From an optimization exercise on the open Yosys and OpenROAD flow, aimed at small area and a short achievable clock period; shortcuts taken in it are not production practice. At most, simulation tests tie the RTL to the original design; equivalence was not proved. Some runs may be left out. An edit can pass the tests and still lose a function that they never use. Only the layout flow was run in runs 7 to 10 and 19; the RTL was not checked for function there. No activity file was given, so power comes from the tool's default toggle rates. No driver is modelled on the clock port, so clocking that relies on it looks cheaper here than on a real chip.

==> flow/design.v <==
`timescale 1ns / 1ps
module shaping_v5(
inp,shapedout,conf,clk,count,rst
    ,r1,r2);
    input [13:0] inp;
	input [11:0] conf;
    input clk;
    input rst;
	output [13:0] shapedout;
    output[11:0] count;
    output r1;
    output r2;
    assign r1 = rst1;
    assign r2 = rst2;
    (* dont_touch = "true" *) wire signed[31:0] step0_0;
    (* dont_touch = "true" *) wire signed[31:0] step0;
    wire signed[31:0] step1;
    wire signed[31:0] step2;
    wire signed[63:0] step3;
    wire signed[63:0] step4;
    wire signed[63:0] step5;
    wire signed[63:0] step6;
    wire signed[63:0] step7;
    wire [1:0] sel;
    wire [4:0] m3;
    wire [4:0] tau;
    assign tau = conf[4:0];
    assign m3 = conf[9:5];
    assign sel = conf[11:10]; 
    reg [13:0] temp0;
	reg signed[31:0] temp1;
	reg signed[31:0] temp2;
	(* dont_touch = "true" *)reg signed[63:0] temp3;
	(* dont_touch = "true" *)reg signed[63:0] temp4;
	(* dont_touch = "true" *)reg signed[63:0] temp5;
	(* dont_touch = "true" *)reg signed[63:0] temp6;
	(* dont_touch = "true" *)reg signed[63:0] temp7;
	reg signed[63:0] temp8;
    reg signed[31:0]  data3;
    reg signed[31:0]  data4;
    reg [11:0] cnt;
    reg rst1;
    reg rst2;
    reg rst3;
    reg rst4;
    reg rst5;
    reg rst6;
    reg rst7;
    parameter k = 100;
    parameter l = 200;
	parameter TAUMAX = 8'hff;
    localparam depth = $clog2(k+1)-1;
    reg [14*(k+l+k+1)-1:0] dline;
    wire signed[31:0] data_k   = {{18{dline[14*k+13]}},dline[14*k+:14]};
    wire signed[31:0] data_kl  = {{18{dline[14*(k+l)+13]}},dline[14*(k+l)+:14]};
    wire signed[31:0] data_klk = {{18{dline[14*(k+l+k)+13]}},dline[14*(k+l+k)+:14]};
    integer i;
    always @(posedge clk)begin
    if(rst)
        cnt <= 12'h001;
    else if(|cnt)
            cnt <= cnt+1;
        else
            cnt <= 12'h000;
    end
    always@(posedge clk)begin
        temp0 <= inp;
    end
    always @(posedge clk)begin
        if(rst)
            rst1 <=1;
        else if(rst1 & cnt<k+l+k+1)
            rst1 <=1;
        else
            rst1 <=12'h000;
    end
    always @(posedge clk)begin
        if(rst)
            rst2 <=1;
        else if(rst1 & cnt<k+l+k+2)
            rst2 <=1;
        else
            rst2 <=12'h000;
    end
    always @(posedge clk)begin
        if(rst)
            rst3 <=1;
        else if(rst1 & cnt<k+l+k+3)
            rst3 <=1;
        else
            rst3 <=12'h000;
    end
    always @(posedge clk)begin
        if(rst)
            rst4 <=1;
        else if(rst1 & cnt<k+l+k+4)
            rst4 <=1;
        else
            rst4 <=12'h000;
    end
    always @(posedge clk)begin
        if(rst)
            rst5 <=1;
        else if(rst1 & cnt<k+l+k+5)
            rst5 <=1;
        else
            rst5 <=12'h000;
    end
    always @(posedge clk)begin
        if(rst)
            rst6 <=1;
        else if(rst1 & cnt<k+l+k+6)
            rst6 <=1;
        else
            rst6 <=12'h000;
    end
     always @(posedge clk)begin
        if(rst)
            rst7 <=1;
        else if(rst1 & cnt<k+l+k+7)
            rst7 <=1;
        else
            rst7 <=12'h000;
    end
    always @(posedge clk)begin
        dline <= {dline[14*(k+l+k)-1:0],step0[13:0]};
     end
	always @(posedge clk)begin
	   if(rst2)
	        temp1 <=  32'h0000_0000;
	   else 
			temp1 <= step1;
	end
	always @(posedge clk)begin
	   if(rst2)
			temp2 <=  32'h0000_0000;
	   else 
			temp2 <= step2;
	end
	always @(posedge clk)begin
	   if(rst3)
			temp3 <=  64'h0000_0000_0000_0000;
	   else 
			temp3 <= step3;
	end
	always @(posedge clk)begin
	   if(rst4)begin
			temp4 <=  64'h0000_0000_0000_0000;
	   end else begin
			temp4 <= step4;
	   end
	end
	always @(posedge clk)begin
	   if(rst5)
			temp5 <=  64'h0000_0000_0000_0000;
	   else
			case(tau)
			5'h00:temp5<=step4;				 
			5'h01:temp5<=temp3+step4;		 
			5'h02:temp5<=temp3+(step4>>>1);	 
			5'h03:temp5<=temp3+(step4>>>2);	 
			5'h04:temp5<=temp3+(step4>>>3);	 
			5'h05:temp5<=temp3+(step4>>>4);	 
			5'h06:temp5<=temp3+(step4>>>5);	 
			5'h07:temp5<=temp3+(step4>>>6);	 
			5'h08:temp5<=temp3+(step4>>>7);	 
			5'h09:temp5<=temp3+(step4>>>8);	 
			5'h0a:temp5<=temp3+(step4>>>9);	 
			5'h0b:temp5<=temp3+(step4>>>10);	 
			5'h0c:temp5<=temp3+(step4>>>11);	 
			5'h0d:temp5<=temp3+(step4>>>12);	 
			5'h0e:temp5<=temp3+(step4>>>13);	 
			5'h0f:temp5<=temp3+(step4>>>14);				 
			5'h10:temp5<=temp3+(step4>>>15);				 
			5'h11:temp5<=temp3+(step4>>>16);		 
			5'h12:temp5<=temp3+(step4>>>17);	 
			5'h13:temp5<=temp3+(step4>>>18);	 
			5'h14:temp5<=temp3+(step4>>>19);	 
			5'h15:temp5<=temp3+(step4>>>20);	 
			5'h16:temp5<=temp3+(step4>>>21);	 
			5'h17:temp5<=temp3+(step4>>>22);	 
			5'h18:temp5<=temp3+(step4>>>23);	 
			5'h19:temp5<=temp3+(step4>>>24);	 
			5'h1a:temp5<=temp3+(step4>>>25);	 
			5'h1b:temp5<=temp3+(step4>>>26);	 
			5'h1c:temp5<=temp3+(step4>>>27);	 
			5'h1d:temp5<=temp3+(step4>>>28);	 
			5'h1e:temp5<=temp3+(step4>>>29);	 
			5'h1f:temp5<=temp3;				 
			endcase
	end
	always @(posedge clk)begin
	   if(rst6)
			temp6 <=  64'h0000_0000_0000_0000;
	   else 
		    temp6 <= step6;
	end
	always @(posedge clk)begin
	   if(rst7)begin
			temp7 <=  64'h0000_0000_0000_0000;
	   end else begin
	   case(m3)
	   5'h00:temp7 <= step7;    
	   5'h01:temp7 <= step7>>>1;
	   5'h02:temp7 <= step7>>>2;
	   5'h03:temp7 <= step7>>>3;
	   5'h04:temp7 <= step7>>>4;
	   5'h05:temp7 <= step7>>>5;
	   5'h06:temp7 <= step7>>>6;
	   5'h07:temp7 <= step7>>>7;
	   5'h08:temp7 <= step7>>>8;
	   5'h09:temp7 <= step7>>>9;
	   5'h0a:temp7 <= step7>>>10;
	   5'h0b:temp7 <= step7>>>11;
	   5'h0c:temp7 <= step7>>>12;
	   5'h0d:temp7 <= step7>>>13;
	   5'h0e:temp7 <= step7>>>14;
	   5'h0f:temp7 <= step7>>>15;
	   5'h10:temp7 <= step7>>>16;
	   5'h11:temp7 <= step7>>>17;
	   5'h12:temp7 <= step7>>>18;
	   5'h13:temp7 <= step7>>>19;
	   5'h14:temp7 <= step7>>>20;
	   5'h15:temp7 <= step7>>>21;
	   5'h16:temp7 <= step7>>>22;
	   5'h17:temp7 <= step7>>>23;
	   5'h18:temp7 <= step7>>>24;
	   5'h19:temp7 <= step7>>>25;
	   5'h1a:temp7 <= step7>>>26;
	   5'h1b:temp7 <= step7>>>27;
	   5'h1c:temp7 <= step7>>>28;
	   5'h1d:temp7 <= step7>>>29;
	   5'h1e:temp7 <= step7>>>30;
	   5'h1f:temp7 <= step7>>>31;
	   endcase
	   end
	end
    assign step0_0 = {{19{inp[13]}},inp[12:0]};
    assign step0 =step0_0;
    assign step1 = step0 - data_k;          
    assign step2 = data_kl - data_klk;  
    assign step3 = {{49{temp1[15]}},temp1[14:0]} - {{49{temp2[15]}},temp2[14:0]};            
    assign step4 = temp3 + temp4;            
    assign step5 = temp5;
    assign step6 = temp6 + temp5;
    assign step7 = sel[1]? (sel[0]? temp6:step5):(sel[0]? temp3:{{51{inp[13]}},inp[12:0]}); 
	assign shapedout = temp7[13:0];
    assign count = cnt;
endmodule
==> flow/run.sh <==
#!/bin/bash
# synth_recipe.tcl (not shown) runs the flow's synth.tcl, then flattens the netlist and writes it again
# the make line also repeats each setting of config.mk as NAME=value (left out here)
make -C /OpenROAD-flow-scripts/flow DESIGN_CONFIG=/design/flow/config.mk WORK_HOME=/design/flow/orfs CLKGATE_MAP_FILE= SYNTH_SCRIPT=/design/flow/synth_recipe.tcl finish
==> flow/config.mk <==
export PLATFORM = sky130hd
export DESIGN_NAME = shaping_v5
export DESIGN_NICKNAME = shaping_v5
export VERILOG_FILES = /design/flow/design.v
export SDC_FILE = /design/flow/constraint.sdc
export NUM_CORES = 4
export LEC_CHECK = 0
export CAP_MARGIN = 20
export CORE_MARGIN = 2
export CORE_UTILIZATION = 40
export SLEW_MARGIN = 20
==> flow/constraint.sdc <==
create_clock -name core_clock -period 11.0 [get_ports {clk}]
set_input_delay 2.2000 -clock core_clock [delete_from_list [all_inputs] [get_ports {clk}]]
set_output_delay 2.2000 -clock core_clock [all_outputs]
set_load 0.01 [all_outputs]
==> flow_summary.toml, run 1 <==
[cts]
htree_levels = 6
numCtsBuffers = 528

[layout]
fin_cells = 22590
seq_cells = 5847
clkbuf_count = 732
drive_above_1_share = 0.1474

[grt]
gr-max-usage-layer = "met1"
use_met2 = 0.4547
grt_use_met1 = 0.4649
overflow = 0
grtUsageMet3 = 0.1298

[sta]
tns_ps = 0
rsz0062_at_grt = "false"
maxSlewViolCount = 0

[worst_setup_path]
cp_top_family = "compound AO/OA/AOI/OAI gates"
crit_buf_inv = 5
reg2reg_from = "temp3[0]"
startpoint = "temp3[0]"

[drt]
viasPerCell = 5.705
drt_iter0_markers = 17690
post_drt_wl_per_cell_microns = 36.22
vias = 128900

[pwr]
power_uw = 40120

[outcome]
status = "no timing/DRC/antenna violations"

[logic_synthesis]
synthDistinctLibCells = 113
synthMuxAreaShare = 0.009924
synth_fa_ha_area_frac = 0.05124
synth_edf_count = 0
ys.flop_type = "dfxtp_1"
synthSimpleGateAreaFrac = 0.07433

[worst_hold_path]
min_delay_path_depth = 0

[die]
nWellTaps = 5904
Fig. 1: run 1, supply network
Pins as bars on the die edge. Tap cells in gray.
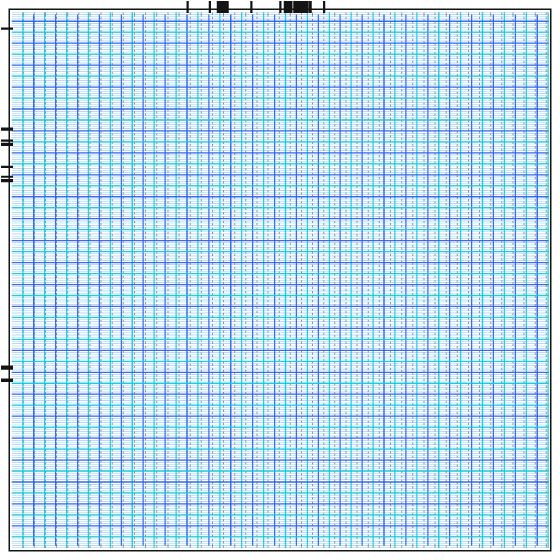
color	net
blue	VDD
cyan	VSS
met1 rails	245
met5 straps	48
area of the core: 0.4415 sq mm
Max IR drop VDD: 0.1743 mV
Die Height: 669.5 microns
die width: 669.5 microns

Fig. 2: run 1, cell classes on the final placement
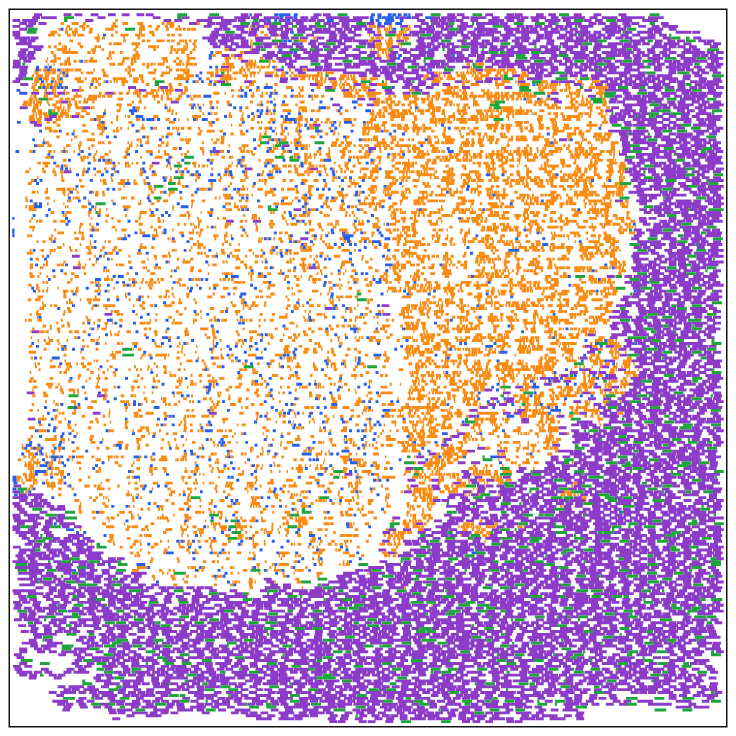
color	class	cells
orange	remaining logic cells	8561
green	clock drivers and dummy loads	929
purple	registers	5847
blue	remaining buffers and delay cells	1257
Post-Route Utilization: 0.4802
register share of the cell area: 0.5523
row count: 244

Fig. 3: run 1, clock distribution
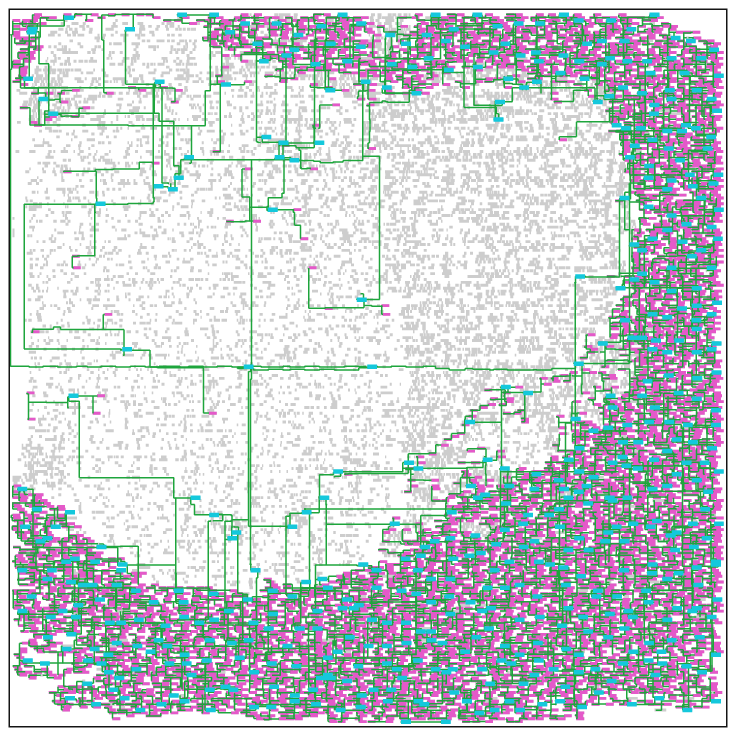
[green] clock wires | length: 59.7 mm
[cyan] clock-net drivers | count: 528
[magenta] flip-flops | count: 5847
flops lie	all over the die
routed clock nets	529
worst clock skew: 130.7 ps
Clk Latency, worst-skew pair: 1110 ps
Clk pwr share: 0.458
Clock Power: 18400 uW

Fig. 4: run 1, clock nets
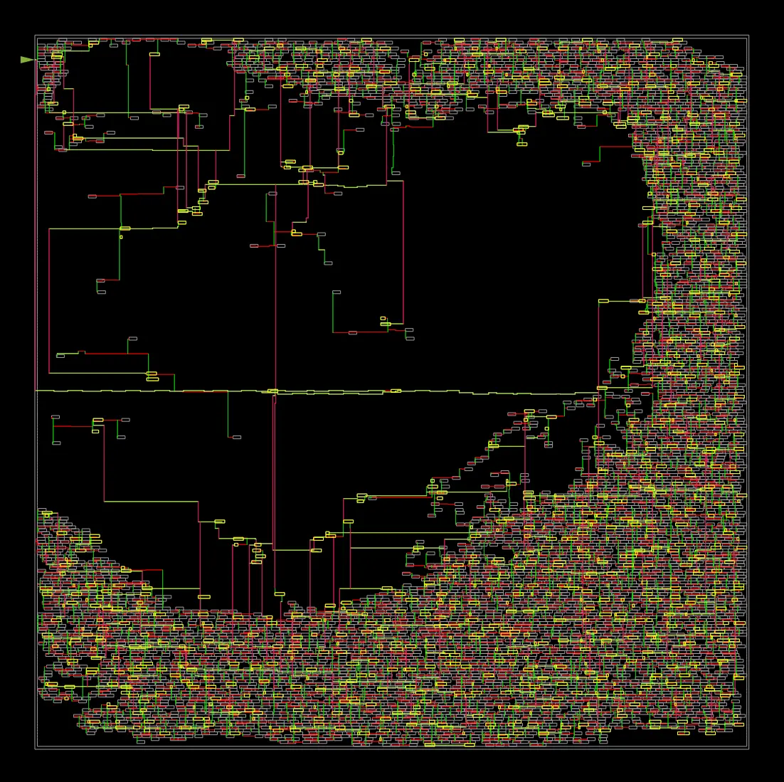

## Run 2: what changed since run 1
==> flow/design.v (replaced) <==
`timescale 1ns / 1ps
module shaping_v5(
inp,shapedout,conf,clk,count,rst
    ,r1,r2);
    input [13:0] inp;
    input [11:0] conf;
    input clk;
    input rst;
    output [13:0] shapedout;
    output [11:0] count;
    output r1;
    output r2;
    parameter k = 100;
    parameter l = 200;
    localparam N = k+l+k+2;           
    wire [4:0] tau = conf[4:0];
    wire [4:0] m3  = conf[9:5];
    wire [1:0] sel = conf[11:10];
    reg [11:0] cnt;
    reg rst1;
    reg rst2;      
    reg rst2d;     
    reg [14*N-1:0] dline;
    reg signed [15:0] temp3;
    reg signed [22:0] temp4;
    reg signed [22:0] tmpS;
    reg signed [15:0] tmpT;
    reg signed [44:0] temp6;
    reg [13:0] temp7;
    always @(posedge clk) begin
        if (rst)
            cnt <= 12'h001;
        else if (|cnt)
            cnt <= cnt + 1'b1;
        else
            cnt <= 12'h000;
    end
    always @(posedge clk) begin
        rst1  <= rst | (rst1 & (cnt < k+l+k+1));
        rst2  <= rst | rst1;
        rst2d <= rst2;
    end
    always @(posedge clk)
        dline <= {dline[14*(N-1)-1:0], inp};
    wire signed [15:0] d0   = {{2{dline[13]}}, dline[13:0]};
    wire signed [15:0] dk   = {{2{dline[14*(k+1)+13]}}, dline[14*(k+1)+:14]};
    wire signed [15:0] dkl  = {{2{dline[14*(k+l+1)+13]}}, dline[14*(k+l+1)+:14]};
    wire signed [15:0] dklk = {{2{dline[14*(k+l+k+1)+13]}}, dline[14*(k+l+k+1)+:14]};
    wire signed [22:0] step4 = temp4 + {{7{temp3[15]}}, temp3};
    wire signed [23:0] w4 = {step4, 1'b0};
    wire signed [23:0] w4s = w4 >>> tau;
    wire signed [22:0] temp5 = tmpS + {{7{tmpT[15]}}, tmpT};
    always @(posedge clk) begin
        if (rst2 | rst2d)
            temp3 <= 16'sd0;
        else
            temp3 <= (d0 - dk) - (dkl - dklk);
    end
    always @(posedge clk) begin
        if (rst2) begin
            temp4 <= 23'sd0;
            tmpS  <= 23'sd0;
            tmpT  <= 16'sd0;
            temp6 <= 45'sd0;
        end else begin
            temp4 <= step4;
            if (tau == 5'd0)
                tmpS <= step4;
            else if (tau == 5'd31)
                tmpS <= 23'sd0;
            else
                tmpS <= w4s[22:0];
            tmpT  <= (tau == 5'd0) ? 16'sd0 : temp3;
            temp6 <= temp6 + {{22{temp5[22]}}, temp5};
        end
    end
    wire signed [13:0] inps = inp;
    wire signed [13:0] sh0 = inps >>> m3;
    wire signed [15:0] sh1 = temp3 >>> m3;
    wire signed [22:0] sh2 = temp5 >>> m3;
    wire signed [44:0] sh3 = temp6 >>> m3;
    always @(posedge clk) begin
        if (rst2)
            temp7 <= 14'd0;
        else
            case (sel)
            2'd0: temp7 <= sh0;
            2'd1: temp7 <= sh1[13:0];
            2'd2: temp7 <= sh2[13:0];
            default: temp7 <= sh3[13:0];
            endcase
    end
    assign shapedout = temp7;
    assign count = cnt;
    assign r1 = rst1;
    assign r2 = rst2;
endmodule
Fig. 5: run 2, clock nets
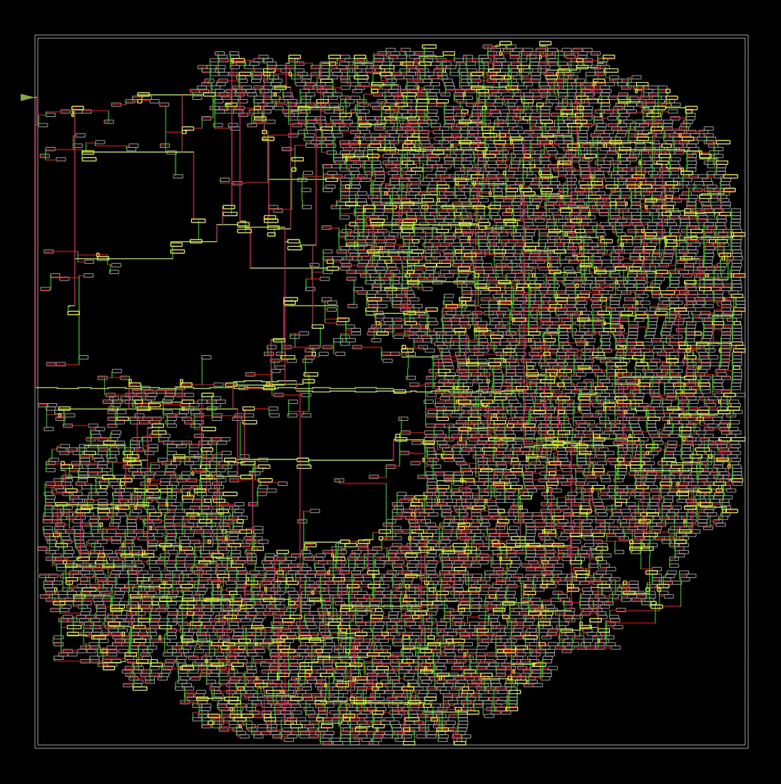
# clock sinks: 5780
TritonCTS Buffers: 530
Clk Latency, worst-skew pair: 980 ps

Fig. 6: run 2, supply network
Pins as bars on the die edge. Tap cells in gray.
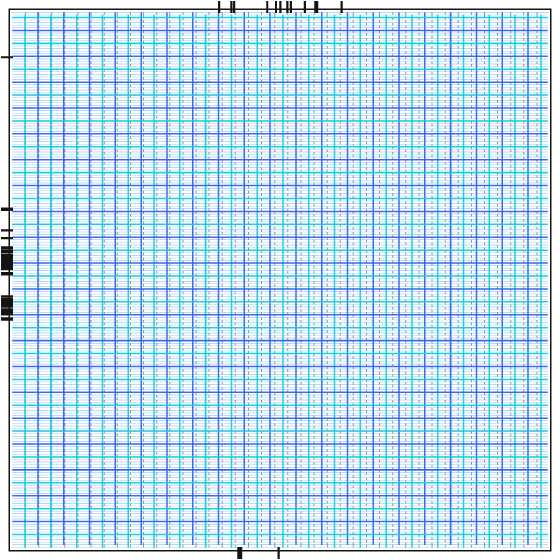
color	net
blue	VDD
cyan	VSS
met1 rails	208
rows	207
met5 straps	41
signal pins	56
area of the core: 0.3173 sq mm
Die Height: 568.2 microns
Max IR drop VDD: 0.1526 mV
die width: 568.2 microns

==> flow_summary.toml, run 2 <==
[worst_setup_path]
crit_buf_inv = 1
rr_endpoint = "temp6[37]"
cp-endpoint = "temp6[37]"
startpoint = "tmpS[0]"
reg2reg_from = "tmpS[0]"
cp_top_family = "compound AO/OA/AOI/OAI gates"

[sta]
tns_ps = 0
skew_ps = 76.92
maxSlewViolCount = 0
rsz0062_at_grt = "false"
post-route-period-util = 0.5295
hold_viol_final = 0

[cts]
cts_root_buffer = "clkbuf_16"
htree_levels = 6
clk_pin_slew_ps = 70

[flow_run]
drv_cap = 0

[logic_synthesis]
synthSimpleGateAreaFrac = 0.02223
yosysTopAreaCell = "dfxtp_1"
synthMuxAreaShare = 0.01118
synth_edf_count = 0
ys.flop_type = "dfxtp_1"
synth_fa_ha_area_frac = 0.01623
synthDistinctLibCells = 92

[pwr]
p_clk_frac = 0.463
powerComb_uw = 187
pg_clk_uw = 18300
combPwrFrac = 0.005
p_sw_uw = 7803
power_uw = 39630

[grt]
grt_pass1_vias = 52950
use_met2 = 0.1682
grt_use_met1 = 0.1629
grtUsageMet3 = 0.02673
gr-max-usage-layer = "met2"
overflow = 0
grt_pass1_wl_mm = 298.6

[drt]
postRouteAntennaNets = 0
post_drt_wl_per_cell_microns = 14.76
wl_met3_mm = 8.492
drt_iter0_markers = 2269
viasPerCell = 4.002
drtPass1Iterations = 5
vias = 50230

[layout]
post-route-util = 0.4760
nFillCells = 26370
fin_area_sq_mm = 0.1510
clkbuf_count = 752
seq_share = 0.7662
antennaDiodeCount = 1
drive_above_1_share = 0.1135
seq_cells = 5780
inv_count = 79
nonClkBufAreaFrac = 0.004839
fin_cells = 12550

[die]
rows = 207
start_util = 0.4014
nWellTaps = 4180

[worst_hold_path]
min_delay_path_depth = 0

[place]
pre_cts_ws_ps = 4194

[outcome]
status = "no timing/DRC/antenna violations"
Fig. 7: run 2, clock distribution
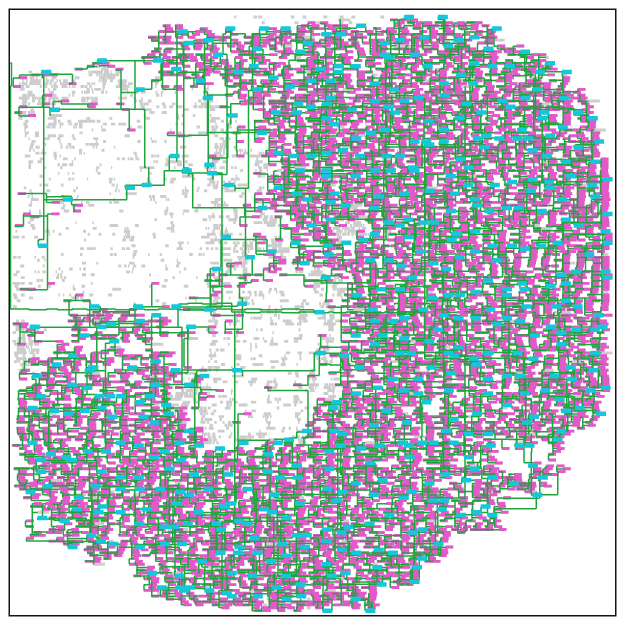

## Run 3: what changed since run 2
--- a/flow/design.v
+++ b/flow/design.v
@@ -72,22 +72,22 @@
                 tmpS <= w4s[22:0];
             tmpT  <= (tau == 5'd0) ? 16'sd0 : temp3;
-            temp6 <= temp6 + {{22{temp5[22]}}, temp5};
+            temp6 <= temp6 + {{22{tmpS[22]}}, tmpS} + {{29{tmpT[15]}}, tmpT};
         end
     end
     wire signed [13:0] inps = inp;
-    wire signed [13:0] sh0 = inps >>> m3;
-    wire signed [15:0] sh1 = temp3 >>> m3;
-    wire signed [22:0] sh2 = temp5 >>> m3;
-    wire signed [44:0] sh3 = temp6 >>> m3;
+    reg signed [44:0] vsrc;
+    always @(*)
+        case (sel)
+        2'd0: vsrc = inps;
+        2'd1: vsrc = temp3;
+        2'd2: vsrc = temp5;
+        default: vsrc = temp6;
+        endcase
+    wire signed [44:0] vsh = vsrc >>> m3;
     always @(posedge clk) begin
         if (rst2)
             temp7 <= 14'd0;
         else
-            case (sel)
-            2'd0: temp7 <= sh0;
-            2'd1: temp7 <= sh1[13:0];
-            2'd2: temp7 <= sh2[13:0];
-            default: temp7 <= sh3[13:0];
-            endcase
+            temp7 <= vsh[13:0];
     end
     assign shapedout = temp7;
--- a/flow/config.mk
+++ b/flow/config.mk
@@ -8,4 +8,8 @@
 export CAP_MARGIN = 20
 export CORE_MARGIN = 2
-export CORE_UTILIZATION = 40
+export CORE_UTILIZATION = 55
+export CTS_BUF_LIST = sky130_fd_sc_hd__clkbuf_8
+export CTS_CLUSTER_DIAMETER = 45
+export CTS_CLUSTER_SIZE = 18
+export SETUP_SLACK_MARGIN = 5
 export SLEW_MARGIN = 20
Fig. 8: run 3, clock distribution
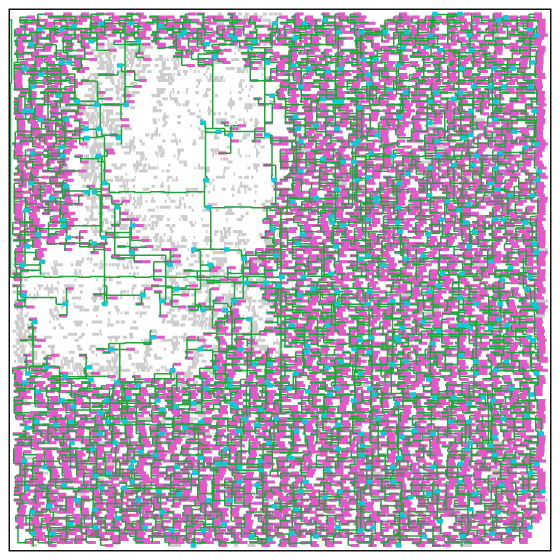
[green] clock wires | length: 50.1 mm
[cyan] clock-net drivers | count: 452
[magenta] flip-flops | count: 5780
flops lie	all over the die
routed clock nets	453
Clk pwr share: 0.359
Clock Power: 11900 uW

Fig. 9: run 3, clock nets
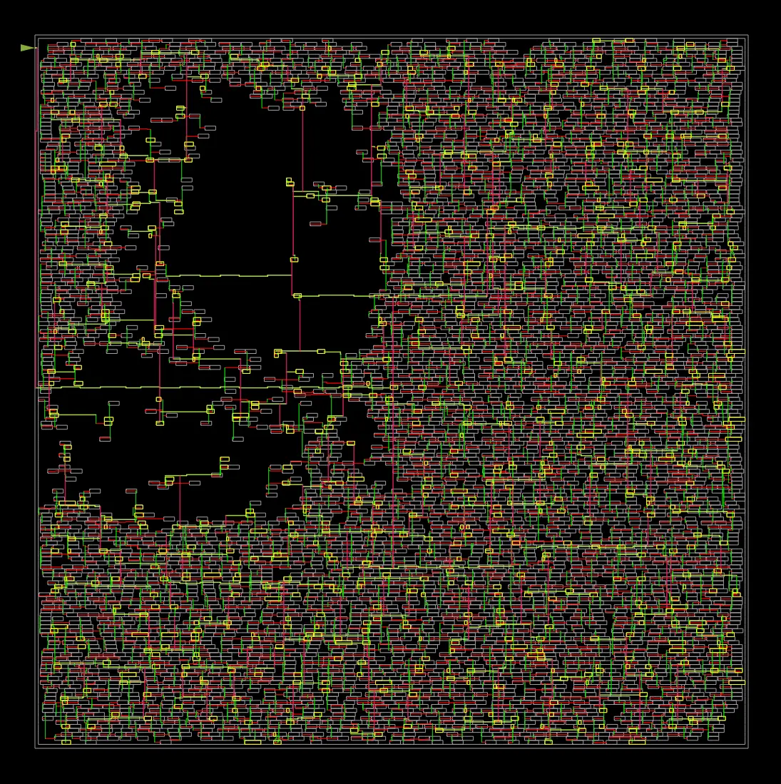
Seq cells: 5780
CLK BUF: 505
worst clock skew: 137.3 ps
TritonCTS Buffers: 452
Clk Latency, worst-skew pair: 1090 ps

==> flow_summary.toml, run 3 <==
[die]
die_w_microns = 486.5
nWellTaps = 3043

[place]
pre_cts_ws_ps = 4839

[worst_setup_path]
cp_top_family = "compound AO/OA/AOI/OAI gates"
reg2reg_from = "temp3[15]"
cp-endpoint = "temp7[4]"
rr_endpoint = "tmpS[3]"

[layout]
antennaDiodeCount = 5
nFillCells = 17210
seq_share = 0.8138
fin_area_sq_mm = 0.1422
drive_above_1_share = 0.1010

[outcome]
status = "no timing/DRC/antenna violations"

[grt]
gr-max-usage-layer = "met1"
grt_pass1_vias = 50440
grt_use_met1 = 0.2231
use_met2 = 0.2005

[drt]
post_drt_wl_per_cell_microns = 15.05
postRouteAntennaNets = 0
drtPass1Iterations = 5
drt_iter0_markers = 2332
viasPerCell = 4.393

[pwr]
combPwrFrac = 0.006
power_uw = 33210
powerComb_uw = 194
p_sw_uw = 6648

[logic_synthesis]
synth_edf_count = 0
synthSimpleGateAreaFrac = 0.02323
yosysTopAreaCell = "dfxtp_1"

[cts]
cts_root_buffer = "clkbuf_8"
htree_levels = 5

[flow_run]
drv_cap = 0

[sta]
post-route-period-util = 0.4577
Fig. 10: run 3, supply network
Pins as bars on the die edge. Tap cells in gray.
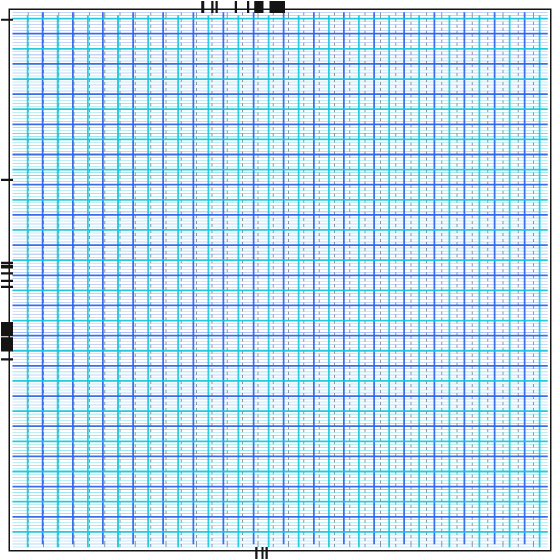

## Run 4: what changed since run 3
==> flow/flow/run.sh (new file) <==
#!/bin/bash
# Standard synthesis, then the standard layout with a larger setup margin for
# timing repair (the clock period and constraints are unchanged).
set -euo pipefail
bash standard.sh synth > synth.log 2>&1
bash standard.sh SETUP_SLACK_MARGIN=7.6 finish > layout.log 2>&1
==> flow/standard.sh (new file) <==
#!/bin/bash
# synth_recipe.tcl (not shown) runs the flow's synth.tcl, then flattens the netlist and writes it again
# the make line also repeats each setting of config.mk as NAME=value (left out here)
make -C /OpenROAD-flow-scripts/flow DESIGN_CONFIG=/design/flow/config.mk WORK_HOME=/design/flow/orfs CLKGATE_MAP_FILE= SYNTH_SCRIPT=/design/flow/synth_recipe.tcl "${@:-finish}"
--- a/flow/config.mk
+++ b/flow/config.mk
@@ -12,4 +12,3 @@
 export CTS_CLUSTER_DIAMETER = 45
 export CTS_CLUSTER_SIZE = 18
-export SETUP_SLACK_MARGIN = 5
 export SLEW_MARGIN = 20
removed: flow/run.sh
Fig. 11: run 4, supply network
Pins as bars on the die edge. Tap cells in gray.
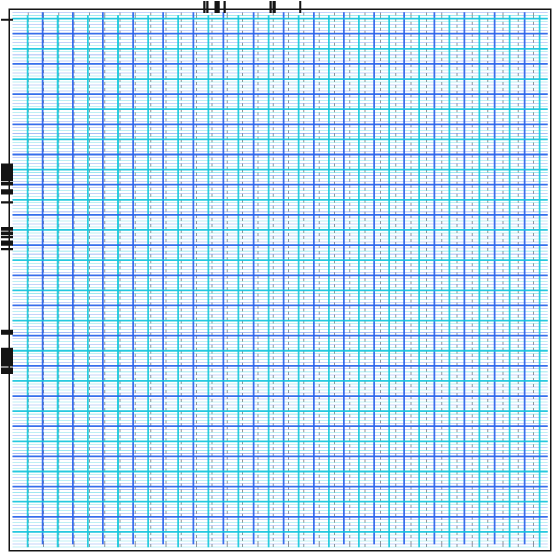
color	net
cyan	VSS
blue	VDD
met5 straps	35
met4 straps	35
signal pins	56
rows	177
tap cells	3043
die width: 486.5 microns
Max IR drop VDD: 0.1683 mV
area of the core: 0.2321 sq mm

==> flow_summary.toml, run 4 <==
[outcome]
status = "no timing/DRC/antenna violations"

[logic_synthesis]
yosysTopAreaCell = "dfxtp_1"
ys.flop_type = "dfxtp_1"
synth_edf_count = 0
synthDistinctLibCells = 85

[layout]
clkbuf_count = 509
inv_count = 98
fin_cells = 11480
nFillCells = 16790
seq_share = 0.7932
seq_cells = 5780
antennaDiodeCount = 6
nonClkBufAreaFrac = 0.01669

[pwr]
combPwrFrac = 0.008
power_uw = 33120
powerComb_uw = 253

[grt]
grtUsageMet3 = 0.02820
grt_use_met1 = 0.2262
overflow = 0
grt_pass1_wl_mm = 284.5

[worst_setup_path]
reg2reg_from = "dline[1414]"
startpoint = "dline[1414]"
cp-endpoint = "temp3[14]"
rr_endpoint = "temp3[14]"

[die]
rows = 177

[drt]
wl_met3_mm = 6.417
drt_iter0_markers = 2190
post_drt_wl_per_cell_microns = 15.35
vias = 50690

[sta]
hold_viol_final = 0
post-route-period-util = 0.3452

[worst_hold_path]
min_delay_path_depth = 0

[cts]
numCtsBuffers = 452
cts.sinks = 5780

[place]
pre_cts_ws_ps = 5117
Fig. 12: run 4, clock distribution
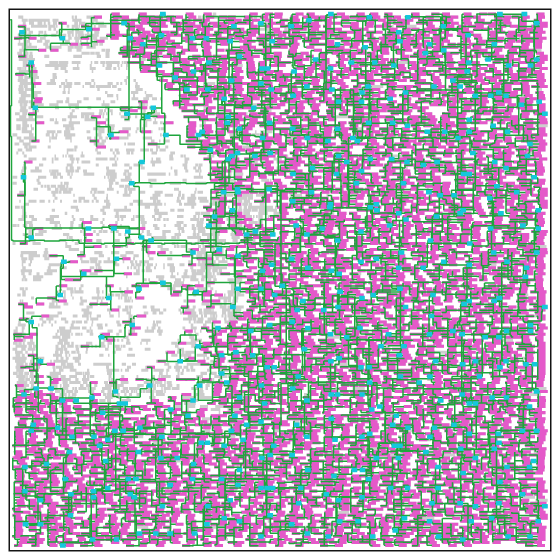
[magenta] flip-flops | count: 5780
[cyan] clock-net drivers | count: 452
[green] clock wires | length: 49.9 mm
routed clock nets	453
Clock Power: 11800 uW
Clk Latency, worst-skew pair: 1020 ps
worst clock skew: 115.4 ps

Fig. 13: run 4, cell classes on the final placement
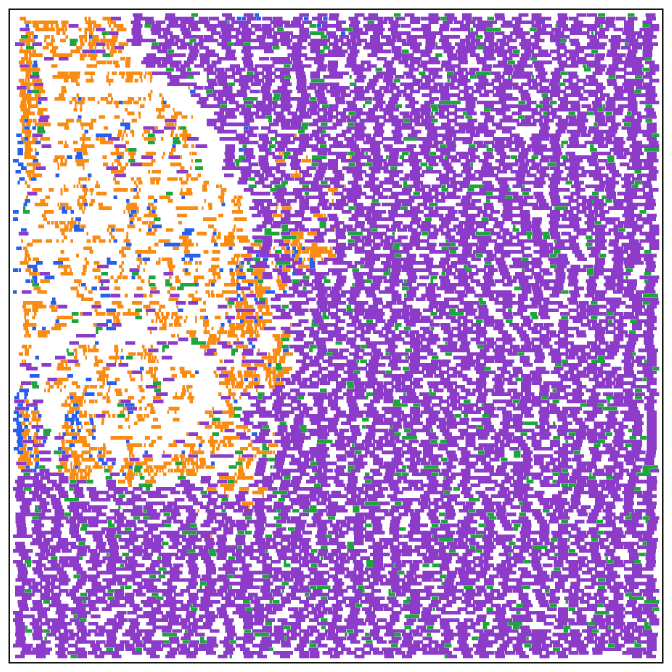

## Run 5: what changed since run 4
--- a/flow/config.mk
+++ b/flow/config.mk
@@ -9,6 +9,6 @@
 export CORE_MARGIN = 2
 export CORE_UTILIZATION = 55
-export CTS_BUF_LIST = sky130_fd_sc_hd__clkbuf_8
-export CTS_CLUSTER_DIAMETER = 45
-export CTS_CLUSTER_SIZE = 18
+export CTS_BUF_LIST = sky130_fd_sc_hd__clkbuf_16
+export CTS_CLUSTER_DIAMETER = 60
+export CTS_CLUSTER_SIZE = 30
 export SLEW_MARGIN = 20
Fig. 14: run 5, cell classes on the final placement
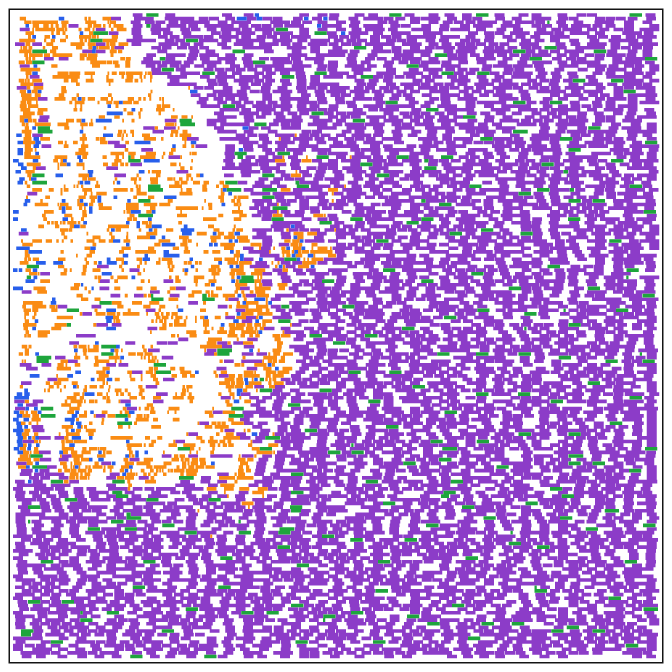
color	class	cells
purple	registers	5780
green	clock drivers and dummy loads	291
orange	remaining logic cells	1637
blue	remaining buffers and delay cells	272
Finished Cell Area: 0.1435 sq mm
register share of the cell area: 0.8076
row count: 177
Post-Route Utilization: 0.6183

==> flow_summary.toml, run 5 <==
[worst_hold_path]
min_delay_path_depth = 0

[worst_setup_path]
cp-endpoint = "temp6[42]"
rr_endpoint = "temp6[42]"
cp_top_family = "compound AO/OA/AOI/OAI gates"
startpoint = "tmpT[15]"

[cts]
clk_pin_slew_ps = 100
cts_root_buffer = "clkbuf_16"
htree_levels = 4
cts.sinks = 5780
numCtsBuffers = 231

[layout]
drive_above_1_share = 0.1226
seq_cells = 5780
largest_reg_flops = 5628
nonClkBufAreaFrac = 0.01915
inv_count = 98
clkbuf_count = 231
fin_cells = 11030

[logic_synthesis]
yosysTopAreaCell = "dfxtp_1"
synthSimpleGateAreaFrac = 0.02323
synth-xor-area-share = 0.005267
synthDistinctLibCells = 85
synth_edf_count = 0
ys.flop_type = "dfxtp_1"
synthMuxAreaShare = 0.01069

[place]
dp_cells = 10530
dp_hpwl_mm = 100.0

[drt]
wl_met3_mm = 5.578
post_drt_wl_per_cell_microns = 15.81
viasPerCell = 4.461
drt_iter0_markers = 2302
postRouteAntennaNets = 0
vias = 49190
drtPass1Iterations = 6

[sta]
rsz0062_at_grt = "true"
hold_viol_final = 0
maxSlewViolCount = 0
post-route-period-util = 0.3438
tns_ps = 0

[die]
core_sq_mm = 0.2321
die_w_microns = 486.5
start_util = 0.5517
nWellTaps = 3043

[grt]
grt_pass1_wl_mm = 278.0
use_met2 = 0.2166
grt_max_degree = 37
overflow = 0
gr-max-usage-layer = "met1"
grt_pass1_vias = 49240
grt_use_met1 = 0.2252
grtUsageMet3 = 0.02525

[pwr]
power_uw = 31290
peakVddDrop_mv = 0.1819
p_sw_uw = 6134
powerComb_uw = 272

[flow_run]
drv_cap = 0

[outcome]
status = "no timing/DRC/antenna violations"
Fig. 15: run 5, clock distribution
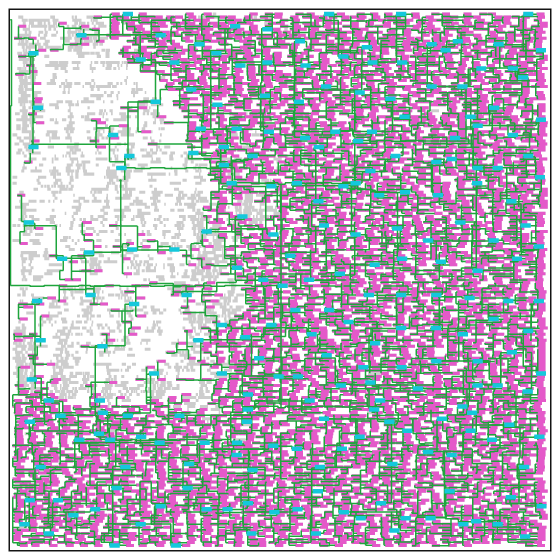
[magenta] flip-flops | count: 5780
[green] clock wires | length: 46.3 mm
[cyan] clock-net drivers | count: 231
flops lie	all over the die
Clk Latency, worst-skew pair: 880 ps
Clock Power: 9940 uW
Clk pwr share: 0.318
worst clock skew: 104.9 ps

Fig. 16: run 5, metal layers overlaid
Two of the layers only.
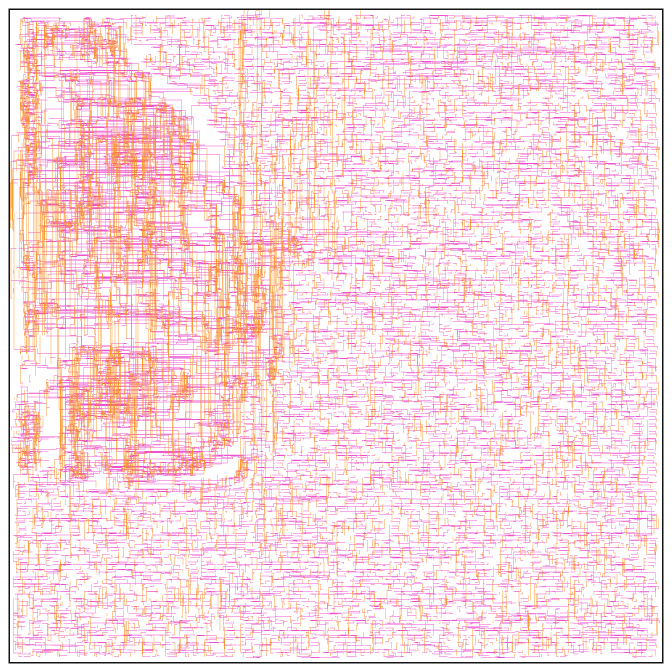

## Run 6: what changed since run 5
--- a/flow/flow/run.sh
+++ b/flow/flow/run.sh
@@ -4,3 +4,3 @@
 set -euo pipefail
 bash standard.sh synth > synth.log 2>&1
-bash standard.sh SETUP_SLACK_MARGIN=7.6 finish > layout.log 2>&1
+bash standard.sh SETUP_SLACK_MARGIN=8.2 finish > layout.log 2>&1
Fig. 17: run 6, metal layers overlaid
Two of the layers only.
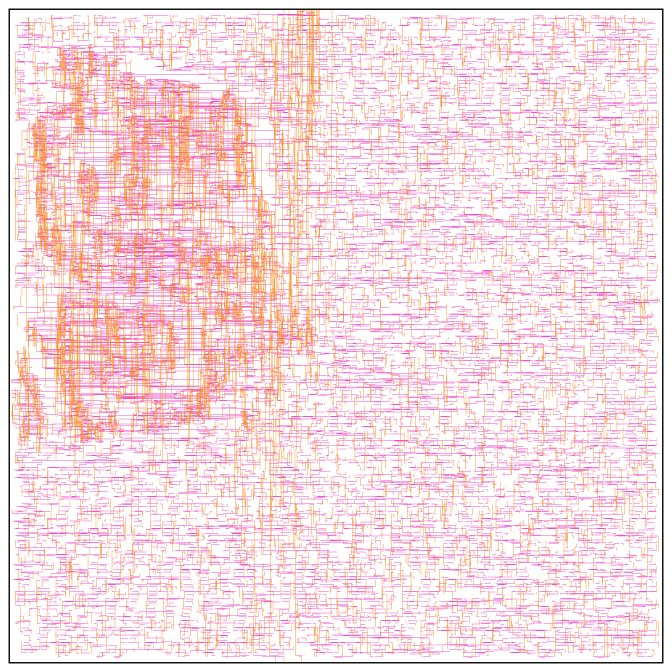
color	layer	wire length
orange	M2	70.0 mm
magenta	M1	93.5 mm
via count: 49520
Total Routed Length: 174.2 mm
wire per inst: 15.71 microns
Tot GR Track Use: 0.1480

==> flow_summary.toml, run 6 <==
[grt]
grt_use_met1 = 0.2295
gr-max-usage-layer = "met1"
use_met2 = 0.2117
grtUsageMet3 = 0.02573
grt_pass1_vias = 49720
overflow = 0
grt_pass1_wl_mm = 280.0

[layout]
seq_cells = 5780
fin_cells = 11090
post-route-util = 0.6235
drive_above_1_share = 0.1365
seq_share = 0.8008
nFillCells = 16920
fin_area_sq_mm = 0.1447
inv_count = 98

[sta]
hold_viol_final = 0
maxSlewViolCount = 0
tns_ps = 0
rsz0062_at_grt = "true"
post-route-period-util = 0.3386

[worst_setup_path]
cp-endpoint = "temp7[9]"
crit_buf_inv = 3
reg2reg_from = "temp6[15]"
cp_top_family = "multiplexers"
startpoint = "conf[10]"
arrival_ps = 4500
rr_endpoint = "temp6[42]"

[cts]
clk_latency_ps = 880
cts.sinks = 5780
htree_levels = 4
cts_root_buffer = "clkbuf_16"

[pwr]
top_power_group = "registers"
combPwrFrac = 0.009
p_sw_uw = 6183
p_clk_frac = 0.322
peakVddDrop_mv = 0.1799

[drt]
drt_iter0_markers = 2257
postRouteAntennaNets = 0
viasPerCell = 4.464
wl_met3_mm = 5.827
drtPass1Iterations = 5

[die]
nWellTaps = 3043
die_w_microns = 486.5
fp.dieH_microns = 486.5
rows = 177
start_util = 0.5517

[worst_hold_path]
min_delay_path_depth = 0

[logic_synthesis]
synth_edf_count = 0
yosysTopAreaCell = "dfxtp_1"
synthMuxAreaShare = 0.01069
ys.flop_type = "dfxtp_1"
synthSimpleGateAreaFrac = 0.02323
synth-xor-area-share = 0.005267

[flow_run]
drv_cap = 0

[outcome]
status = "no timing/DRC/antenna violations"

[place]
pre_cts_ws_ps = 5141
dp_hpwl_mm = 95.97
Fig. 18: run 6, clock nets
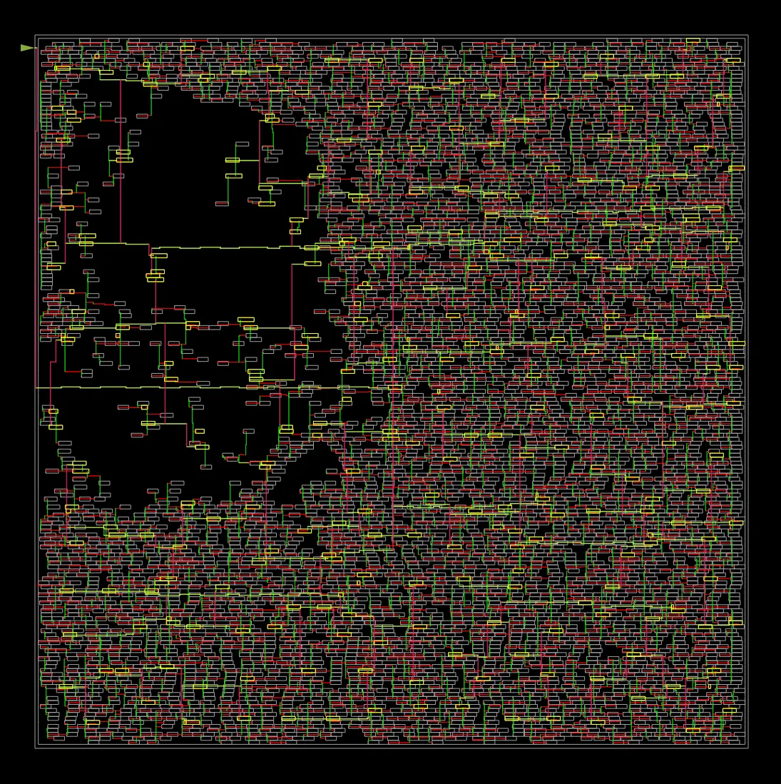
CLK BUF: 235
TritonCTS Buffers: 233

Fig. 19: run 6, clock distribution
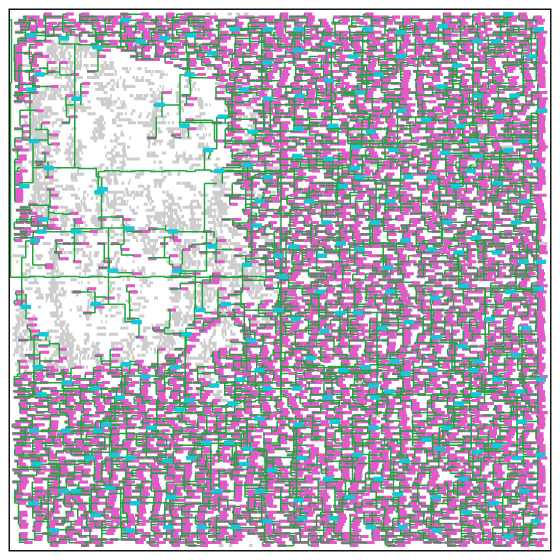

## Run 7: what changed since run 6
==> flow/design.v (replaced) <==
`timescale 1ns / 1ps
module shaping_v5(
inp,shapedout,conf,clk,count,rst
    ,r1,r2);
    input [13:0] inp;
    input [11:0] conf;
    input clk;
    input rst;
    output [13:0] shapedout;
    output [11:0] count;
    output r1;
    output r2;
    parameter k = 100;
    parameter l = 200;
    localparam N = k+l+k+1;           
    wire [4:0] tau = conf[4:0];
    wire [4:0] m3  = conf[9:5];
    wire [1:0] sel = conf[11:10];
    reg [11:0] cnt;
    reg rst1;
    reg rst2;      
    reg rst2d;     
    reg [14*N-1:0] dline;
    reg signed [14:0] temp2;
    reg signed [15:0] temp3;
    reg signed [22:0] acc4;
    reg signed [22:0] tmpS;
    reg signed [15:0] tmpT;
    reg [22:0] t6lo;
    reg [21:0] t6hi;
    reg signed [2:0] c6;
    reg [13:0] temp7;
    always @(posedge clk) begin
        if (rst)
            cnt <= 12'h001;
        else if (|cnt)
            cnt <= cnt + 1'b1;
        else
            cnt <= 12'h000;
    end
    always @(posedge clk) begin
        rst1 <= rst | (rst1 & (cnt < k+l+k+1));
        rst2 <= rst | rst1;
        rst2d <= rst2;
    end
    always @(posedge clk)
        dline <= {dline[14*(N-1)-1:0], inp};
    wire signed [15:0] d0   = {{2{dline[13]}}, dline[13:0]};
    wire signed [15:0] dk1  = {{2{dline[14*(k+1)+13]}}, dline[14*(k+1)+:14]};
    wire signed [14:0] dkl  = {dline[14*(k+l)+13], dline[14*(k+l)+:14]};
    wire signed [14:0] dklk = {dline[14*(k+l+k)+13], dline[14*(k+l+k)+:14]};
    wire signed [23:0] w4 = {acc4, 1'b0};
    wire signed [23:0] w4s = w4 >>> tau;
    wire [24:0] lo_sum = t6lo + tmpS[22:0] + {{7{tmpT[15]}}, tmpT};
    wire [21:0] t6hi_now = t6hi + {{19{c6[2]}}, c6};
    wire signed [44:0] temp6 = {t6hi_now, t6lo};
    wire signed [22:0] temp5 = tmpS + {{7{tmpT[15]}}, tmpT};
    always @(posedge clk) begin
        if (rst2) begin
            temp2 <= 15'sd0;
            tmpS  <= 23'sd0;
            tmpT  <= 16'sd0;
            t6lo  <= 23'd0;
            t6hi  <= 22'd0;
            c6    <= 3'sd0;
        end else begin
            temp2 <= dkl - dklk;
            if (tau == 5'd0)
                tmpS <= acc4;
            else if (tau == 5'd31)
                tmpS <= 23'sd0;
            else
                tmpS <= w4s[22:0];
            tmpT  <= (tau == 5'd0) ? 16'sd0 : temp3;
            t6lo  <= lo_sum[22:0];
            t6hi  <= t6hi_now;
            c6    <= {1'b0, lo_sum[24:23]} - {2'b00, tmpS[22]} - {2'b00, tmpT[15]};
        end
    end
    always @(posedge clk) begin
        if (rst2 | rst2d) begin
            temp3 <= 16'sd0;
            acc4  <= 23'sd0;
        end else begin
            temp3 <= d0 - dk1 - {temp2[14], temp2};
            acc4  <= acc4 + {{7{d0[15]}}, d0} - {{7{dk1[15]}}, dk1} - {{8{temp2[14]}}, temp2};
        end
    end
    wire signed [13:0] inps = inp;
    reg signed [44:0] vsrc;
    always @(*)
        case (sel)
        2'd0: vsrc = inps;
        2'd1: vsrc = temp3;
        2'd2: vsrc = temp5;
        default: vsrc = temp6;
        endcase
    wire signed [44:0] vsh = vsrc >>> m3;
    always @(posedge clk) begin
        if (rst2)
            temp7 <= 14'd0;
        else
            temp7 <= vsh[13:0];
    end
    assign shapedout = temp7;
    assign count = cnt;
    assign r1 = rst1;
    assign r2 = rst2;
endmodule
--- a/flow/flow/run.sh
+++ b/flow/flow/run.sh
@@ -4,3 +4,3 @@
 set -euo pipefail
 bash standard.sh synth > synth.log 2>&1
-bash standard.sh SETUP_SLACK_MARGIN=8.2 finish > layout.log 2>&1
+bash standard.sh SETUP_SLACK_MARGIN=7.6 finish > layout.log 2>&1
--- a/flow/config.mk
+++ b/flow/config.mk
@@ -10,5 +10,5 @@
 export CORE_UTILIZATION = 55
 export CTS_BUF_LIST = sky130_fd_sc_hd__clkbuf_16
-export CTS_CLUSTER_DIAMETER = 60
-export CTS_CLUSTER_SIZE = 30
+export CTS_CLUSTER_DIAMETER = 55
+export CTS_CLUSTER_SIZE = 36
 export SLEW_MARGIN = 20
Fig. 20: run 7, clock distribution
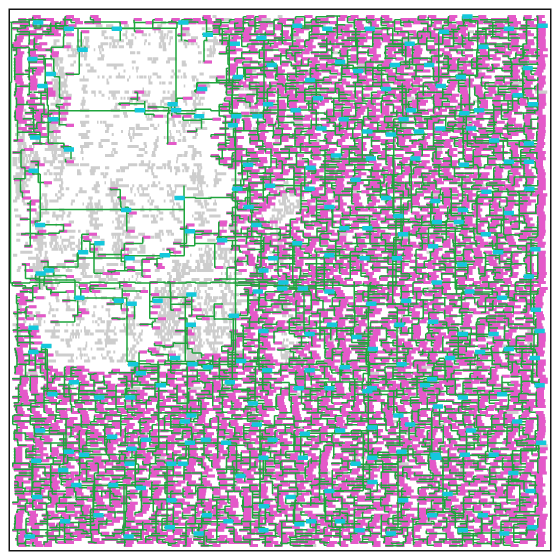
[magenta] flip-flops | count: 5784
[green] clock wires | length: 46.6 mm
[cyan] clock-net drivers | count: 241
routed clock nets	242
worst clock skew: 81.14 ps
Clk pwr share: 0.350
Clock Power: 11500 uW
Clk Latency, worst-skew pair: 900 ps

==> flow_summary.toml, run 7 <==
[grt]
grt_usage = 0.1429
grt_pass1_vias = 48200
use_met2 = 0.1952
grt_pass1_wl_mm = 269.1
grt_max_degree = 42
overflow = 0

[pwr]
combPwrFrac = 0.011
top_power_group = "registers"
peakVddDrop_mv = 0.1842

[layout]
inv_count = 130
clkbuf_count = 241
seq_share = 0.8077
fin_cells = 11030
seq_cells = 5784
nonClkBufAreaFrac = 0.01358
drive_above_1_share = 0.1158
nFillCells = 16810

[sta]
tns_ps = 0
hold_viol_final = 0
rsz0062_at_grt = "true"
post-route-period-util = 0.3782

[place]
dp_cells = 10470
dp_hpwl_mm = 94.49

[logic_synthesis]
synth_edf_count = 0
synthSimpleGateAreaFrac = 0.02123
synthMuxAreaShare = 0.01229
yosysTopAreaCell = "dfxtp_1"
synth-xor-area-share = 0.006923

[cts]
cts_root_buffer = "clkbuf_16"
cts.sinks = 5784
numCtsBuffers = 241
htree_levels = 4

[die]
start_util = 0.5542
core_sq_mm = 0.2306
die_w_microns = 486.0

[worst_setup_path]
crit_buf_inv = 2
cp-endpoint = "c6[1]"
rr_endpoint = "c6[1]"

[drt]
post_drt_wl_per_cell_microns = 15.12
drt-total-wl_mm = 166.9
wl_met3_mm = 7.150
drtPass1Iterations = 5
viasPerCell = 4.383

[worst_hold_path]
min_delay_path_depth = 0

[outcome]
status = "no timing/DRC/antenna violations"
Fig. 21: run 7, cell classes on the final placement
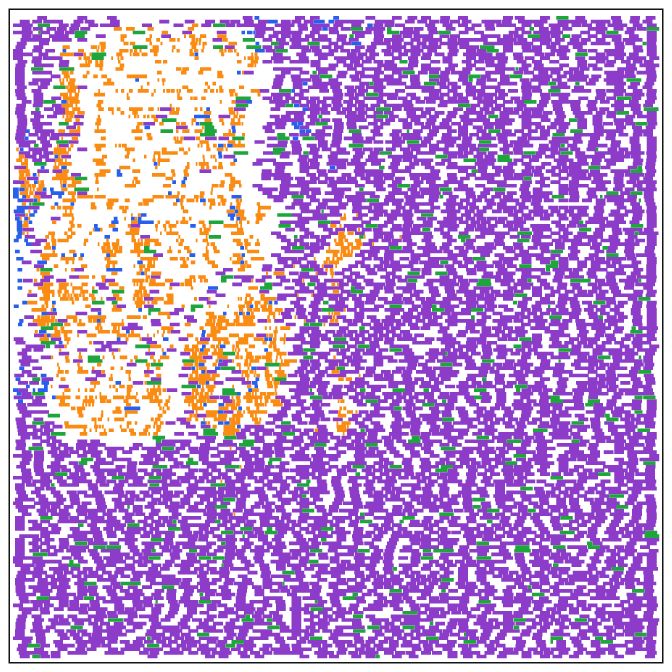
color	class	cells
green	clock drivers and dummy loads	442
purple	registers	5784
blue	remaining buffers and delay cells	194
orange	remaining logic cells	1587
row count: 176
Post-Route Utilization: 0.6225
Finished Cell Area: 0.1435 sq mm

Fig. 22: run 7, clock nets
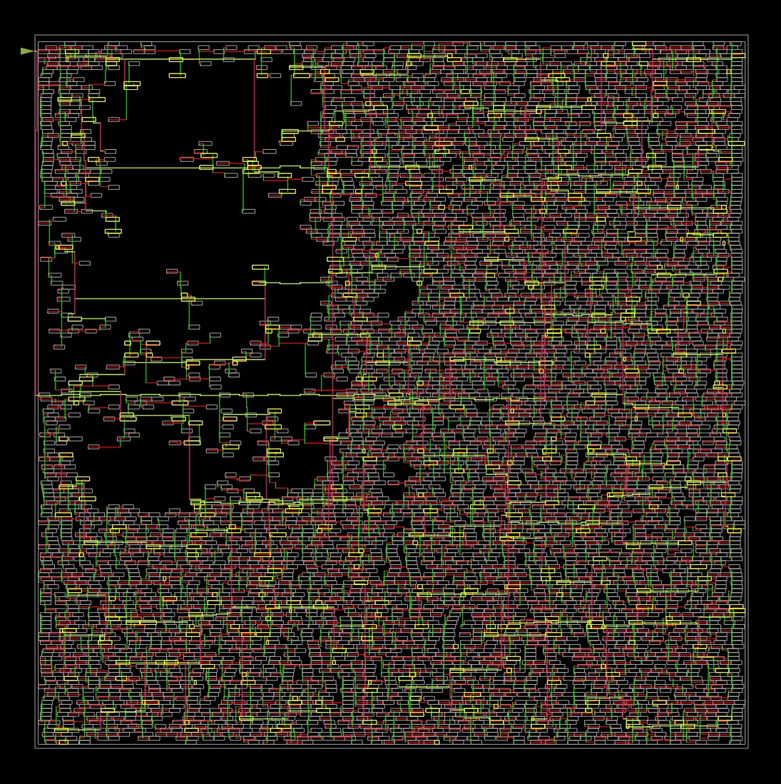

## Run 8: what changed since run 7
--- a/flow/config.mk
+++ b/flow/config.mk
@@ -10,5 +10,5 @@
 export CORE_UTILIZATION = 55
 export CTS_BUF_LIST = sky130_fd_sc_hd__clkbuf_16
-export CTS_CLUSTER_DIAMETER = 55
-export CTS_CLUSTER_SIZE = 36
+export CTS_CLUSTER_DIAMETER = 60
+export CTS_CLUSTER_SIZE = 30
 export SLEW_MARGIN = 20
Fig. 23: run 8, clock nets
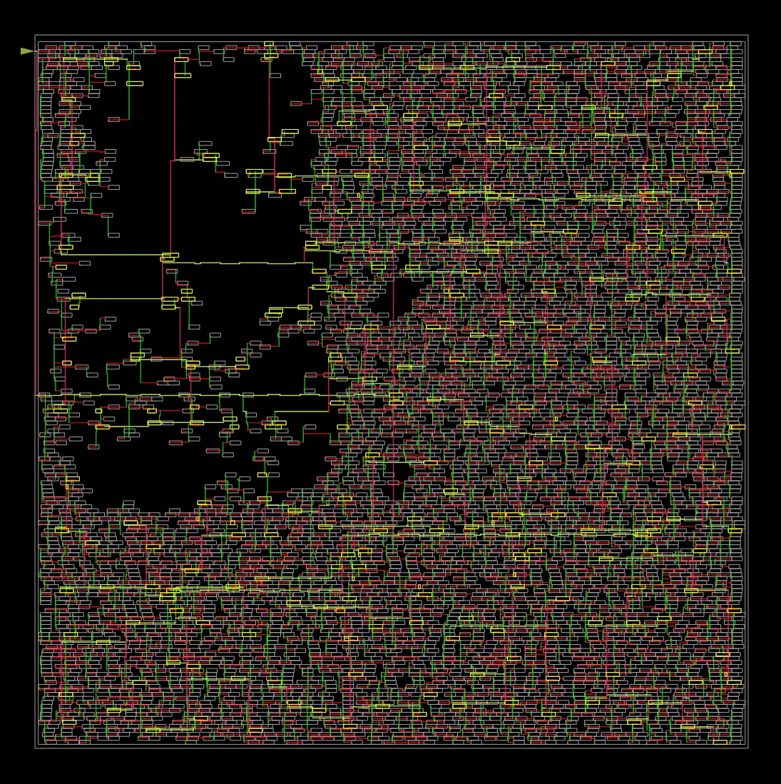
worst clock skew: 66.62 ps
Clock Power: 9950 uW

Fig. 24: run 8, metal layers overlaid
Two of the layers only.
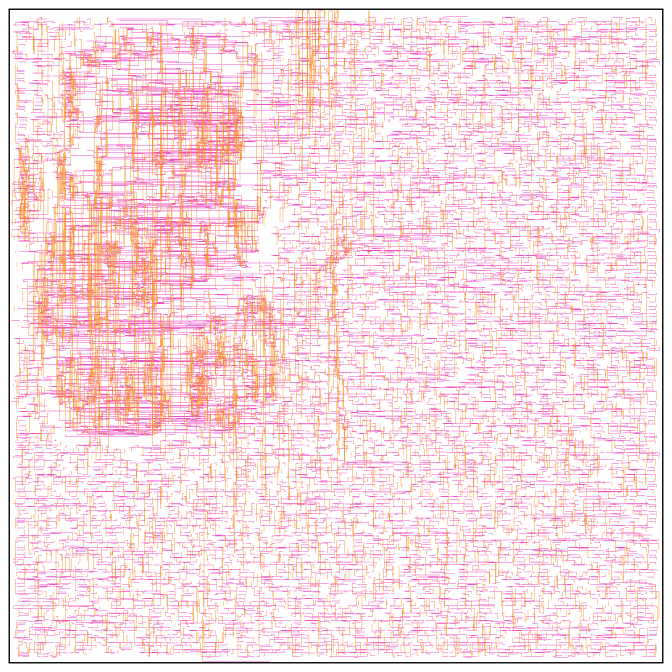
color	layer	wire length
orange	M2	65.6 mm
magenta	M1	90.8 mm
Total Routed Length: 166.4 mm
wire per inst: 15.29 microns

==> flow_summary.toml, run 8 <==
[outcome]
status = "no timing/DRC/antenna violations"

[layout]
fin_cells = 10880
nonClkBufAreaFrac = 0.01439
post-route-util = 0.6132
clkbuf_count = 235
fin_area_sq_mm = 0.1414
nFillCells = 17010
largest_reg_flops = 5614
seq_share = 0.8199
inv_count = 130
drive_above_1_share = 0.09752
top_register = "dline"
seq_cells = 5784

[worst_setup_path]
cp-endpoint = "c6[1]"
crit_buf_inv = 2
reg2reg_from = "t6lo[1]"
startpoint = "t6lo[1]"
cp_top_family = "adder cells"
rr_endpoint = "c6[1]"

[die]
nWellTaps = 3026
rows = 176
fp.dieH_microns = 486.0
start_util = 0.5542
die_w_microns = 486.0
core_sq_mm = 0.2306

[sta]
hold_viol_final = 0
tns_ps = 0
post-route-period-util = 0.3896
rsz0062_at_grt = "true"
maxSlewViolCount = 0

[drt]
viasPerCell = 4.410
vias = 47990
postRouteAntennaNets = 0
drt_iter0_markers = 2390
wl_met3_mm = 6.316

[grt]
grt_pass1_wl_mm = 269.0
grt_usage = 0.1421
grt_pass1_vias = 48250
grt_max_degree = 42
gr-max-usage-layer = "met1"
grtUsageMet3 = 0.02548
overflow = 0
use_met2 = 0.1974

[pwr]
powerComb_uw = 379
top_power_group = "registers"
p_sw_uw = 6175
p_clk_frac = 0.317
power_uw = 31430

[logic_synthesis]
synth_edf_count = 0
yosysTopAreaCell = "dfxtp_1"
synth_fa_ha_area_frac = 0.02248

[cts]
clk_pin_slew_ps = 100
htree_levels = 4
cts.sinks = 5784

[place]
dp_hpwl_mm = 94.49
pre_cts_ws_ps = 4960

[flow_run]
drv_cap = 0
Fig. 25: run 8, cell classes on the final placement
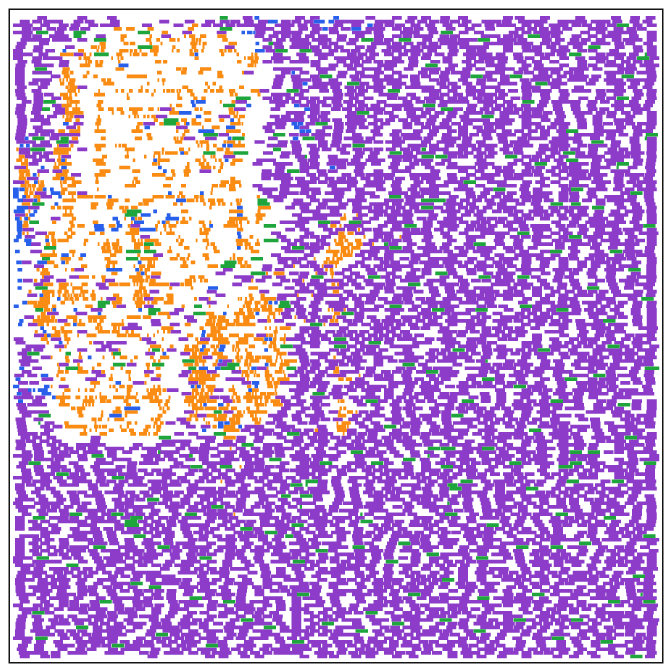

## Run 9: what changed since run 8
==> flow/design.v (replaced) <==
`timescale 1ns / 1ps
module shaping_v5(
inp,shapedout,conf,clk,count,rst
    ,r1,r2);
    input [13:0] inp;
    input [11:0] conf;
    input clk;
    input rst;
    output [13:0] shapedout;
    output [11:0] count;
    output r1;
    output r2;
    parameter k = 100;
    parameter l = 200;
    localparam N = k+l+k+1;           
    wire [4:0] tau = conf[4:0];
    wire [4:0] m3  = conf[9:5];
    wire [1:0] sel = conf[11:10];
    reg [11:0] cnt;
    reg rst1;
    reg rst2;      
    reg rst2d;     
    reg [14*N-1:0] dline;
    reg signed [15:0] temp3;
    reg signed [22:0] acc4;
    reg signed [15:0] q3;
    reg signed [22:0] tmpS;
    reg signed [15:0] tmpT;
    reg signed [44:0] temp6;
    reg [13:0] temp7;
    always @(posedge clk) begin
        if (rst)
            cnt <= 12'h001;
        else if (|cnt)
            cnt <= cnt + 1'b1;
        else
            cnt <= 12'h000;
    end
    always @(posedge clk) begin
        rst1  <= rst | (rst1 & (cnt < k+l+k+1));
        rst2  <= rst | rst1;
        rst2d <= rst2;
    end
    always @(posedge clk)
        dline <= {dline[14*(N-1)-1:0], inp};
    wire signed [15:0] d0   = {{2{dline[13]}}, dline[13:0]};
    wire signed [15:0] dk   = {{2{dline[14*k+13]}}, dline[14*k+:14]};
    wire signed [15:0] dkl  = {{2{dline[14*(k+l)+13]}}, dline[14*(k+l)+:14]};
    wire signed [15:0] dklk = {{2{dline[14*(k+l+k)+13]}}, dline[14*(k+l+k)+:14]};
    wire signed [23:0] w4 = {acc4, 1'b0};
    wire signed [23:0] w4s = w4 >>> tau;
    wire signed [22:0] temp5 = tmpS + {{7{tmpT[15]}}, tmpT};
    always @(posedge clk)
        q3 <= dklk - dk - dkl;
    always @(posedge clk) begin
        if (rst2 | rst2d) begin
            temp3 <= 16'sd0;
            acc4  <= 23'sd0;
        end else begin
            temp3 <= d0 + q3;
            acc4  <= acc4 + {{7{d0[15]}}, d0} + {{7{q3[15]}}, q3};
        end
    end
    always @(posedge clk) begin
        if (tau == 5'd0)
            tmpS <= acc4;
        else if (tau == 5'd31)
            tmpS <= 23'sd0;
        else
            tmpS <= w4s[22:0];
        tmpT <= (tau == 5'd0) ? 16'sd0 : temp3;
    end
    always @(posedge clk) begin
        if (rst2)
            temp6 <= 45'sd0;
        else
            temp6 <= temp6 + {{22{tmpS[22]}}, tmpS} + {{29{tmpT[15]}}, tmpT};
    end
    wire signed [13:0] inps = inp;
    reg signed [44:0] vsrc;
    always @(*)
        case (sel)
        2'd0: vsrc = inps;
        2'd1: vsrc = temp3;
        2'd2: vsrc = temp5;
        default: vsrc = temp6;
        endcase
    wire signed [44:0] vsh = vsrc >>> m3;
    always @(posedge clk) begin
        if (rst2)
            temp7 <= 14'd0;
        else
            temp7 <= vsh[13:0];
    end
    assign shapedout = temp7;
    assign count = cnt;
    assign r1 = rst1;
    assign r2 = rst2;
endmodule
Fig. 26: run 9, cell classes on the final placement
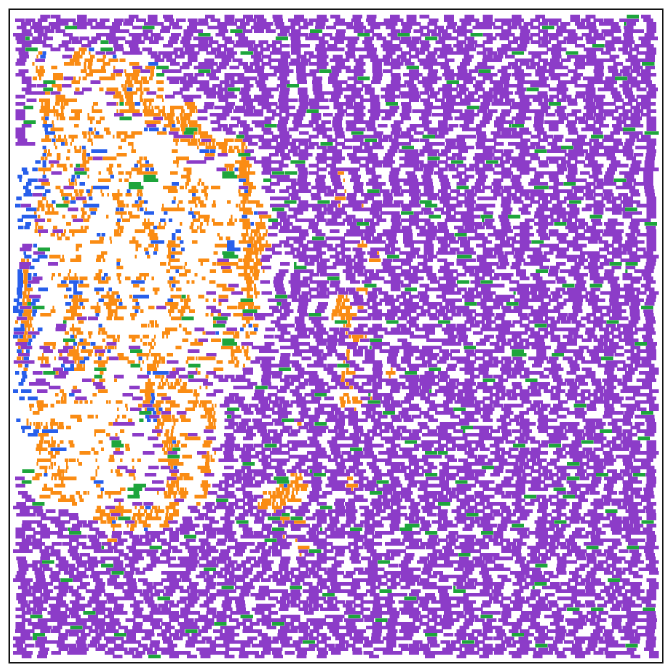
color	class	cells
purple	registers	5782
orange	remaining logic cells	1656
green	clock drivers and dummy loads	294
blue	remaining buffers and delay cells	242
Finished Cell Area: 0.1433 sq mm
register share of the cell area: 0.8090
Post-Route Utilization: 0.6162

==> flow_summary.toml, run 9 <==
[outcome]
status = "no timing/DRC/antenna violations"

[sta]
rsz0062_at_grt = "true"
hold_viol_final = 0
tns_ps = 0
maxSlewViolCount = 0
min_period_ps = 3839
post-route-period-util = 0.3490

[drt]
drt-total-wl_mm = 171.6
post_drt_wl_per_cell_microns = 15.57
drtPass1Iterations = 5
wl_met3_mm = 5.745
postRouteAntennaNets = 0
vias = 49140
viasPerCell = 4.459

[worst_setup_path]
cp-endpoint = "temp7[2]"
rr_endpoint = "temp7[0]"
startpoint = "conf[10]"
crit_buf_inv = 4
cp_top_family = "simple AND/OR/NAND/NOR gates"
reg2reg_from = "tmpS[1]"

[place]
pre_cts_ws_ps = 5158
dp_hpwl_mm = 98.23
numPortBuffers = 55
dp_cells = 10550

[grt]
grt_pass1_wl_mm = 274.6
grt_max_degree = 65
gr-max-usage-layer = "met1"
grt_use_met1 = 0.2304
use_met2 = 0.2041
grt_pass1_vias = 48760
grtUsageMet3 = 0.02433
overflow = 0
grt_usage = 0.1452

[layout]
antennaDiodeCount = 3
inv_count = 93
drive_above_1_share = 0.1135
nonClkBufAreaFrac = 0.01776
largest_reg_flops = 5614
nFillCells = 16930
top_register = "dline"
clkbuf_count = 235

[cts]
cts.sinks = 5782
cts_root_buffer = "clkbuf_16"
clk_pin_slew_ps = 100
clk_latency_ps = 870
numCtsBuffers = 232

[flow_run]
drv_cap = 0

[die]
rows = 177
nWellTaps = 3043
start_util = 0.5535

[pwr]
top_power_group = "registers"
p_clk_frac = 0.316
combPwrFrac = 0.011
p_sw_uw = 6111

[logic_synthesis]
synthMuxAreaShare = 0.01164
synthSimpleGateAreaFrac = 0.02253
synth_edf_count = 0
synth-xor-area-share = 0.005580
synth_fa_ha_area_frac = 0.02493

[worst_hold_path]
min_delay_path_depth = 0
Fig. 27: run 9, supply network
Pins as bars on the die edge. Tap cells in gray.
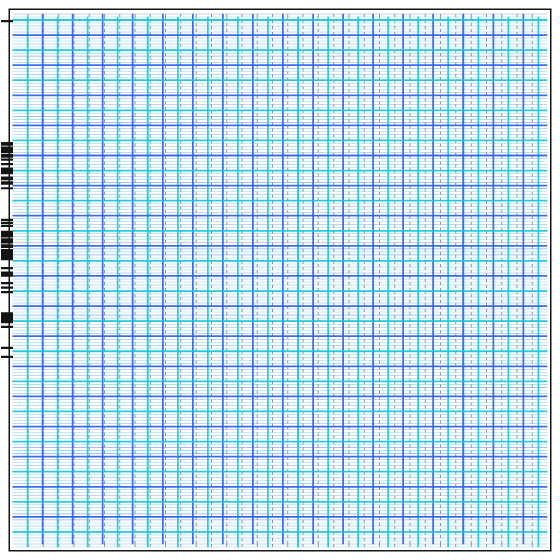
color	net
cyan	VSS
blue	VDD
met4 straps	35
tap cells	3043
signal pins	56
met1 rails	178
rows	177
Max IR drop VDD: 0.2141 mV
die width: 487.8 microns
Die Height: 487.8 microns
area of the core: 0.2325 sq mm

Fig. 28: run 9, clock distribution
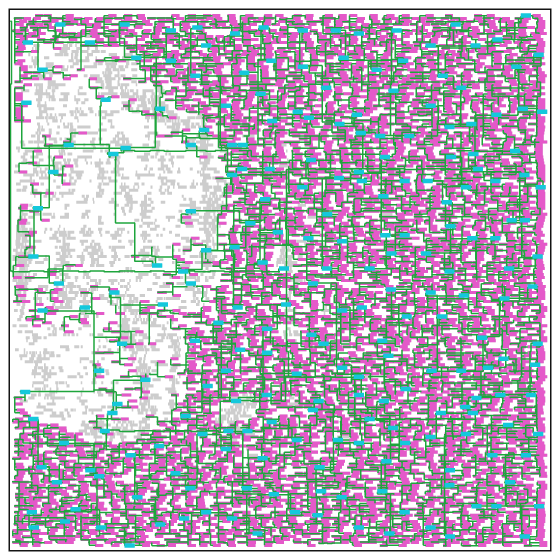

## Run 10: what changed since run 9
==> flow/flow/run.sh (replaced) <==
#!/bin/bash
# Standard synthesis, then the standard layout with a larger setup margin for
# timing repair and no dummy loads in clock tree synthesis (the clock period
# and constraints are unchanged).
set -euo pipefail
bash standard.sh synth > synth.log 2>&1
bash standard.sh SETUP_SLACK_MARGIN=7.6 \
  "CTS_ARGS=-sink_clustering_enable -repair_clock_nets -sink_clustering_size 30 -sink_clustering_max_diameter 60 -buf_list sky130_fd_sc_hd__clkbuf_16 -dont_use_dummy_load" \
  finish > layout.log 2>&1
Fig. 29: run 10, clock distribution
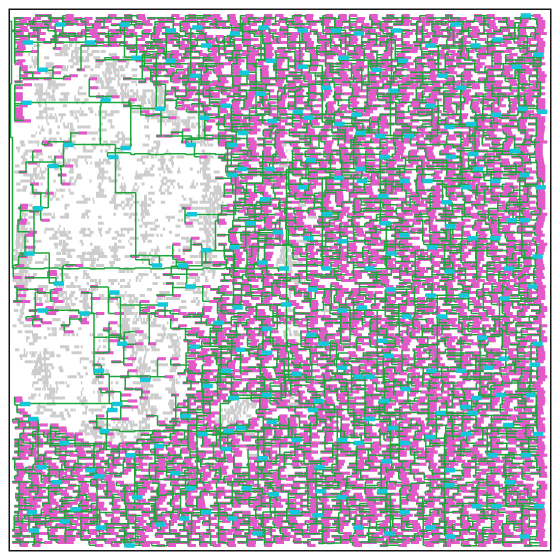
[magenta] flip-flops | count: 5782
[green] clock wires | length: 46.2 mm
[cyan] clock-net drivers | count: 232
routed clock nets	233
flops lie	all over the die
Clk pwr share: 0.303
Clock Power: 9310 uW

==> flow_summary.toml, run 10 <==
[flow_run]
drv_cap = 0

[sta]
hold_viol_final = 0
skew_ps = 129.7

[grt]
grt_pass1_vias = 48460
grt_pass1_wl_mm = 272.5
overflow = 0

[layout]
fin_area_sq_mm = 0.1420
seq_cells = 5782
inv_count = 93
clkbuf_count = 232

[worst_setup_path]
arrival_ps = 4460
crit_buf_inv = 4
rr_endpoint = "temp6[43]"

[cts]
clk_pin_slew_ps = 100
clk_latency_ps = 880
cts_root_buffer = "clkbuf_16"
htree_levels = 4
cts.sinks = 5782

[die]
core_sq_mm = 0.2325

[outcome]
status = "no timing/DRC/antenna violations"

[logic_synthesis]
synthSimpleGateAreaFrac = 0.02253
synth-xor-area-share = 0.005580
synth_fa_ha_area_frac = 0.02493

[drt]
vias = 48830
post_drt_wl_per_cell_microns = 15.62
postRouteAntennaNets = 0

[worst_hold_path]
min_delay_path_depth = 0

[pwr]
powerComb_uw = 340
p_sw_uw = 5787
combPwrFrac = 0.011

[place]
numPortBuffers = 55
Fig. 30: run 10, cell classes on the final placement
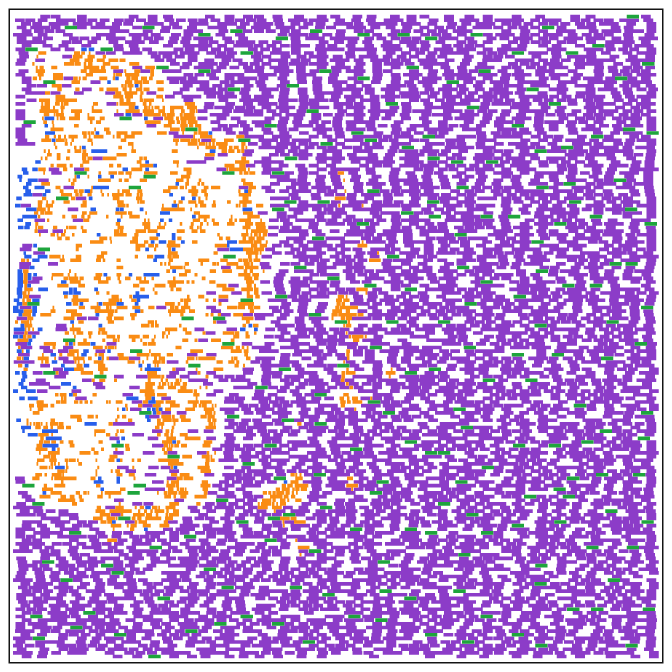
color	class	cells
green	clock-net drivers	232
purple	registers	5782
orange	remaining logic cells	1654
blue	remaining buffers and delay cells	217
row count: 177
Post-Route Utilization: 0.6108
register share of the cell area: 0.8162

## Run 11: what changed since run 10
--- a/flow/design.v
+++ b/flow/design.v
@@ -63,17 +63,18 @@
     end
     always @(posedge clk) begin
-        if (tau == 5'd0)
-            tmpS <= acc4;
-        else if (tau == 5'd31)
-            tmpS <= 23'sd0;
-        else
-            tmpS <= w4s[22:0];
-        tmpT <= (tau == 5'd0) ? 16'sd0 : temp3;
-    end
-    always @(posedge clk) begin
-        if (rst2)
+        if (rst2) begin
+            tmpS  <= 23'sd0;
+            tmpT  <= 16'sd0;
             temp6 <= 45'sd0;
-        else
+        end else begin
+            if (tau == 5'd0)
+                tmpS <= acc4;
+            else if (tau == 5'd31)
+                tmpS <= 23'sd0;
+            else
+                tmpS <= w4s[22:0];
+            tmpT  <= (tau == 5'd0) ? 16'sd0 : temp3;
             temp6 <= temp6 + {{22{tmpS[22]}}, tmpS} + {{29{tmpT[15]}}, tmpT};
+        end
     end
     wire signed [13:0] inps = inp;
--- a/flow/config.mk
+++ b/flow/config.mk
@@ -8,5 +8,5 @@
 export CAP_MARGIN = 20
 export CORE_MARGIN = 2
-export CORE_UTILIZATION = 55
+export CORE_UTILIZATION = 70
 export CTS_BUF_LIST = sky130_fd_sc_hd__clkbuf_16
 export CTS_CLUSTER_DIAMETER = 60
==> flow_summary.toml, run 11 <==
[logic_synthesis]
synth-xor-area-share = 0.006415
synth_common_cells = "dfxtp_1, nor2_1, nand2_1"
synth_edf_count = 0
ys.flop_type = "dfxtp_1"
synth_most_common_cell = "dfxtp_1"
syn_avg_cell_area_sq_um = 17.12
yosysTopAreaCell = "dfxtp_1"
synth_top_family_by_area = "compound AO/OA/AOI/OAI gates"
synthMuxAreaShare = 0.01312
yosys-top-cells-area = "dfxtp_1, fa_1, ha_1"
ys.warnings.count = 1
syn_inst = 7497
synth_compound_area_frac = 0.02609
seq_area_frac_synth = 0.9019
synth-async-reset-ratio = 0
syn_nets = 7731
ys_seq_elements = 5782
synth_top_area_share = 0.9019
synth_area_sq_mm = 0.1283
synth_fa_ha_area_frac = 0.02500
synthDistinctLibCells = 83
synthSimpleGateAreaFrac = 0.02214

[outcome]
stop_error = "[ERROR DPL-0033] detailed placement checks failed during check placement."
failed_stage = "detailed placement (3_5_place_dp)"
status = "aborted with a tool error"

[place]
dp_hpwl_mm = 131.9
gp_congestion = 0.8011
numPortBuffers = 55

[die]
die_w_microns = 432.2
fp.dieH_microns = 432.2
io_pins = 56
rows = 157
start_util = 0.7025
## Run 12: what changed since run 11
==> flow/flow/run.sh (replaced) <==
#!/bin/bash
# Standard synthesis, then the standard layout with a larger setup margin for
# timing repair and no dummy loads in clock tree synthesis (the clock period
# and constraints are unchanged).
set -euo pipefail
bash standard.sh synth > synth.log 2>&1
bash standard.sh SETUP_SLACK_MARGIN=7.6 \
  "CTS_ARGS=-sink_clustering_enable -repair_clock_nets -sink_clustering_size 40 -sink_clustering_max_diameter 50 -buf_list sky130_fd_sc_hd__clkbuf_16 -dont_use_dummy_load" \
  finish > layout.log 2>&1
--- a/flow/config.mk
+++ b/flow/config.mk
@@ -8,7 +8,7 @@
 export CAP_MARGIN = 20
 export CORE_MARGIN = 2
-export CORE_UTILIZATION = 70
+export CORE_UTILIZATION = 55
 export CTS_BUF_LIST = sky130_fd_sc_hd__clkbuf_16
-export CTS_CLUSTER_DIAMETER = 60
-export CTS_CLUSTER_SIZE = 30
+export CTS_CLUSTER_DIAMETER = 50
+export CTS_CLUSTER_SIZE = 40
 export SLEW_MARGIN = 20
Fig. 31: run 12, metal layers overlaid
Two of the layers only.
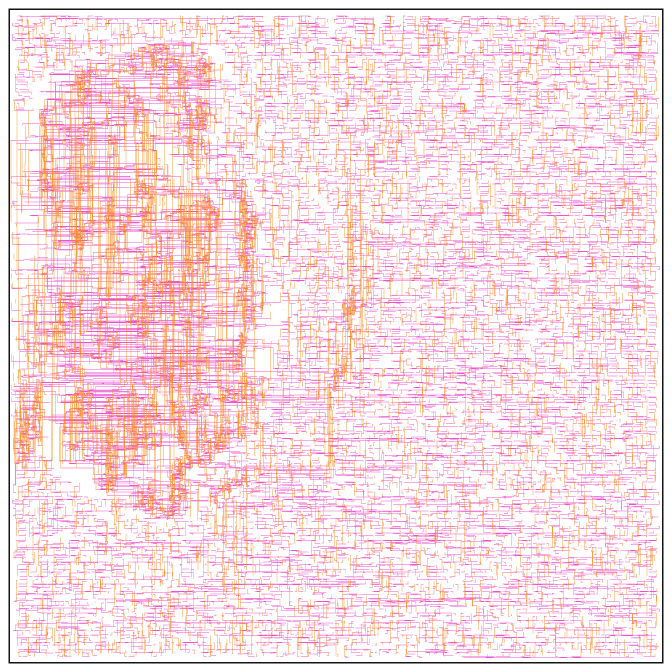
color	layer	wire length
orange	M2	69.2 mm
magenta	M1	93.6 mm
Tot GR Track Use: 0.1478
Total Routed Length: 174.5 mm
wire per inst: 15.84 microns
via count: 49310

==> flow_summary.toml, run 12 <==
[outcome]
status = "no timing/DRC/antenna violations"

[worst_setup_path]
crit_buf_inv = 1
startpoint = "temp6[1]"
cp-endpoint = "temp6[41]"
cp_top_family = "simple AND/OR/NAND/NOR gates"
arrival_ps = 4430

[logic_synthesis]
synth_area_sq_mm = 0.1283
synth_top_area_share = 0.9019
syn_inst = 7497
yosysTopAreaCell = "dfxtp_1"
seq_area_frac_synth = 0.9019
synthSimpleGateAreaFrac = 0.02214
ys.warnings.count = 1
ys.flop_type = "dfxtp_1"
synth_compound_area_frac = 0.02609
synth_edf_count = 0
synth-xor-area-share = 0.006415
ys_seq_elements = 5782
yosys-top-cells-area = "dfxtp_1, fa_1, ha_1"
synth_most_common_cell = "dfxtp_1"
synth-async-reset-ratio = 0
synth_top_family_by_area = "compound AO/OA/AOI/OAI gates"

[cts]
clk_pin_slew_ps = 110
clk_latency_ps = 970
htree_levels = 5

[die]
nWellTaps = 3043
io_pins = 56
start_util = 0.5525
rows = 177

[pwr]
power_uw = 33010
powerComb_uw = 289
combPwrFrac = 0.009
top_power_group = "registers"
p_clk_frac = 0.352

[grt]
gr-max-usage-layer = "met1"
grt_pass1_vias = 49940
grtUsageMet3 = 0.02839
overflow = 0

[layout]
fin_cells = 11020
fin_area_sq_mm = 0.1447
largest_reg_flops = 5614
top_register = "dline"
nonClkBufAreaFrac = 0.01491
inv_count = 101
seq_cells = 5782
clkbuf_count = 354

[place]
gp_congestion = 0.8039
dp_hpwl_mm = 97.19

[sta]
hold_viol_final = 0
tns_ps = 0
skew_ps = 124.9

[flow_run]
drv_cap = 0

[drt]
wl_met3_mm = 6.614
Fig. 32: run 12, supply network
Pins as bars on the die edge. Tap cells in gray.
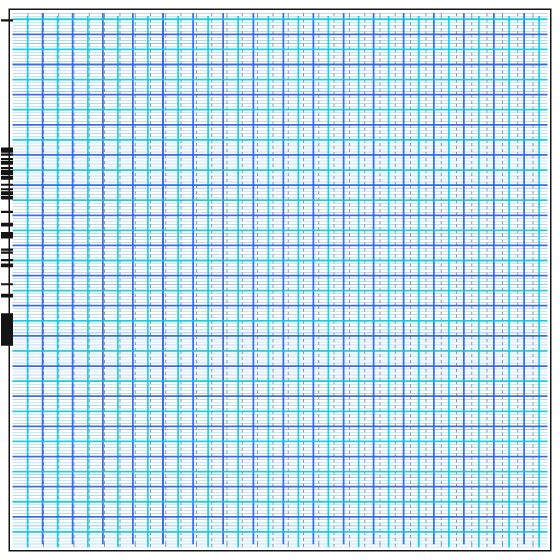
color	net
cyan	VSS
blue	VDD
signal pins	56
rows	177
tap cells	3043
met4 straps	35
met1 rails	178
die width: 487.1 microns
Max IR drop VDD: 0.1805 mV
area of the core: 0.2323 sq mm

Fig. 33: run 12, cell classes on the final placement
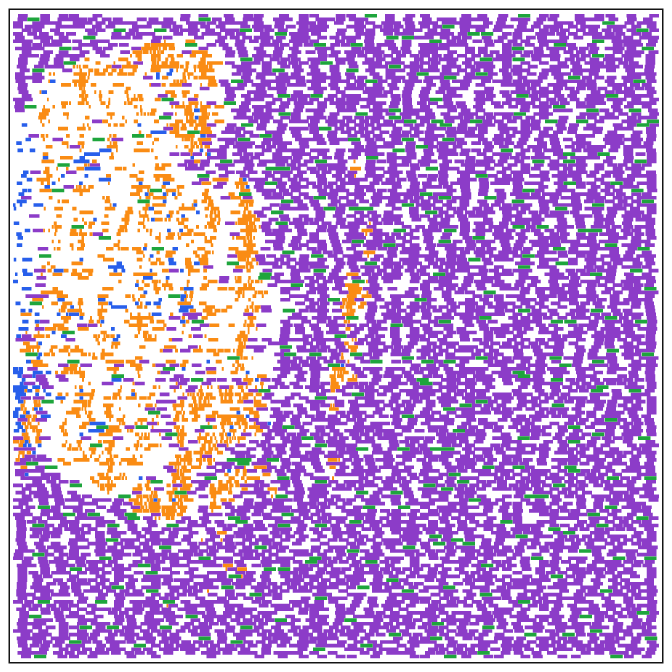

## Run 13: what changed since run 12
==> flow/flow/run.sh (replaced) <==
#!/bin/bash
# Standard synthesis, then the standard layout with a larger setup margin for
# timing repair and no dummy loads in clock tree synthesis (the clock period
# and constraints are unchanged).
set -euo pipefail
bash standard.sh synth > synth.log 2>&1
bash standard.sh SETUP_SLACK_MARGIN=7.6 \
  "CTS_ARGS=-sink_clustering_enable -repair_clock_nets -sink_clustering_size 30 -sink_clustering_max_diameter 80 -buf_list sky130_fd_sc_hd__clkbuf_16 -dont_use_dummy_load" \
  finish > layout.log 2>&1
--- a/flow/config.mk
+++ b/flow/config.mk
@@ -10,5 +10,5 @@
 export CORE_UTILIZATION = 55
 export CTS_BUF_LIST = sky130_fd_sc_hd__clkbuf_16
-export CTS_CLUSTER_DIAMETER = 50
-export CTS_CLUSTER_SIZE = 40
+export CTS_CLUSTER_DIAMETER = 80
+export CTS_CLUSTER_SIZE = 30
 export SLEW_MARGIN = 20
Fig. 34: run 13, cell classes on the final placement
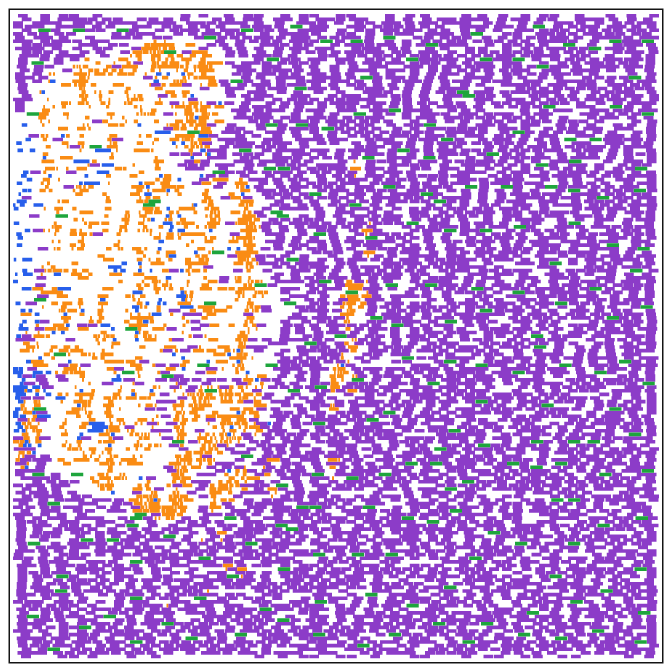
color	class	cells
orange	remaining logic cells	1640
purple	registers	5782
green	clock-net drivers	224
blue	remaining buffers and delay cells	207
register share of the cell area: 0.8195
Post-Route Utilization: 0.6089
Finished Cell Area: 0.1414 sq mm

Fig. 35: run 13, metal layers overlaid
Two of the layers only.
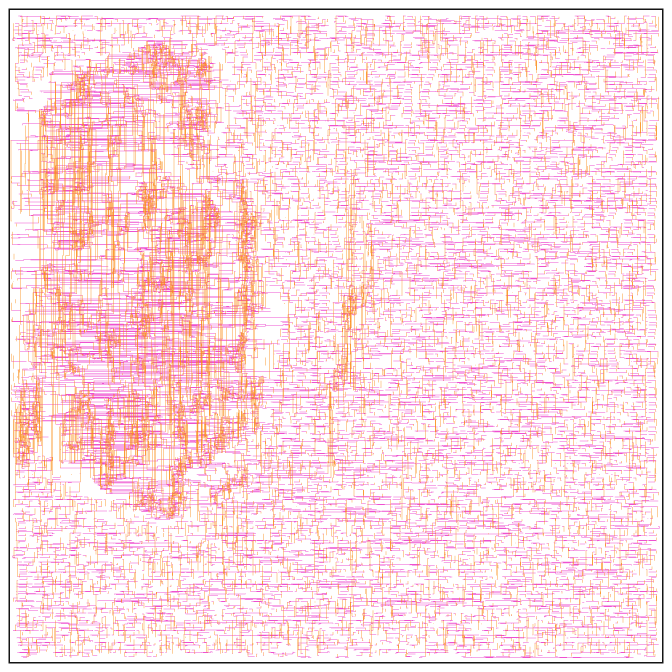
color	layer	wire length
orange	M2	67.2 mm
magenta	M1	94.2 mm
wire per inst: 15.74 microns
via count: 48550
Total Routed Length: 171.5 mm

==> flow_summary.toml, run 13 <==
[outcome]
status = "no timing/DRC/antenna violations"

[worst_setup_path]
rr_endpoint = "temp6[41]"
cp-endpoint = "temp7[3]"
cp_top_family = "compound AO/OA/AOI/OAI gates"
arrival_ps = 4340

[logic_synthesis]
synth_top_family_by_area = "compound AO/OA/AOI/OAI gates"
synthDistinctLibCells = 83
synth-async-reset-ratio = 0
yosys-top-cells-area = "dfxtp_1, fa_1, ha_1"
synth-xor-area-share = 0.006415
ys.warnings.count = 1
synth_most_common_cell = "dfxtp_1"
ys.flop_type = "dfxtp_1"
syn_avg_cell_area_sq_um = 17.12
synth_edf_count = 0
synth_area_sq_mm = 0.1283
ys_seq_elements = 5782
synth_common_cells = "dfxtp_1, nor2_1, nand2_1"

[sta]
rsz0062_at_grt = "true"
min_period_ps = 3728
tns_ps = 0
skew_ps = 137.7

[die]
nWellTaps = 3043
io_pins = 56
start_util = 0.5525
rows = 177

[grt]
gr-max-usage-layer = "met1"
grtUsageMet3 = 0.02482
grt_usage = 0.1447
grt_max_degree = 57

[pwr]
powerComb_uw = 284
power_uw = 30550

[layout]
top_register = "dline"
antennaDiodeCount = 3
seq_cells = 5782
drive_above_1_share = 0.09971

[drt]
drt_iter0_markers = 2425
postRouteAntennaNets = 0

[cts]
htree_levels = 4

[flow_run]
drv_cap = 0

[place]
dp_hpwl_mm = 97.19
Fig. 36: run 13, clock distribution
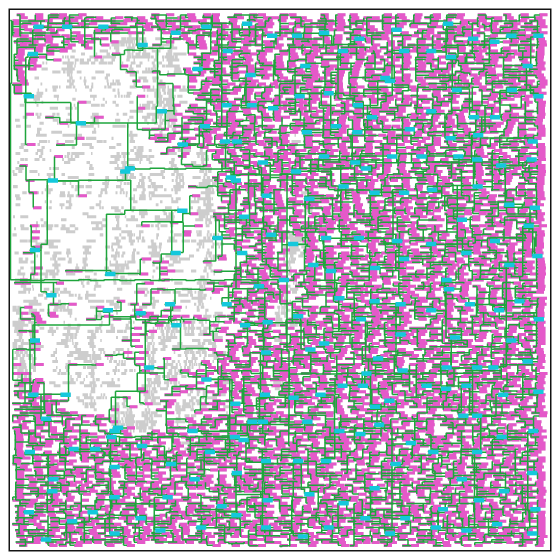

## Run 14: what changed since run 13
--- a/flow/config.mk
+++ b/flow/config.mk
@@ -8,5 +8,5 @@
 export CAP_MARGIN = 20
 export CORE_MARGIN = 2
-export CORE_UTILIZATION = 55
+export CORE_UTILIZATION = 63
 export CTS_BUF_LIST = sky130_fd_sc_hd__clkbuf_16
 export CTS_CLUSTER_DIAMETER = 80
Fig. 37: run 14, clock distribution
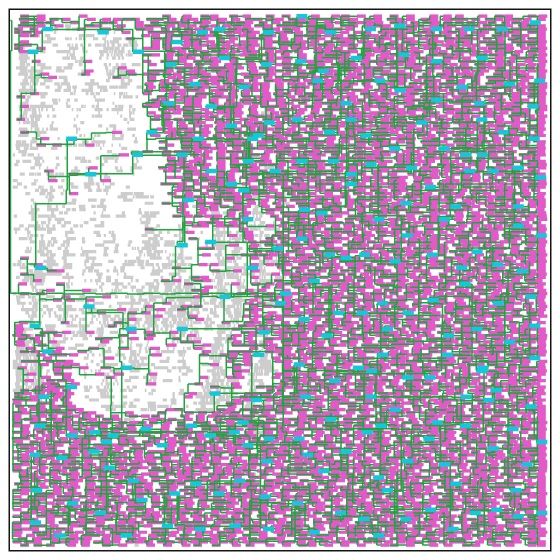
[green] clock wires | length: 46.0 mm
[cyan] clock-net drivers | count: 220
[magenta] flip-flops | count: 5782
flops lie	all over the die
routed clock nets	221
Clk Latency, worst-skew pair: 850 ps
Clock Power: 9150 uW

==> flow_summary.toml, run 14 <==
[die]
rows = 165
nWellTaps = 2672

[logic_synthesis]
ys.flop_type = "dfxtp_1"
synthDistinctLibCells = 83
synth_top_area_share = 0.9019
synth_top_family_by_area = "compound AO/OA/AOI/OAI gates"
synth-async-reset-ratio = 0

[layout]
nonClkBufAreaFrac = 0.01633
inv_count = 102
clkbuf_count = 220
fin_area_sq_mm = 0.1409
seq_share = 0.8223

[pwr]
p_sw_uw = 5766
p_clk_frac = 0.300
combPwrFrac = 0.009
powerComb_uw = 285

[drt]
viasPerCell = 4.598
post_drt_wl_per_cell_microns = 16.59

[worst_setup_path]
startpoint = "tmpS[1]"
arrival_ps = 4500
reg2reg_from = "tmpS[1]"

[cts]
cts_root_buffer = "clkbuf_16"

[outcome]
status = "no timing/DRC/antenna violations"

[place]
pre_cts_ws_ps = 5387
dp_cells = 10170

[flow_run]
drv_cap = 0

[grt]
gr-max-usage-layer = "met1"
overflow = 0

[sta]
maxSlewViolCount = 0
Fig. 38: run 14, supply network
Pins as bars on the die edge. Tap cells in gray.
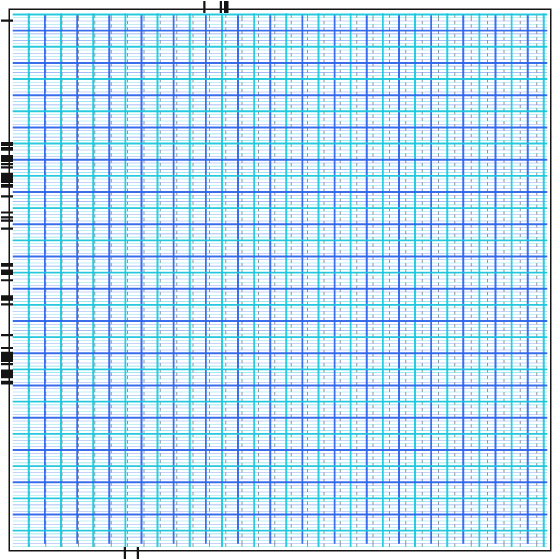
color	net
cyan	VSS
blue	VDD
rows	165
met1 rails	166
met5 straps	33
met4 straps	33
tap cells	2672
Max IR drop VDD: 0.1776 mV
die width: 455.4 microns

Fig. 39: run 14, metal layers overlaid
Two of the layers only.
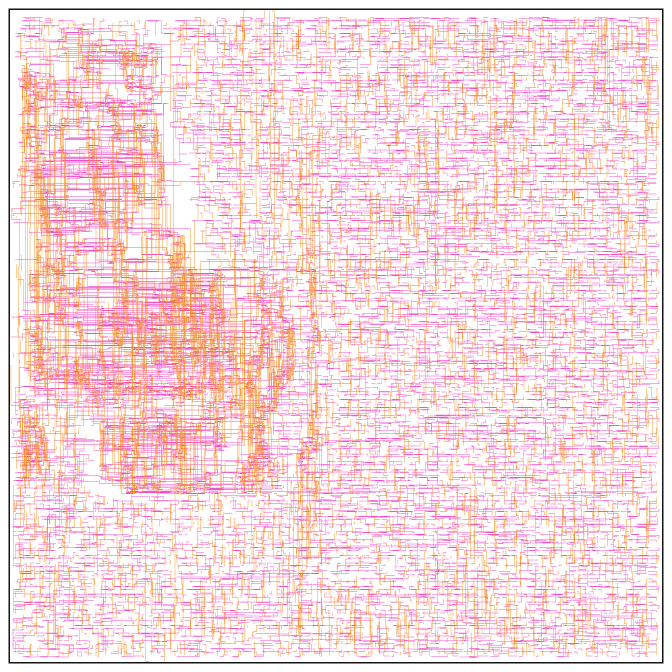

## Run 15: what changed since run 14
==> flow/flow/run.sh (replaced) <==
#!/bin/bash
# Standard synthesis, then the standard layout with a larger setup margin for
# timing repair and no dummy loads in clock tree synthesis (the clock period
# and constraints are unchanged).
set -euo pipefail
bash standard.sh synth > synth.log 2>&1
bash standard.sh SETUP_SLACK_MARGIN=7.6 \
  "CTS_ARGS=-sink_clustering_enable -repair_clock_nets -sink_clustering_size 30 -sink_clustering_max_diameter 110 -buf_list sky130_fd_sc_hd__clkbuf_16 -dont_use_dummy_load" \
  finish > layout.log 2>&1
--- a/flow/config.mk
+++ b/flow/config.mk
@@ -8,7 +8,7 @@
 export CAP_MARGIN = 20
 export CORE_MARGIN = 2
-export CORE_UTILIZATION = 63
+export CORE_UTILIZATION = 55
 export CTS_BUF_LIST = sky130_fd_sc_hd__clkbuf_16
-export CTS_CLUSTER_DIAMETER = 80
+export CTS_CLUSTER_DIAMETER = 110
 export CTS_CLUSTER_SIZE = 30
 export SLEW_MARGIN = 20
Fig. 40: run 15, metal layers overlaid
Two of the layers only.
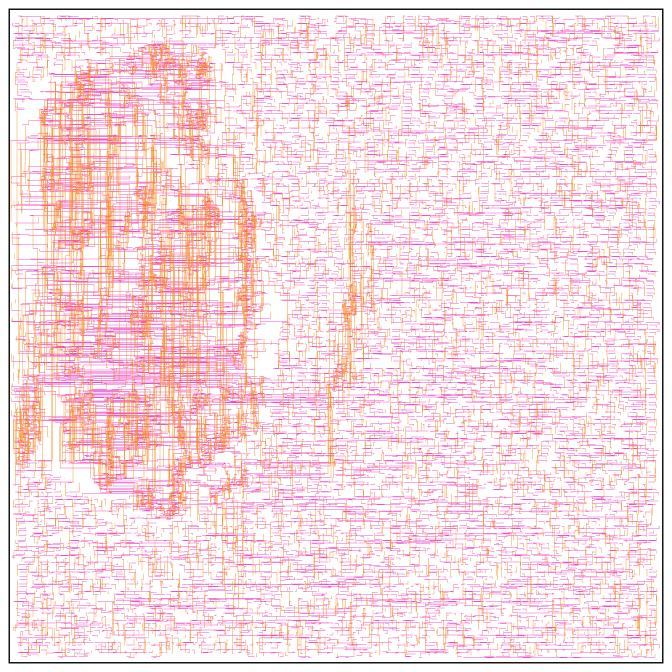
color	layer	wire length
orange	M2	68.0 mm
magenta	M1	94.1 mm
Total Routed Length: 172.4 mm
wire per inst: 15.81 microns
Tot GR Track Use: 0.1445
via count: 48390

==> flow_summary.toml, run 15 <==
[cts]
clk_pin_slew_ps = 100
clk_latency_ps = 850
htree_levels = 4
numCtsBuffers = 216

[layout]
largest_reg_flops = 5614
top_register = "dline"
antennaDiodeCount = 1
inv_count = 101
fin_cells = 10910
clkbuf_count = 216
drive_above_1_share = 0.1034
nonClkBufAreaFrac = 0.01728

[worst_setup_path]
crit_buf_inv = 5
rr_endpoint = "temp6[37]"
reg2reg_from = "temp6[1]"
cp_top_family = "buffers and inverters"

[drt]
postRouteAntennaNets = 0
viasPerCell = 4.437
wl_met3_mm = 5.991

[grt]
grt_pass1_wl_mm = 271.8
grtUsageMet3 = 0.02484
gr-max-usage-layer = "met1"
use_met2 = 0.2021

[logic_synthesis]
synth_edf_count = 0
synthDistinctLibCells = 83
synth_top_family_by_area = "compound AO/OA/AOI/OAI gates"
synth_most_common_cell = "dfxtp_1"
seq_area_frac_synth = 0.9019
synth_fa_ha_area_frac = 0.02500
yosys-top-cells-area = "dfxtp_1, fa_1, ha_1"
synthMuxAreaShare = 0.01312
syn_nets = 7731
synth-async-reset-ratio = 0
ys.flop_type = "dfxtp_1"
ys.warnings.count = 1
synth-xor-area-share = 0.006415

[die]
core_sq_mm = 0.2323
io_pins = 56
die_w_microns = 487.1
rows = 177

[sta]
rsz0062_at_grt = "true"
maxSlewViolCount = 0
tns_ps = 0
hold_viol_final = 0
skew_ps = 98.69
post-route-period-util = 0.3351

[pwr]
combPwrFrac = 0.010
powerComb_uw = 301
power_uw = 30430

[place]
gp_congestion = 0.8039
numPortBuffers = 55

[outcome]
status = "no timing/DRC/antenna violations"
Fig. 41: run 15, cell classes on the final placement
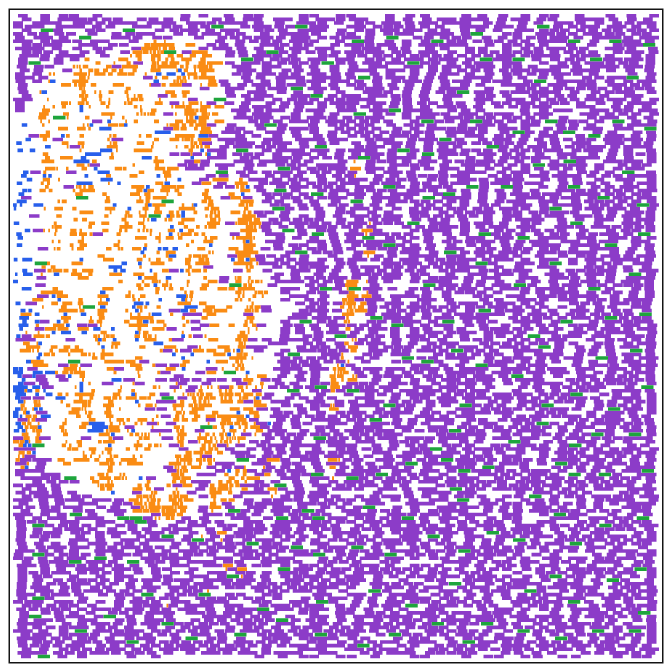
color	class	cells
blue	remaining buffers and delay cells	225
purple	registers	5782
green	clock-net drivers	216
orange	remaining logic cells	1640
Post-Route Utilization: 0.6098
register share of the cell area: 0.8182
Finished Cell Area: 0.1417 sq mm

Fig. 42: run 15, clock nets
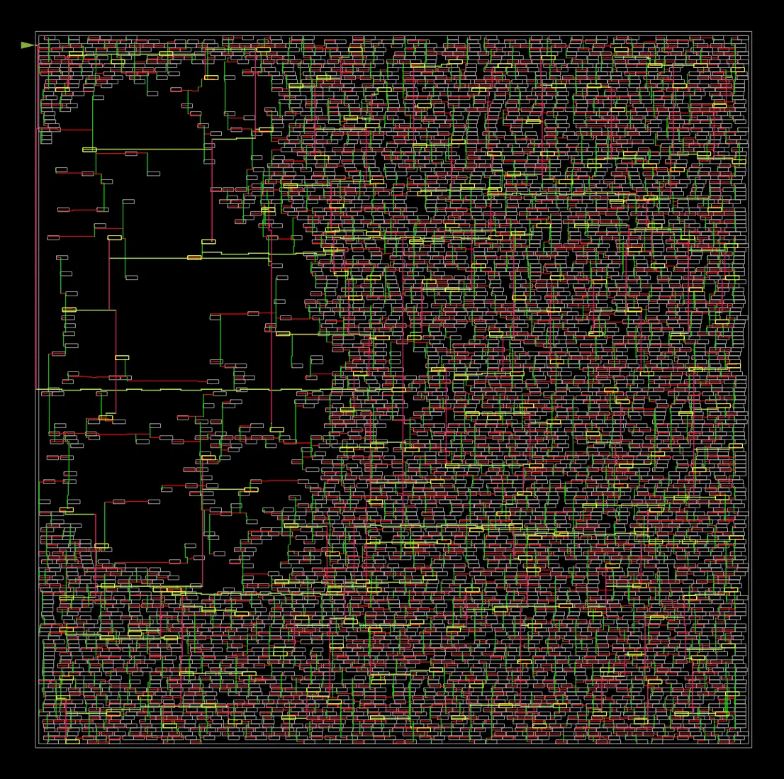

## Run 16: what changed since run 15
--- a/flow/flow/run.sh
+++ b/flow/flow/run.sh
@@ -5,5 +5,5 @@
 set -euo pipefail
 bash standard.sh synth > synth.log 2>&1
-bash standard.sh SETUP_SLACK_MARGIN=7.6 \
+bash standard.sh SETUP_SLACK_MARGIN=7.35 \
   "CTS_ARGS=-sink_clustering_enable -repair_clock_nets -sink_clustering_size 30 -sink_clustering_max_diameter 110 -buf_list sky130_fd_sc_hd__clkbuf_16 -dont_use_dummy_load" \
   finish > layout.log 2>&1
Fig. 43: run 16, clock nets
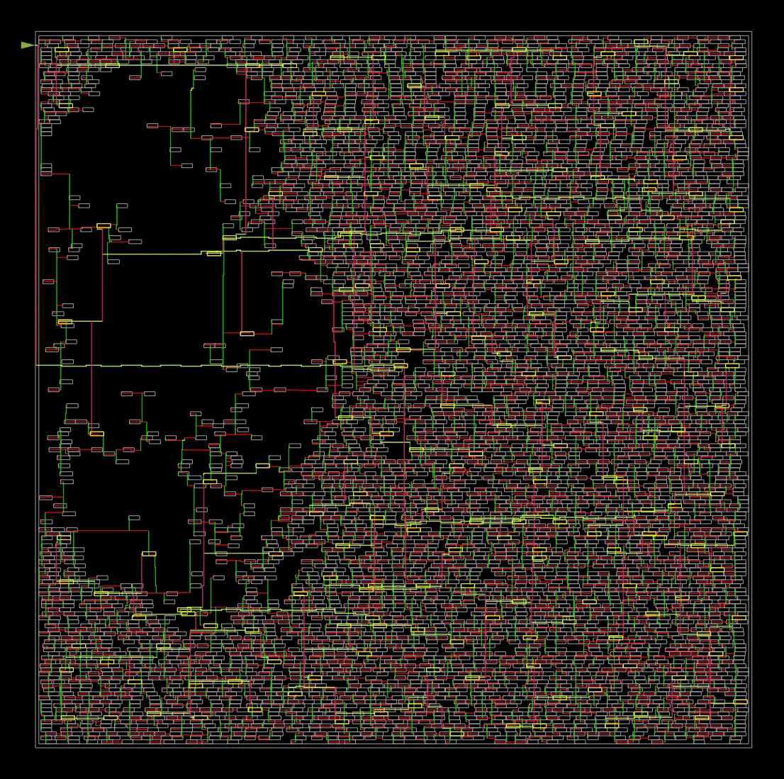
Seq cells: 5782
# clock sinks: 5782
CLK BUF: 213
Clock Power: 8970 uW
worst clock skew: 98.87 ps

Fig. 44: run 16, supply network
Pins as bars on the die edge. Tap cells in gray.
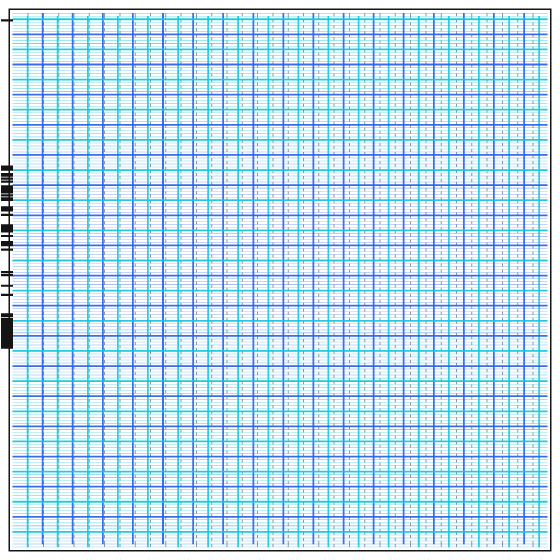
color	net
blue	VDD
cyan	VSS
met5 straps	35
tap cells	3043
rows	177
met4 straps	35
Max IR drop VDD: 0.1797 mV
die width: 487.1 microns
Die Height: 487.1 microns

==> flow_summary.toml, run 16 <==
[drt]
drt_iter0_markers = 2355
drtPass1Iterations = 5
viasPerCell = 4.429
postRouteAntennaNets = 0
wl_met3_mm = 5.696
post_drt_wl_per_cell_microns = 15.71

[grt]
grt_pass1_wl_mm = 272.7
grtUsageMet3 = 0.02539
grt_usage = 0.1447
grt_max_degree = 56
grt_use_met1 = 0.2290
gr-max-usage-layer = "met1"

[logic_synthesis]
synth_common_cells = "dfxtp_1, nor2_1, nand2_1"
synthSimpleGateAreaFrac = 0.02214
ys.warnings.count = 1
yosysTopAreaCell = "dfxtp_1"
synth_most_common_cell = "dfxtp_1"
synth_top_family_by_area = "compound AO/OA/AOI/OAI gates"
syn_avg_cell_area_sq_um = 17.12
ys_seq_elements = 5782
synthMuxAreaShare = 0.01312
syn_inst = 7497
yosys-top-cells-area = "dfxtp_1, fa_1, ha_1"
synth-async-reset-ratio = 0
synth_fa_ha_area_frac = 0.02500
synth_edf_count = 0

[layout]
seq_share = 0.8266
antennaDiodeCount = 6
fin_area_sq_mm = 0.1402
fin_cells = 10840
nFillCells = 17110

[worst_setup_path]
startpoint = "conf[10]"
crit_buf_inv = 3
arrival_ps = 4340
cp_top_family = "simple AND/OR/NAND/NOR gates"
cp-endpoint = "temp7[3]"
rr_endpoint = "temp6[41]"

[outcome]
status = "no timing/DRC/antenna violations"

[die]
rows = 177
nWellTaps = 3043
start_util = 0.5525
core_sq_mm = 0.2323

[pwr]
combPwrFrac = 0.009
p_sw_uw = 5687
top_power_group = "registers"
power_uw = 30330
p_clk_frac = 0.296
powerComb_uw = 261

[cts]
clk_latency_ps = 860
numCtsBuffers = 213
cts_root_buffer = "clkbuf_16"

[sta]
rsz0062_at_grt = "true"
post-route-period-util = 0.3378
hold_viol_final = 0

[place]
dp_hpwl_mm = 98.93

[worst_hold_path]
min_delay_path_depth = 0
Fig. 45: run 16, clock distribution
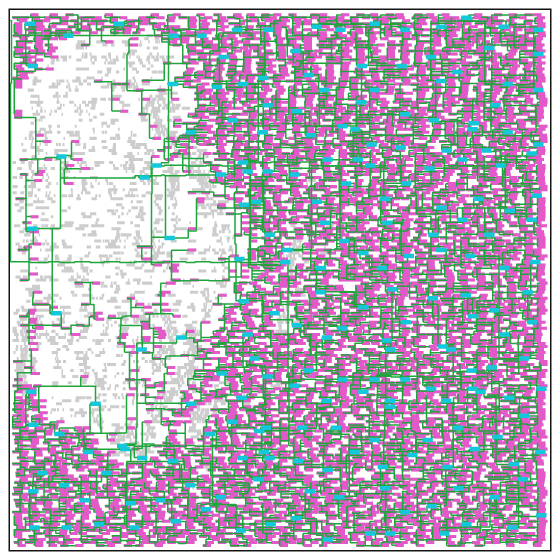

## Run 17: what changed since run 16
==> flow/flow/run.sh (replaced) <==
#!/bin/bash
# Standard synthesis, then the standard layout with a larger setup margin for
# timing repair and no dummy loads in clock tree synthesis (the clock period
# and constraints are unchanged).
set -euo pipefail
bash standard.sh synth > synth.log 2>&1
bash standard.sh SETUP_SLACK_MARGIN=7.6 \
  "CTS_ARGS=-sink_clustering_enable -repair_clock_nets -sink_clustering_size 34 -sink_clustering_max_diameter 110 -buf_list sky130_fd_sc_hd__clkbuf_16 -dont_use_dummy_load" \
  finish > layout.log 2>&1
--- a/flow/config.mk
+++ b/flow/config.mk
@@ -11,4 +11,4 @@
 export CTS_BUF_LIST = sky130_fd_sc_hd__clkbuf_16
 export CTS_CLUSTER_DIAMETER = 110
-export CTS_CLUSTER_SIZE = 30
+export CTS_CLUSTER_SIZE = 34
 export SLEW_MARGIN = 20
Fig. 46: run 17, clock distribution
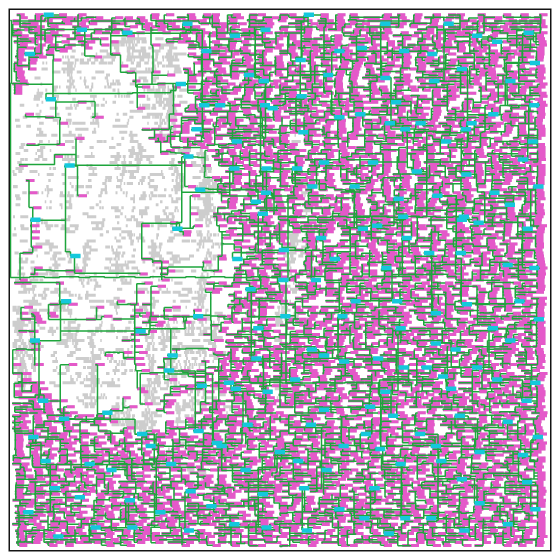
[green] clock wires | length: 45.9 mm
[cyan] clock-net drivers | count: 194
[magenta] flip-flops | count: 5782
routed clock nets	195
Clk Latency, worst-skew pair: 890 ps
Clock Power: 8640 uW
Clk pwr share: 0.288

==> flow_summary.toml, run 17 <==
[drt]
postRouteAntennaNets = 0
drt-total-wl_mm = 170.8
post_drt_wl_per_cell_microns = 15.72
viasPerCell = 4.436
vias = 48210

[layout]
nonClkBufAreaFrac = 0.01581
seq_cells = 5782
fin_cells = 10870
post-route-util = 0.6055
drive_above_1_share = 0.09323
inv_count = 101

[outcome]
status = "no timing/DRC/antenna violations"

[logic_synthesis]
seq_area_frac_synth = 0.9019
synth_top_family_by_area = "compound AO/OA/AOI/OAI gates"
synth_common_cells = "dfxtp_1, nor2_1, nand2_1"
synth_fa_ha_area_frac = 0.02500
synth_top_area_share = 0.9019
synth_compound_area_frac = 0.02609
synth-xor-area-share = 0.006415
syn_inst = 7497
syn_avg_cell_area_sq_um = 17.12
syn_nets = 7731
synth_edf_count = 0
synthSimpleGateAreaFrac = 0.02214

[pwr]
peakVddDrop_mv = 0.1703
powerComb_uw = 285
top_power_group = "registers"
p_sw_uw = 5651

[grt]
overflow = 0
grtUsageMet3 = 0.02436
use_met2 = 0.2006
gr-max-usage-layer = "met1"
grt_use_met1 = 0.2295

[sta]
tns_ps = 0
maxSlewViolCount = 0

[die]
fp.dieH_microns = 487.1
core_sq_mm = 0.2323

[worst_setup_path]
crit_buf_inv = 5
reg2reg_from = "tmpS[3]"
cp-endpoint = "temp7[2]"
cp_top_family = "buffers and inverters"
startpoint = "conf[10]"

[cts]
cts.sinks = 5782
numCtsBuffers = 194

[place]
pre_cts_ws_ps = 5227
Fig. 47: run 17, clock nets
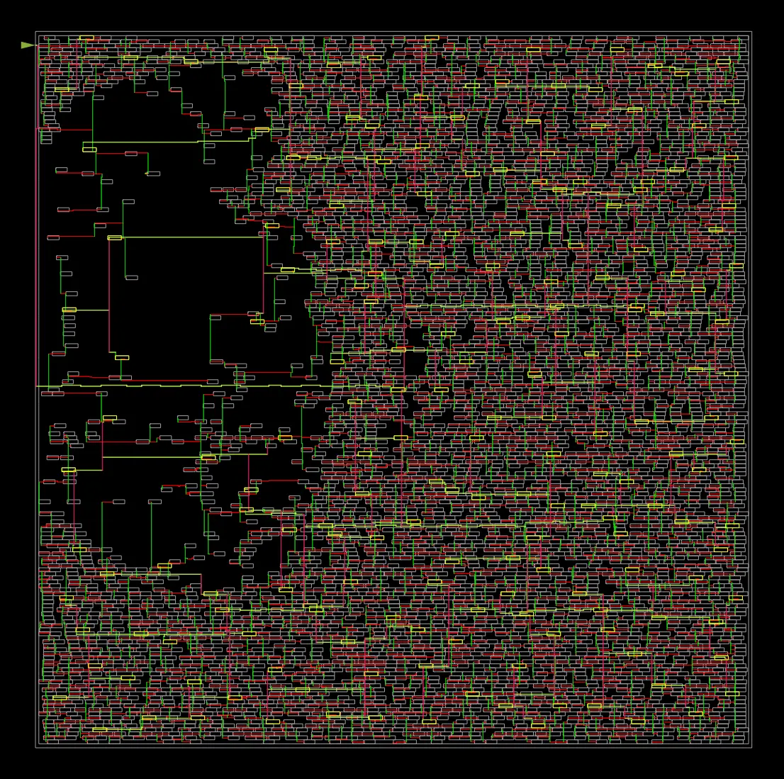
CLK BUF: 194
worst clock skew: 127.9 ps

Fig. 48: run 17, metal layers overlaid
Two of the layers only.
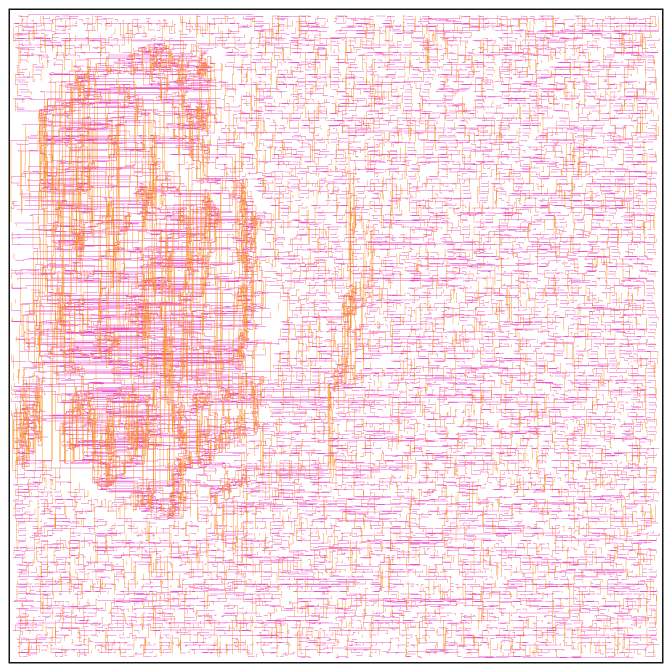

## Run 18: what changed since run 17
==> flow/flow/run.sh (replaced) <==
#!/bin/bash
# Standard synthesis, then the standard layout with a larger setup margin for
# timing repair (the clock period and constraints are unchanged).
set -euo pipefail
bash standard.sh synth > synth.log 2>&1
bash standard.sh SETUP_SLACK_MARGIN=7.6 finish > layout.log 2>&1
--- a/flow/config.mk
+++ b/flow/config.mk
@@ -10,5 +10,5 @@
 export CORE_UTILIZATION = 55
 export CTS_BUF_LIST = sky130_fd_sc_hd__clkbuf_16
-export CTS_CLUSTER_DIAMETER = 110
-export CTS_CLUSTER_SIZE = 34
+export CTS_CLUSTER_DIAMETER = 60
+export CTS_CLUSTER_SIZE = 30
 export SLEW_MARGIN = 20
Fig. 49: run 18, metal layers overlaid
Two of the layers only.
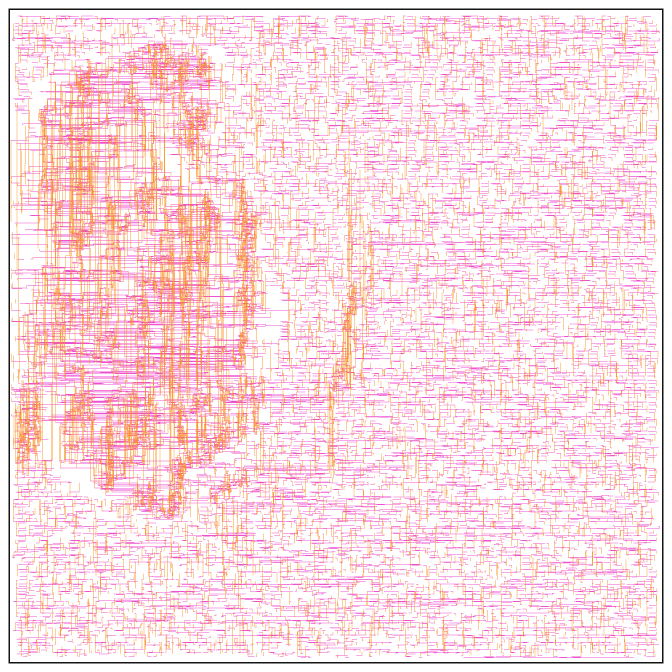
color	layer	wire length
magenta	M1	93.9 mm
orange	M2	68.3 mm
via count: 48850
wire per inst: 15.70 microns
Total Routed Length: 172.5 mm

==> flow_summary.toml, run 18 <==
[logic_synthesis]
synth-async-reset-ratio = 0
synth_most_common_cell = "dfxtp_1"
synth_common_cells = "dfxtp_1, nor2_1, nand2_1"
synthDistinctLibCells = 83
seq_area_frac_synth = 0.9019
ys.warnings.count = 1

[layout]
post-route-util = 0.6158
seq_share = 0.8103
antennaDiodeCount = 3
fin_area_sq_mm = 0.1431

[grt]
gr-max-usage-layer = "met1"
grt_pass1_vias = 48680
grt_pass1_wl_mm = 272.9
grt_usage = 0.1449
grt_max_degree = 57

[worst_setup_path]
arrival_ps = 4360
startpoint = "conf[10]"
cp-endpoint = "temp7[3]"

[drt]
wl_met3_mm = 6.330
postRouteAntennaNets = 0
drt_iter0_markers = 2427

[place]
dp_cells = 10540
dp_hpwl_mm = 97.19
numPortBuffers = 55

[pwr]
peakVddDrop_mv = 0.1853
top_power_group = "registers"

[outcome]
status = "no timing/DRC/antenna violations"

[sta]
min_period_ps = 3719
post-route-period-util = 0.3381
hold_viol_final = 0

[die]
io_pins = 56
start_util = 0.5525
die_w_microns = 487.1
Fig. 50: run 18, clock nets
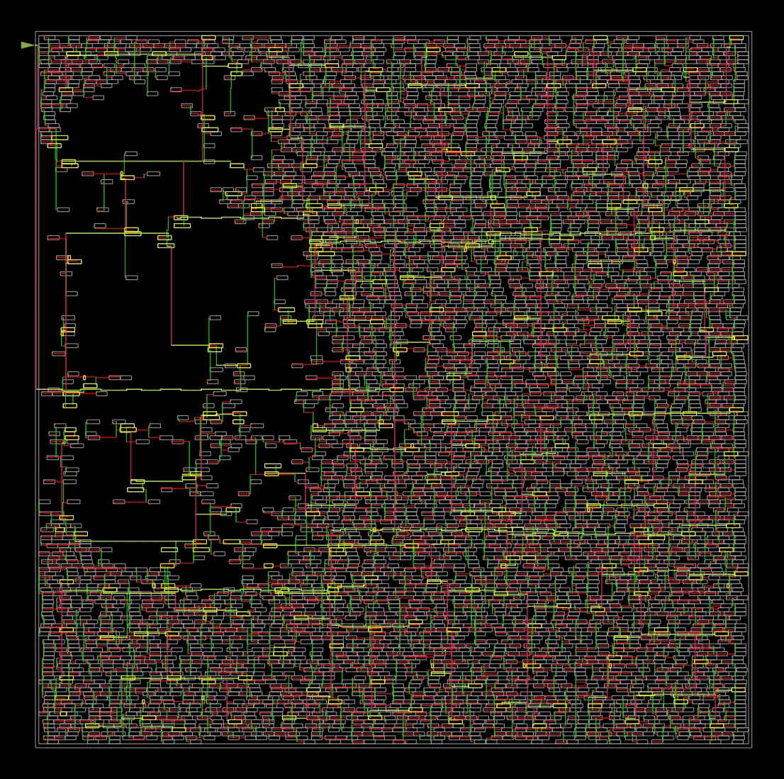
CLK BUF: 235
Clk Latency, worst-skew pair: 860 ps

Fig. 51: run 18, clock distribution
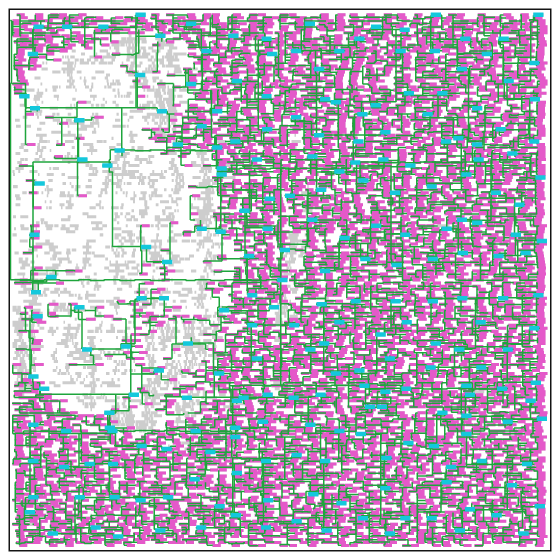

## Run 19: what changed since run 18
--- a/flow/design.v
+++ b/flow/design.v
@@ -63,18 +63,17 @@
     end
     always @(posedge clk) begin
-        if (rst2) begin
-            tmpS  <= 23'sd0;
-            tmpT  <= 16'sd0;
+        if (tau == 5'd0)
+            tmpS <= acc4;
+        else if (tau == 5'd31)
+            tmpS <= 23'sd0;
+        else
+            tmpS <= w4s[22:0];
+        tmpT <= (tau == 5'd0) ? 16'sd0 : temp3;
+    end
+    always @(posedge clk) begin
+        if (rst2)
             temp6 <= 45'sd0;
-        end else begin
-            if (tau == 5'd0)
-                tmpS <= acc4;
-            else if (tau == 5'd31)
-                tmpS <= 23'sd0;
-            else
-                tmpS <= w4s[22:0];
-            tmpT  <= (tau == 5'd0) ? 16'sd0 : temp3;
+        else
             temp6 <= temp6 + {{22{tmpS[22]}}, tmpS} + {{29{tmpT[15]}}, tmpT};
-        end
     end
     wire signed [13:0] inps = inp;
==> flow/flow/run.sh (replaced) <==
#!/bin/bash
# Standard synthesis, then the standard layout with a larger setup margin for
# timing repair and no dummy loads in clock tree synthesis (the clock period
# and constraints are unchanged).
set -euo pipefail
bash standard.sh synth > synth.log 2>&1
bash standard.sh SETUP_SLACK_MARGIN=7.6 \
  "CTS_ARGS=-sink_clustering_enable -repair_clock_nets -sink_clustering_size 30 -sink_clustering_max_diameter 110 -buf_list sky130_fd_sc_hd__clkbuf_16 -dont_use_dummy_load" \
  finish > layout.log 2>&1
--- a/flow/config.mk
+++ b/flow/config.mk
@@ -10,5 +10,5 @@
 export CORE_UTILIZATION = 55
 export CTS_BUF_LIST = sky130_fd_sc_hd__clkbuf_16
-export CTS_CLUSTER_DIAMETER = 60
+export CTS_CLUSTER_DIAMETER = 110
 export CTS_CLUSTER_SIZE = 30
 export SLEW_MARGIN = 20
Fig. 52: run 19, clock distribution
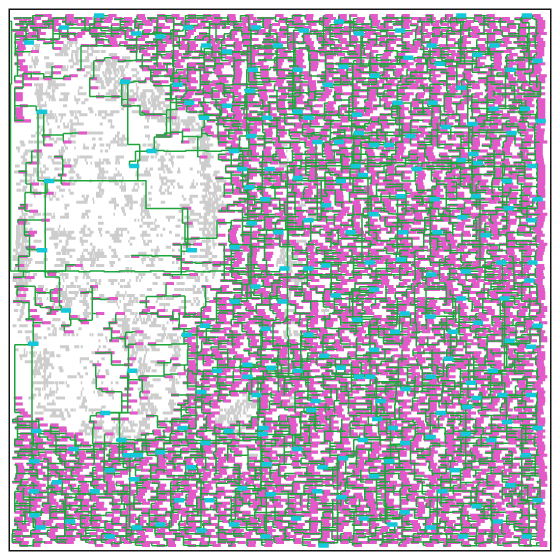
[cyan] clock-net drivers | count: 214
[magenta] flip-flops | count: 5782
[green] clock wires | length: 46.2 mm
flops lie	all over the die
Clock Power: 8990 uW
Clk Latency, worst-skew pair: 870 ps
Clk pwr share: 0.295
worst clock skew: 105.8 ps

==> flow_summary.toml, run 19 <==
[layout]
post-route-util = 0.6088
nonClkBufAreaFrac = 0.01646
inv_count = 93
top_register = "dline"
nFillCells = 17070
seq_share = 0.8187
largest_reg_flops = 5614
drive_above_1_share = 0.1025
antennaDiodeCount = 3

[pwr]
combPwrFrac = 0.011
powerComb_uw = 337
top_power_group = "registers"

[logic_synthesis]
ys.warnings.count = 1
synth_common_cells = "dfxtp_1, nor2_1, nand2_1"
synth_edf_count = 0
synth_top_family_by_area = "compound AO/OA/AOI/OAI gates"
synthMuxAreaShare = 0.01164
syn_inst = 7522
yosysTopAreaCell = "dfxtp_1"
synthSimpleGateAreaFrac = 0.02253
ys_seq_elements = 5782
synth-xor-area-share = 0.005580
synth-async-reset-ratio = 0
synth_compound_area_frac = 0.03055
synth_fa_ha_area_frac = 0.02493

[drt]
drtPass1Iterations = 5
viasPerCell = 4.452
wl_met3_mm = 4.956
postRouteAntennaNets = 0
vias = 48600
post_drt_wl_per_cell_microns = 15.63
drt-total-wl_mm = 170.6
drt_iter0_markers = 2488

[worst_setup_path]
cp-endpoint = "temp7[2]"
rr_endpoint = "temp6[43]"
reg2reg_from = "temp6[1]"
startpoint = "conf[10]"

[die]
io_pins = 56
die_w_microns = 487.8

[grt]
grt_use_met1 = 0.2294
grtUsageMet3 = 0.02355
use_met2 = 0.2021
grt_max_degree = 65
overflow = 0
grt_pass1_wl_mm = 271.9

[outcome]
status = "no timing/DRC/antenna violations"

[sta]
rsz0062_at_grt = "true"
hold_viol_final = 0

[flow_run]
drv_cap = 0

[place]
dp_hpwl_mm = 98.23
numPortBuffers = 55
pre_cts_ws_ps = 5158

[cts]
cts.sinks = 5782
htree_levels = 4
cts_root_buffer = "clkbuf_16"

[worst_hold_path]
min_delay_path_depth = 0
Fig. 53: run 19, clock nets
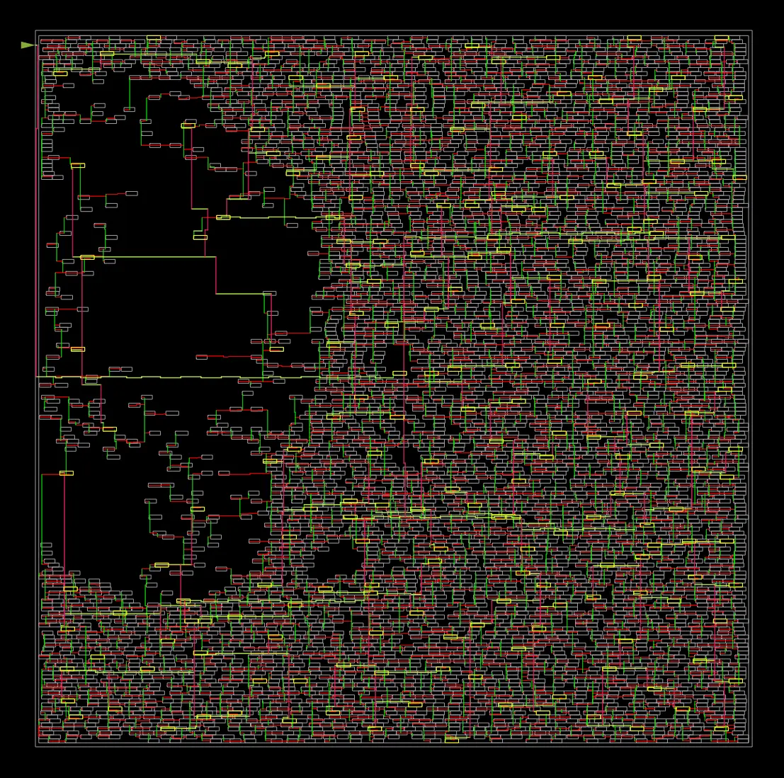
TritonCTS Buffers: 214
CLK BUF: 214

## port drivers added, routing unchanged
The results above use ideal ports. As a check the final layouts listed here were re-extracted and re-timed, cells and wires unchanged.
Step 1 assumes that a clkbuf_16 drives the clock port and a buf_2 every other input.
Step 2 adds t to the input delays and takes it off the output delays; t is the mean of the earliest and latest rising clock arrival at the registers after step 1. Input paths then give back, and output paths get back, about the clock's delay inside the block.
Slacks: no drivers / after step 1 / after step 2; pairs: no drivers / after step 1.
run	t (ns)	slack for setup (ns)	worst setup path after step 2	worst register clock-pin slew, ns
run 1	1.159	0.840 / 0.840 / 0.651	input to register	0.09 / 0.09
run 2	1.028	5.175 / 5.175 / 4.480	input to register	0.07 / 0.07
run 3	1.100	5.966 / 6.024 / 4.924	input to register	0.10 / 0.10
run 4	1.080	7.203 / 7.139 / 6.262	input to register	0.10 / 0.10
run 5	0.921	7.218 / 7.218 / 6.446	input to register	0.11 / 0.11
run 6	0.938	7.275 / 7.243 / 6.379	input to register	0.11 / 0.11
run 7	0.956	6.840 / 6.840 / 6.119	input to register	0.12 / 0.12
run 8	0.927	6.714 / 6.714 / 6.020	input to register	0.10 / 0.10
run 9	0.916	7.161 / 7.195 / 6.278	input to register	0.11 / 0.11
run 10	0.898	7.169 / 7.200 / 6.302	input to register	0.11 / 0.11
run 12	0.975	7.298 / 7.256 / 6.398	input to register	0.12 / 0.12
run 13	0.897	7.272 / 7.313 / 6.416	input to register	0.10 / 0.10
run 14	0.890	7.158 / 7.158 / 6.387	input to register	0.11 / 0.11
run 15	0.907	7.314 / 7.318 / 6.445	input to register	0.12 / 0.12
run 16	0.908	7.284 / 7.314 / 6.415	input to register	0.12 / 0.12
run 17	0.917	7.220 / 7.265 / 6.347	input to register	0.12 / 0.12
run 18	0.912	7.281 / 7.275 / 6.408	input to register	0.11 / 0.11
run 19	0.920	7.066 / 7.100 / 6.179	input to register	0.11 / 0.11
After both steps every run listed still meets setup and hold. For run 3, which loses most, drivers alone change the setup slack by +0.058 ns; drivers and shift together by -1.042 ns.
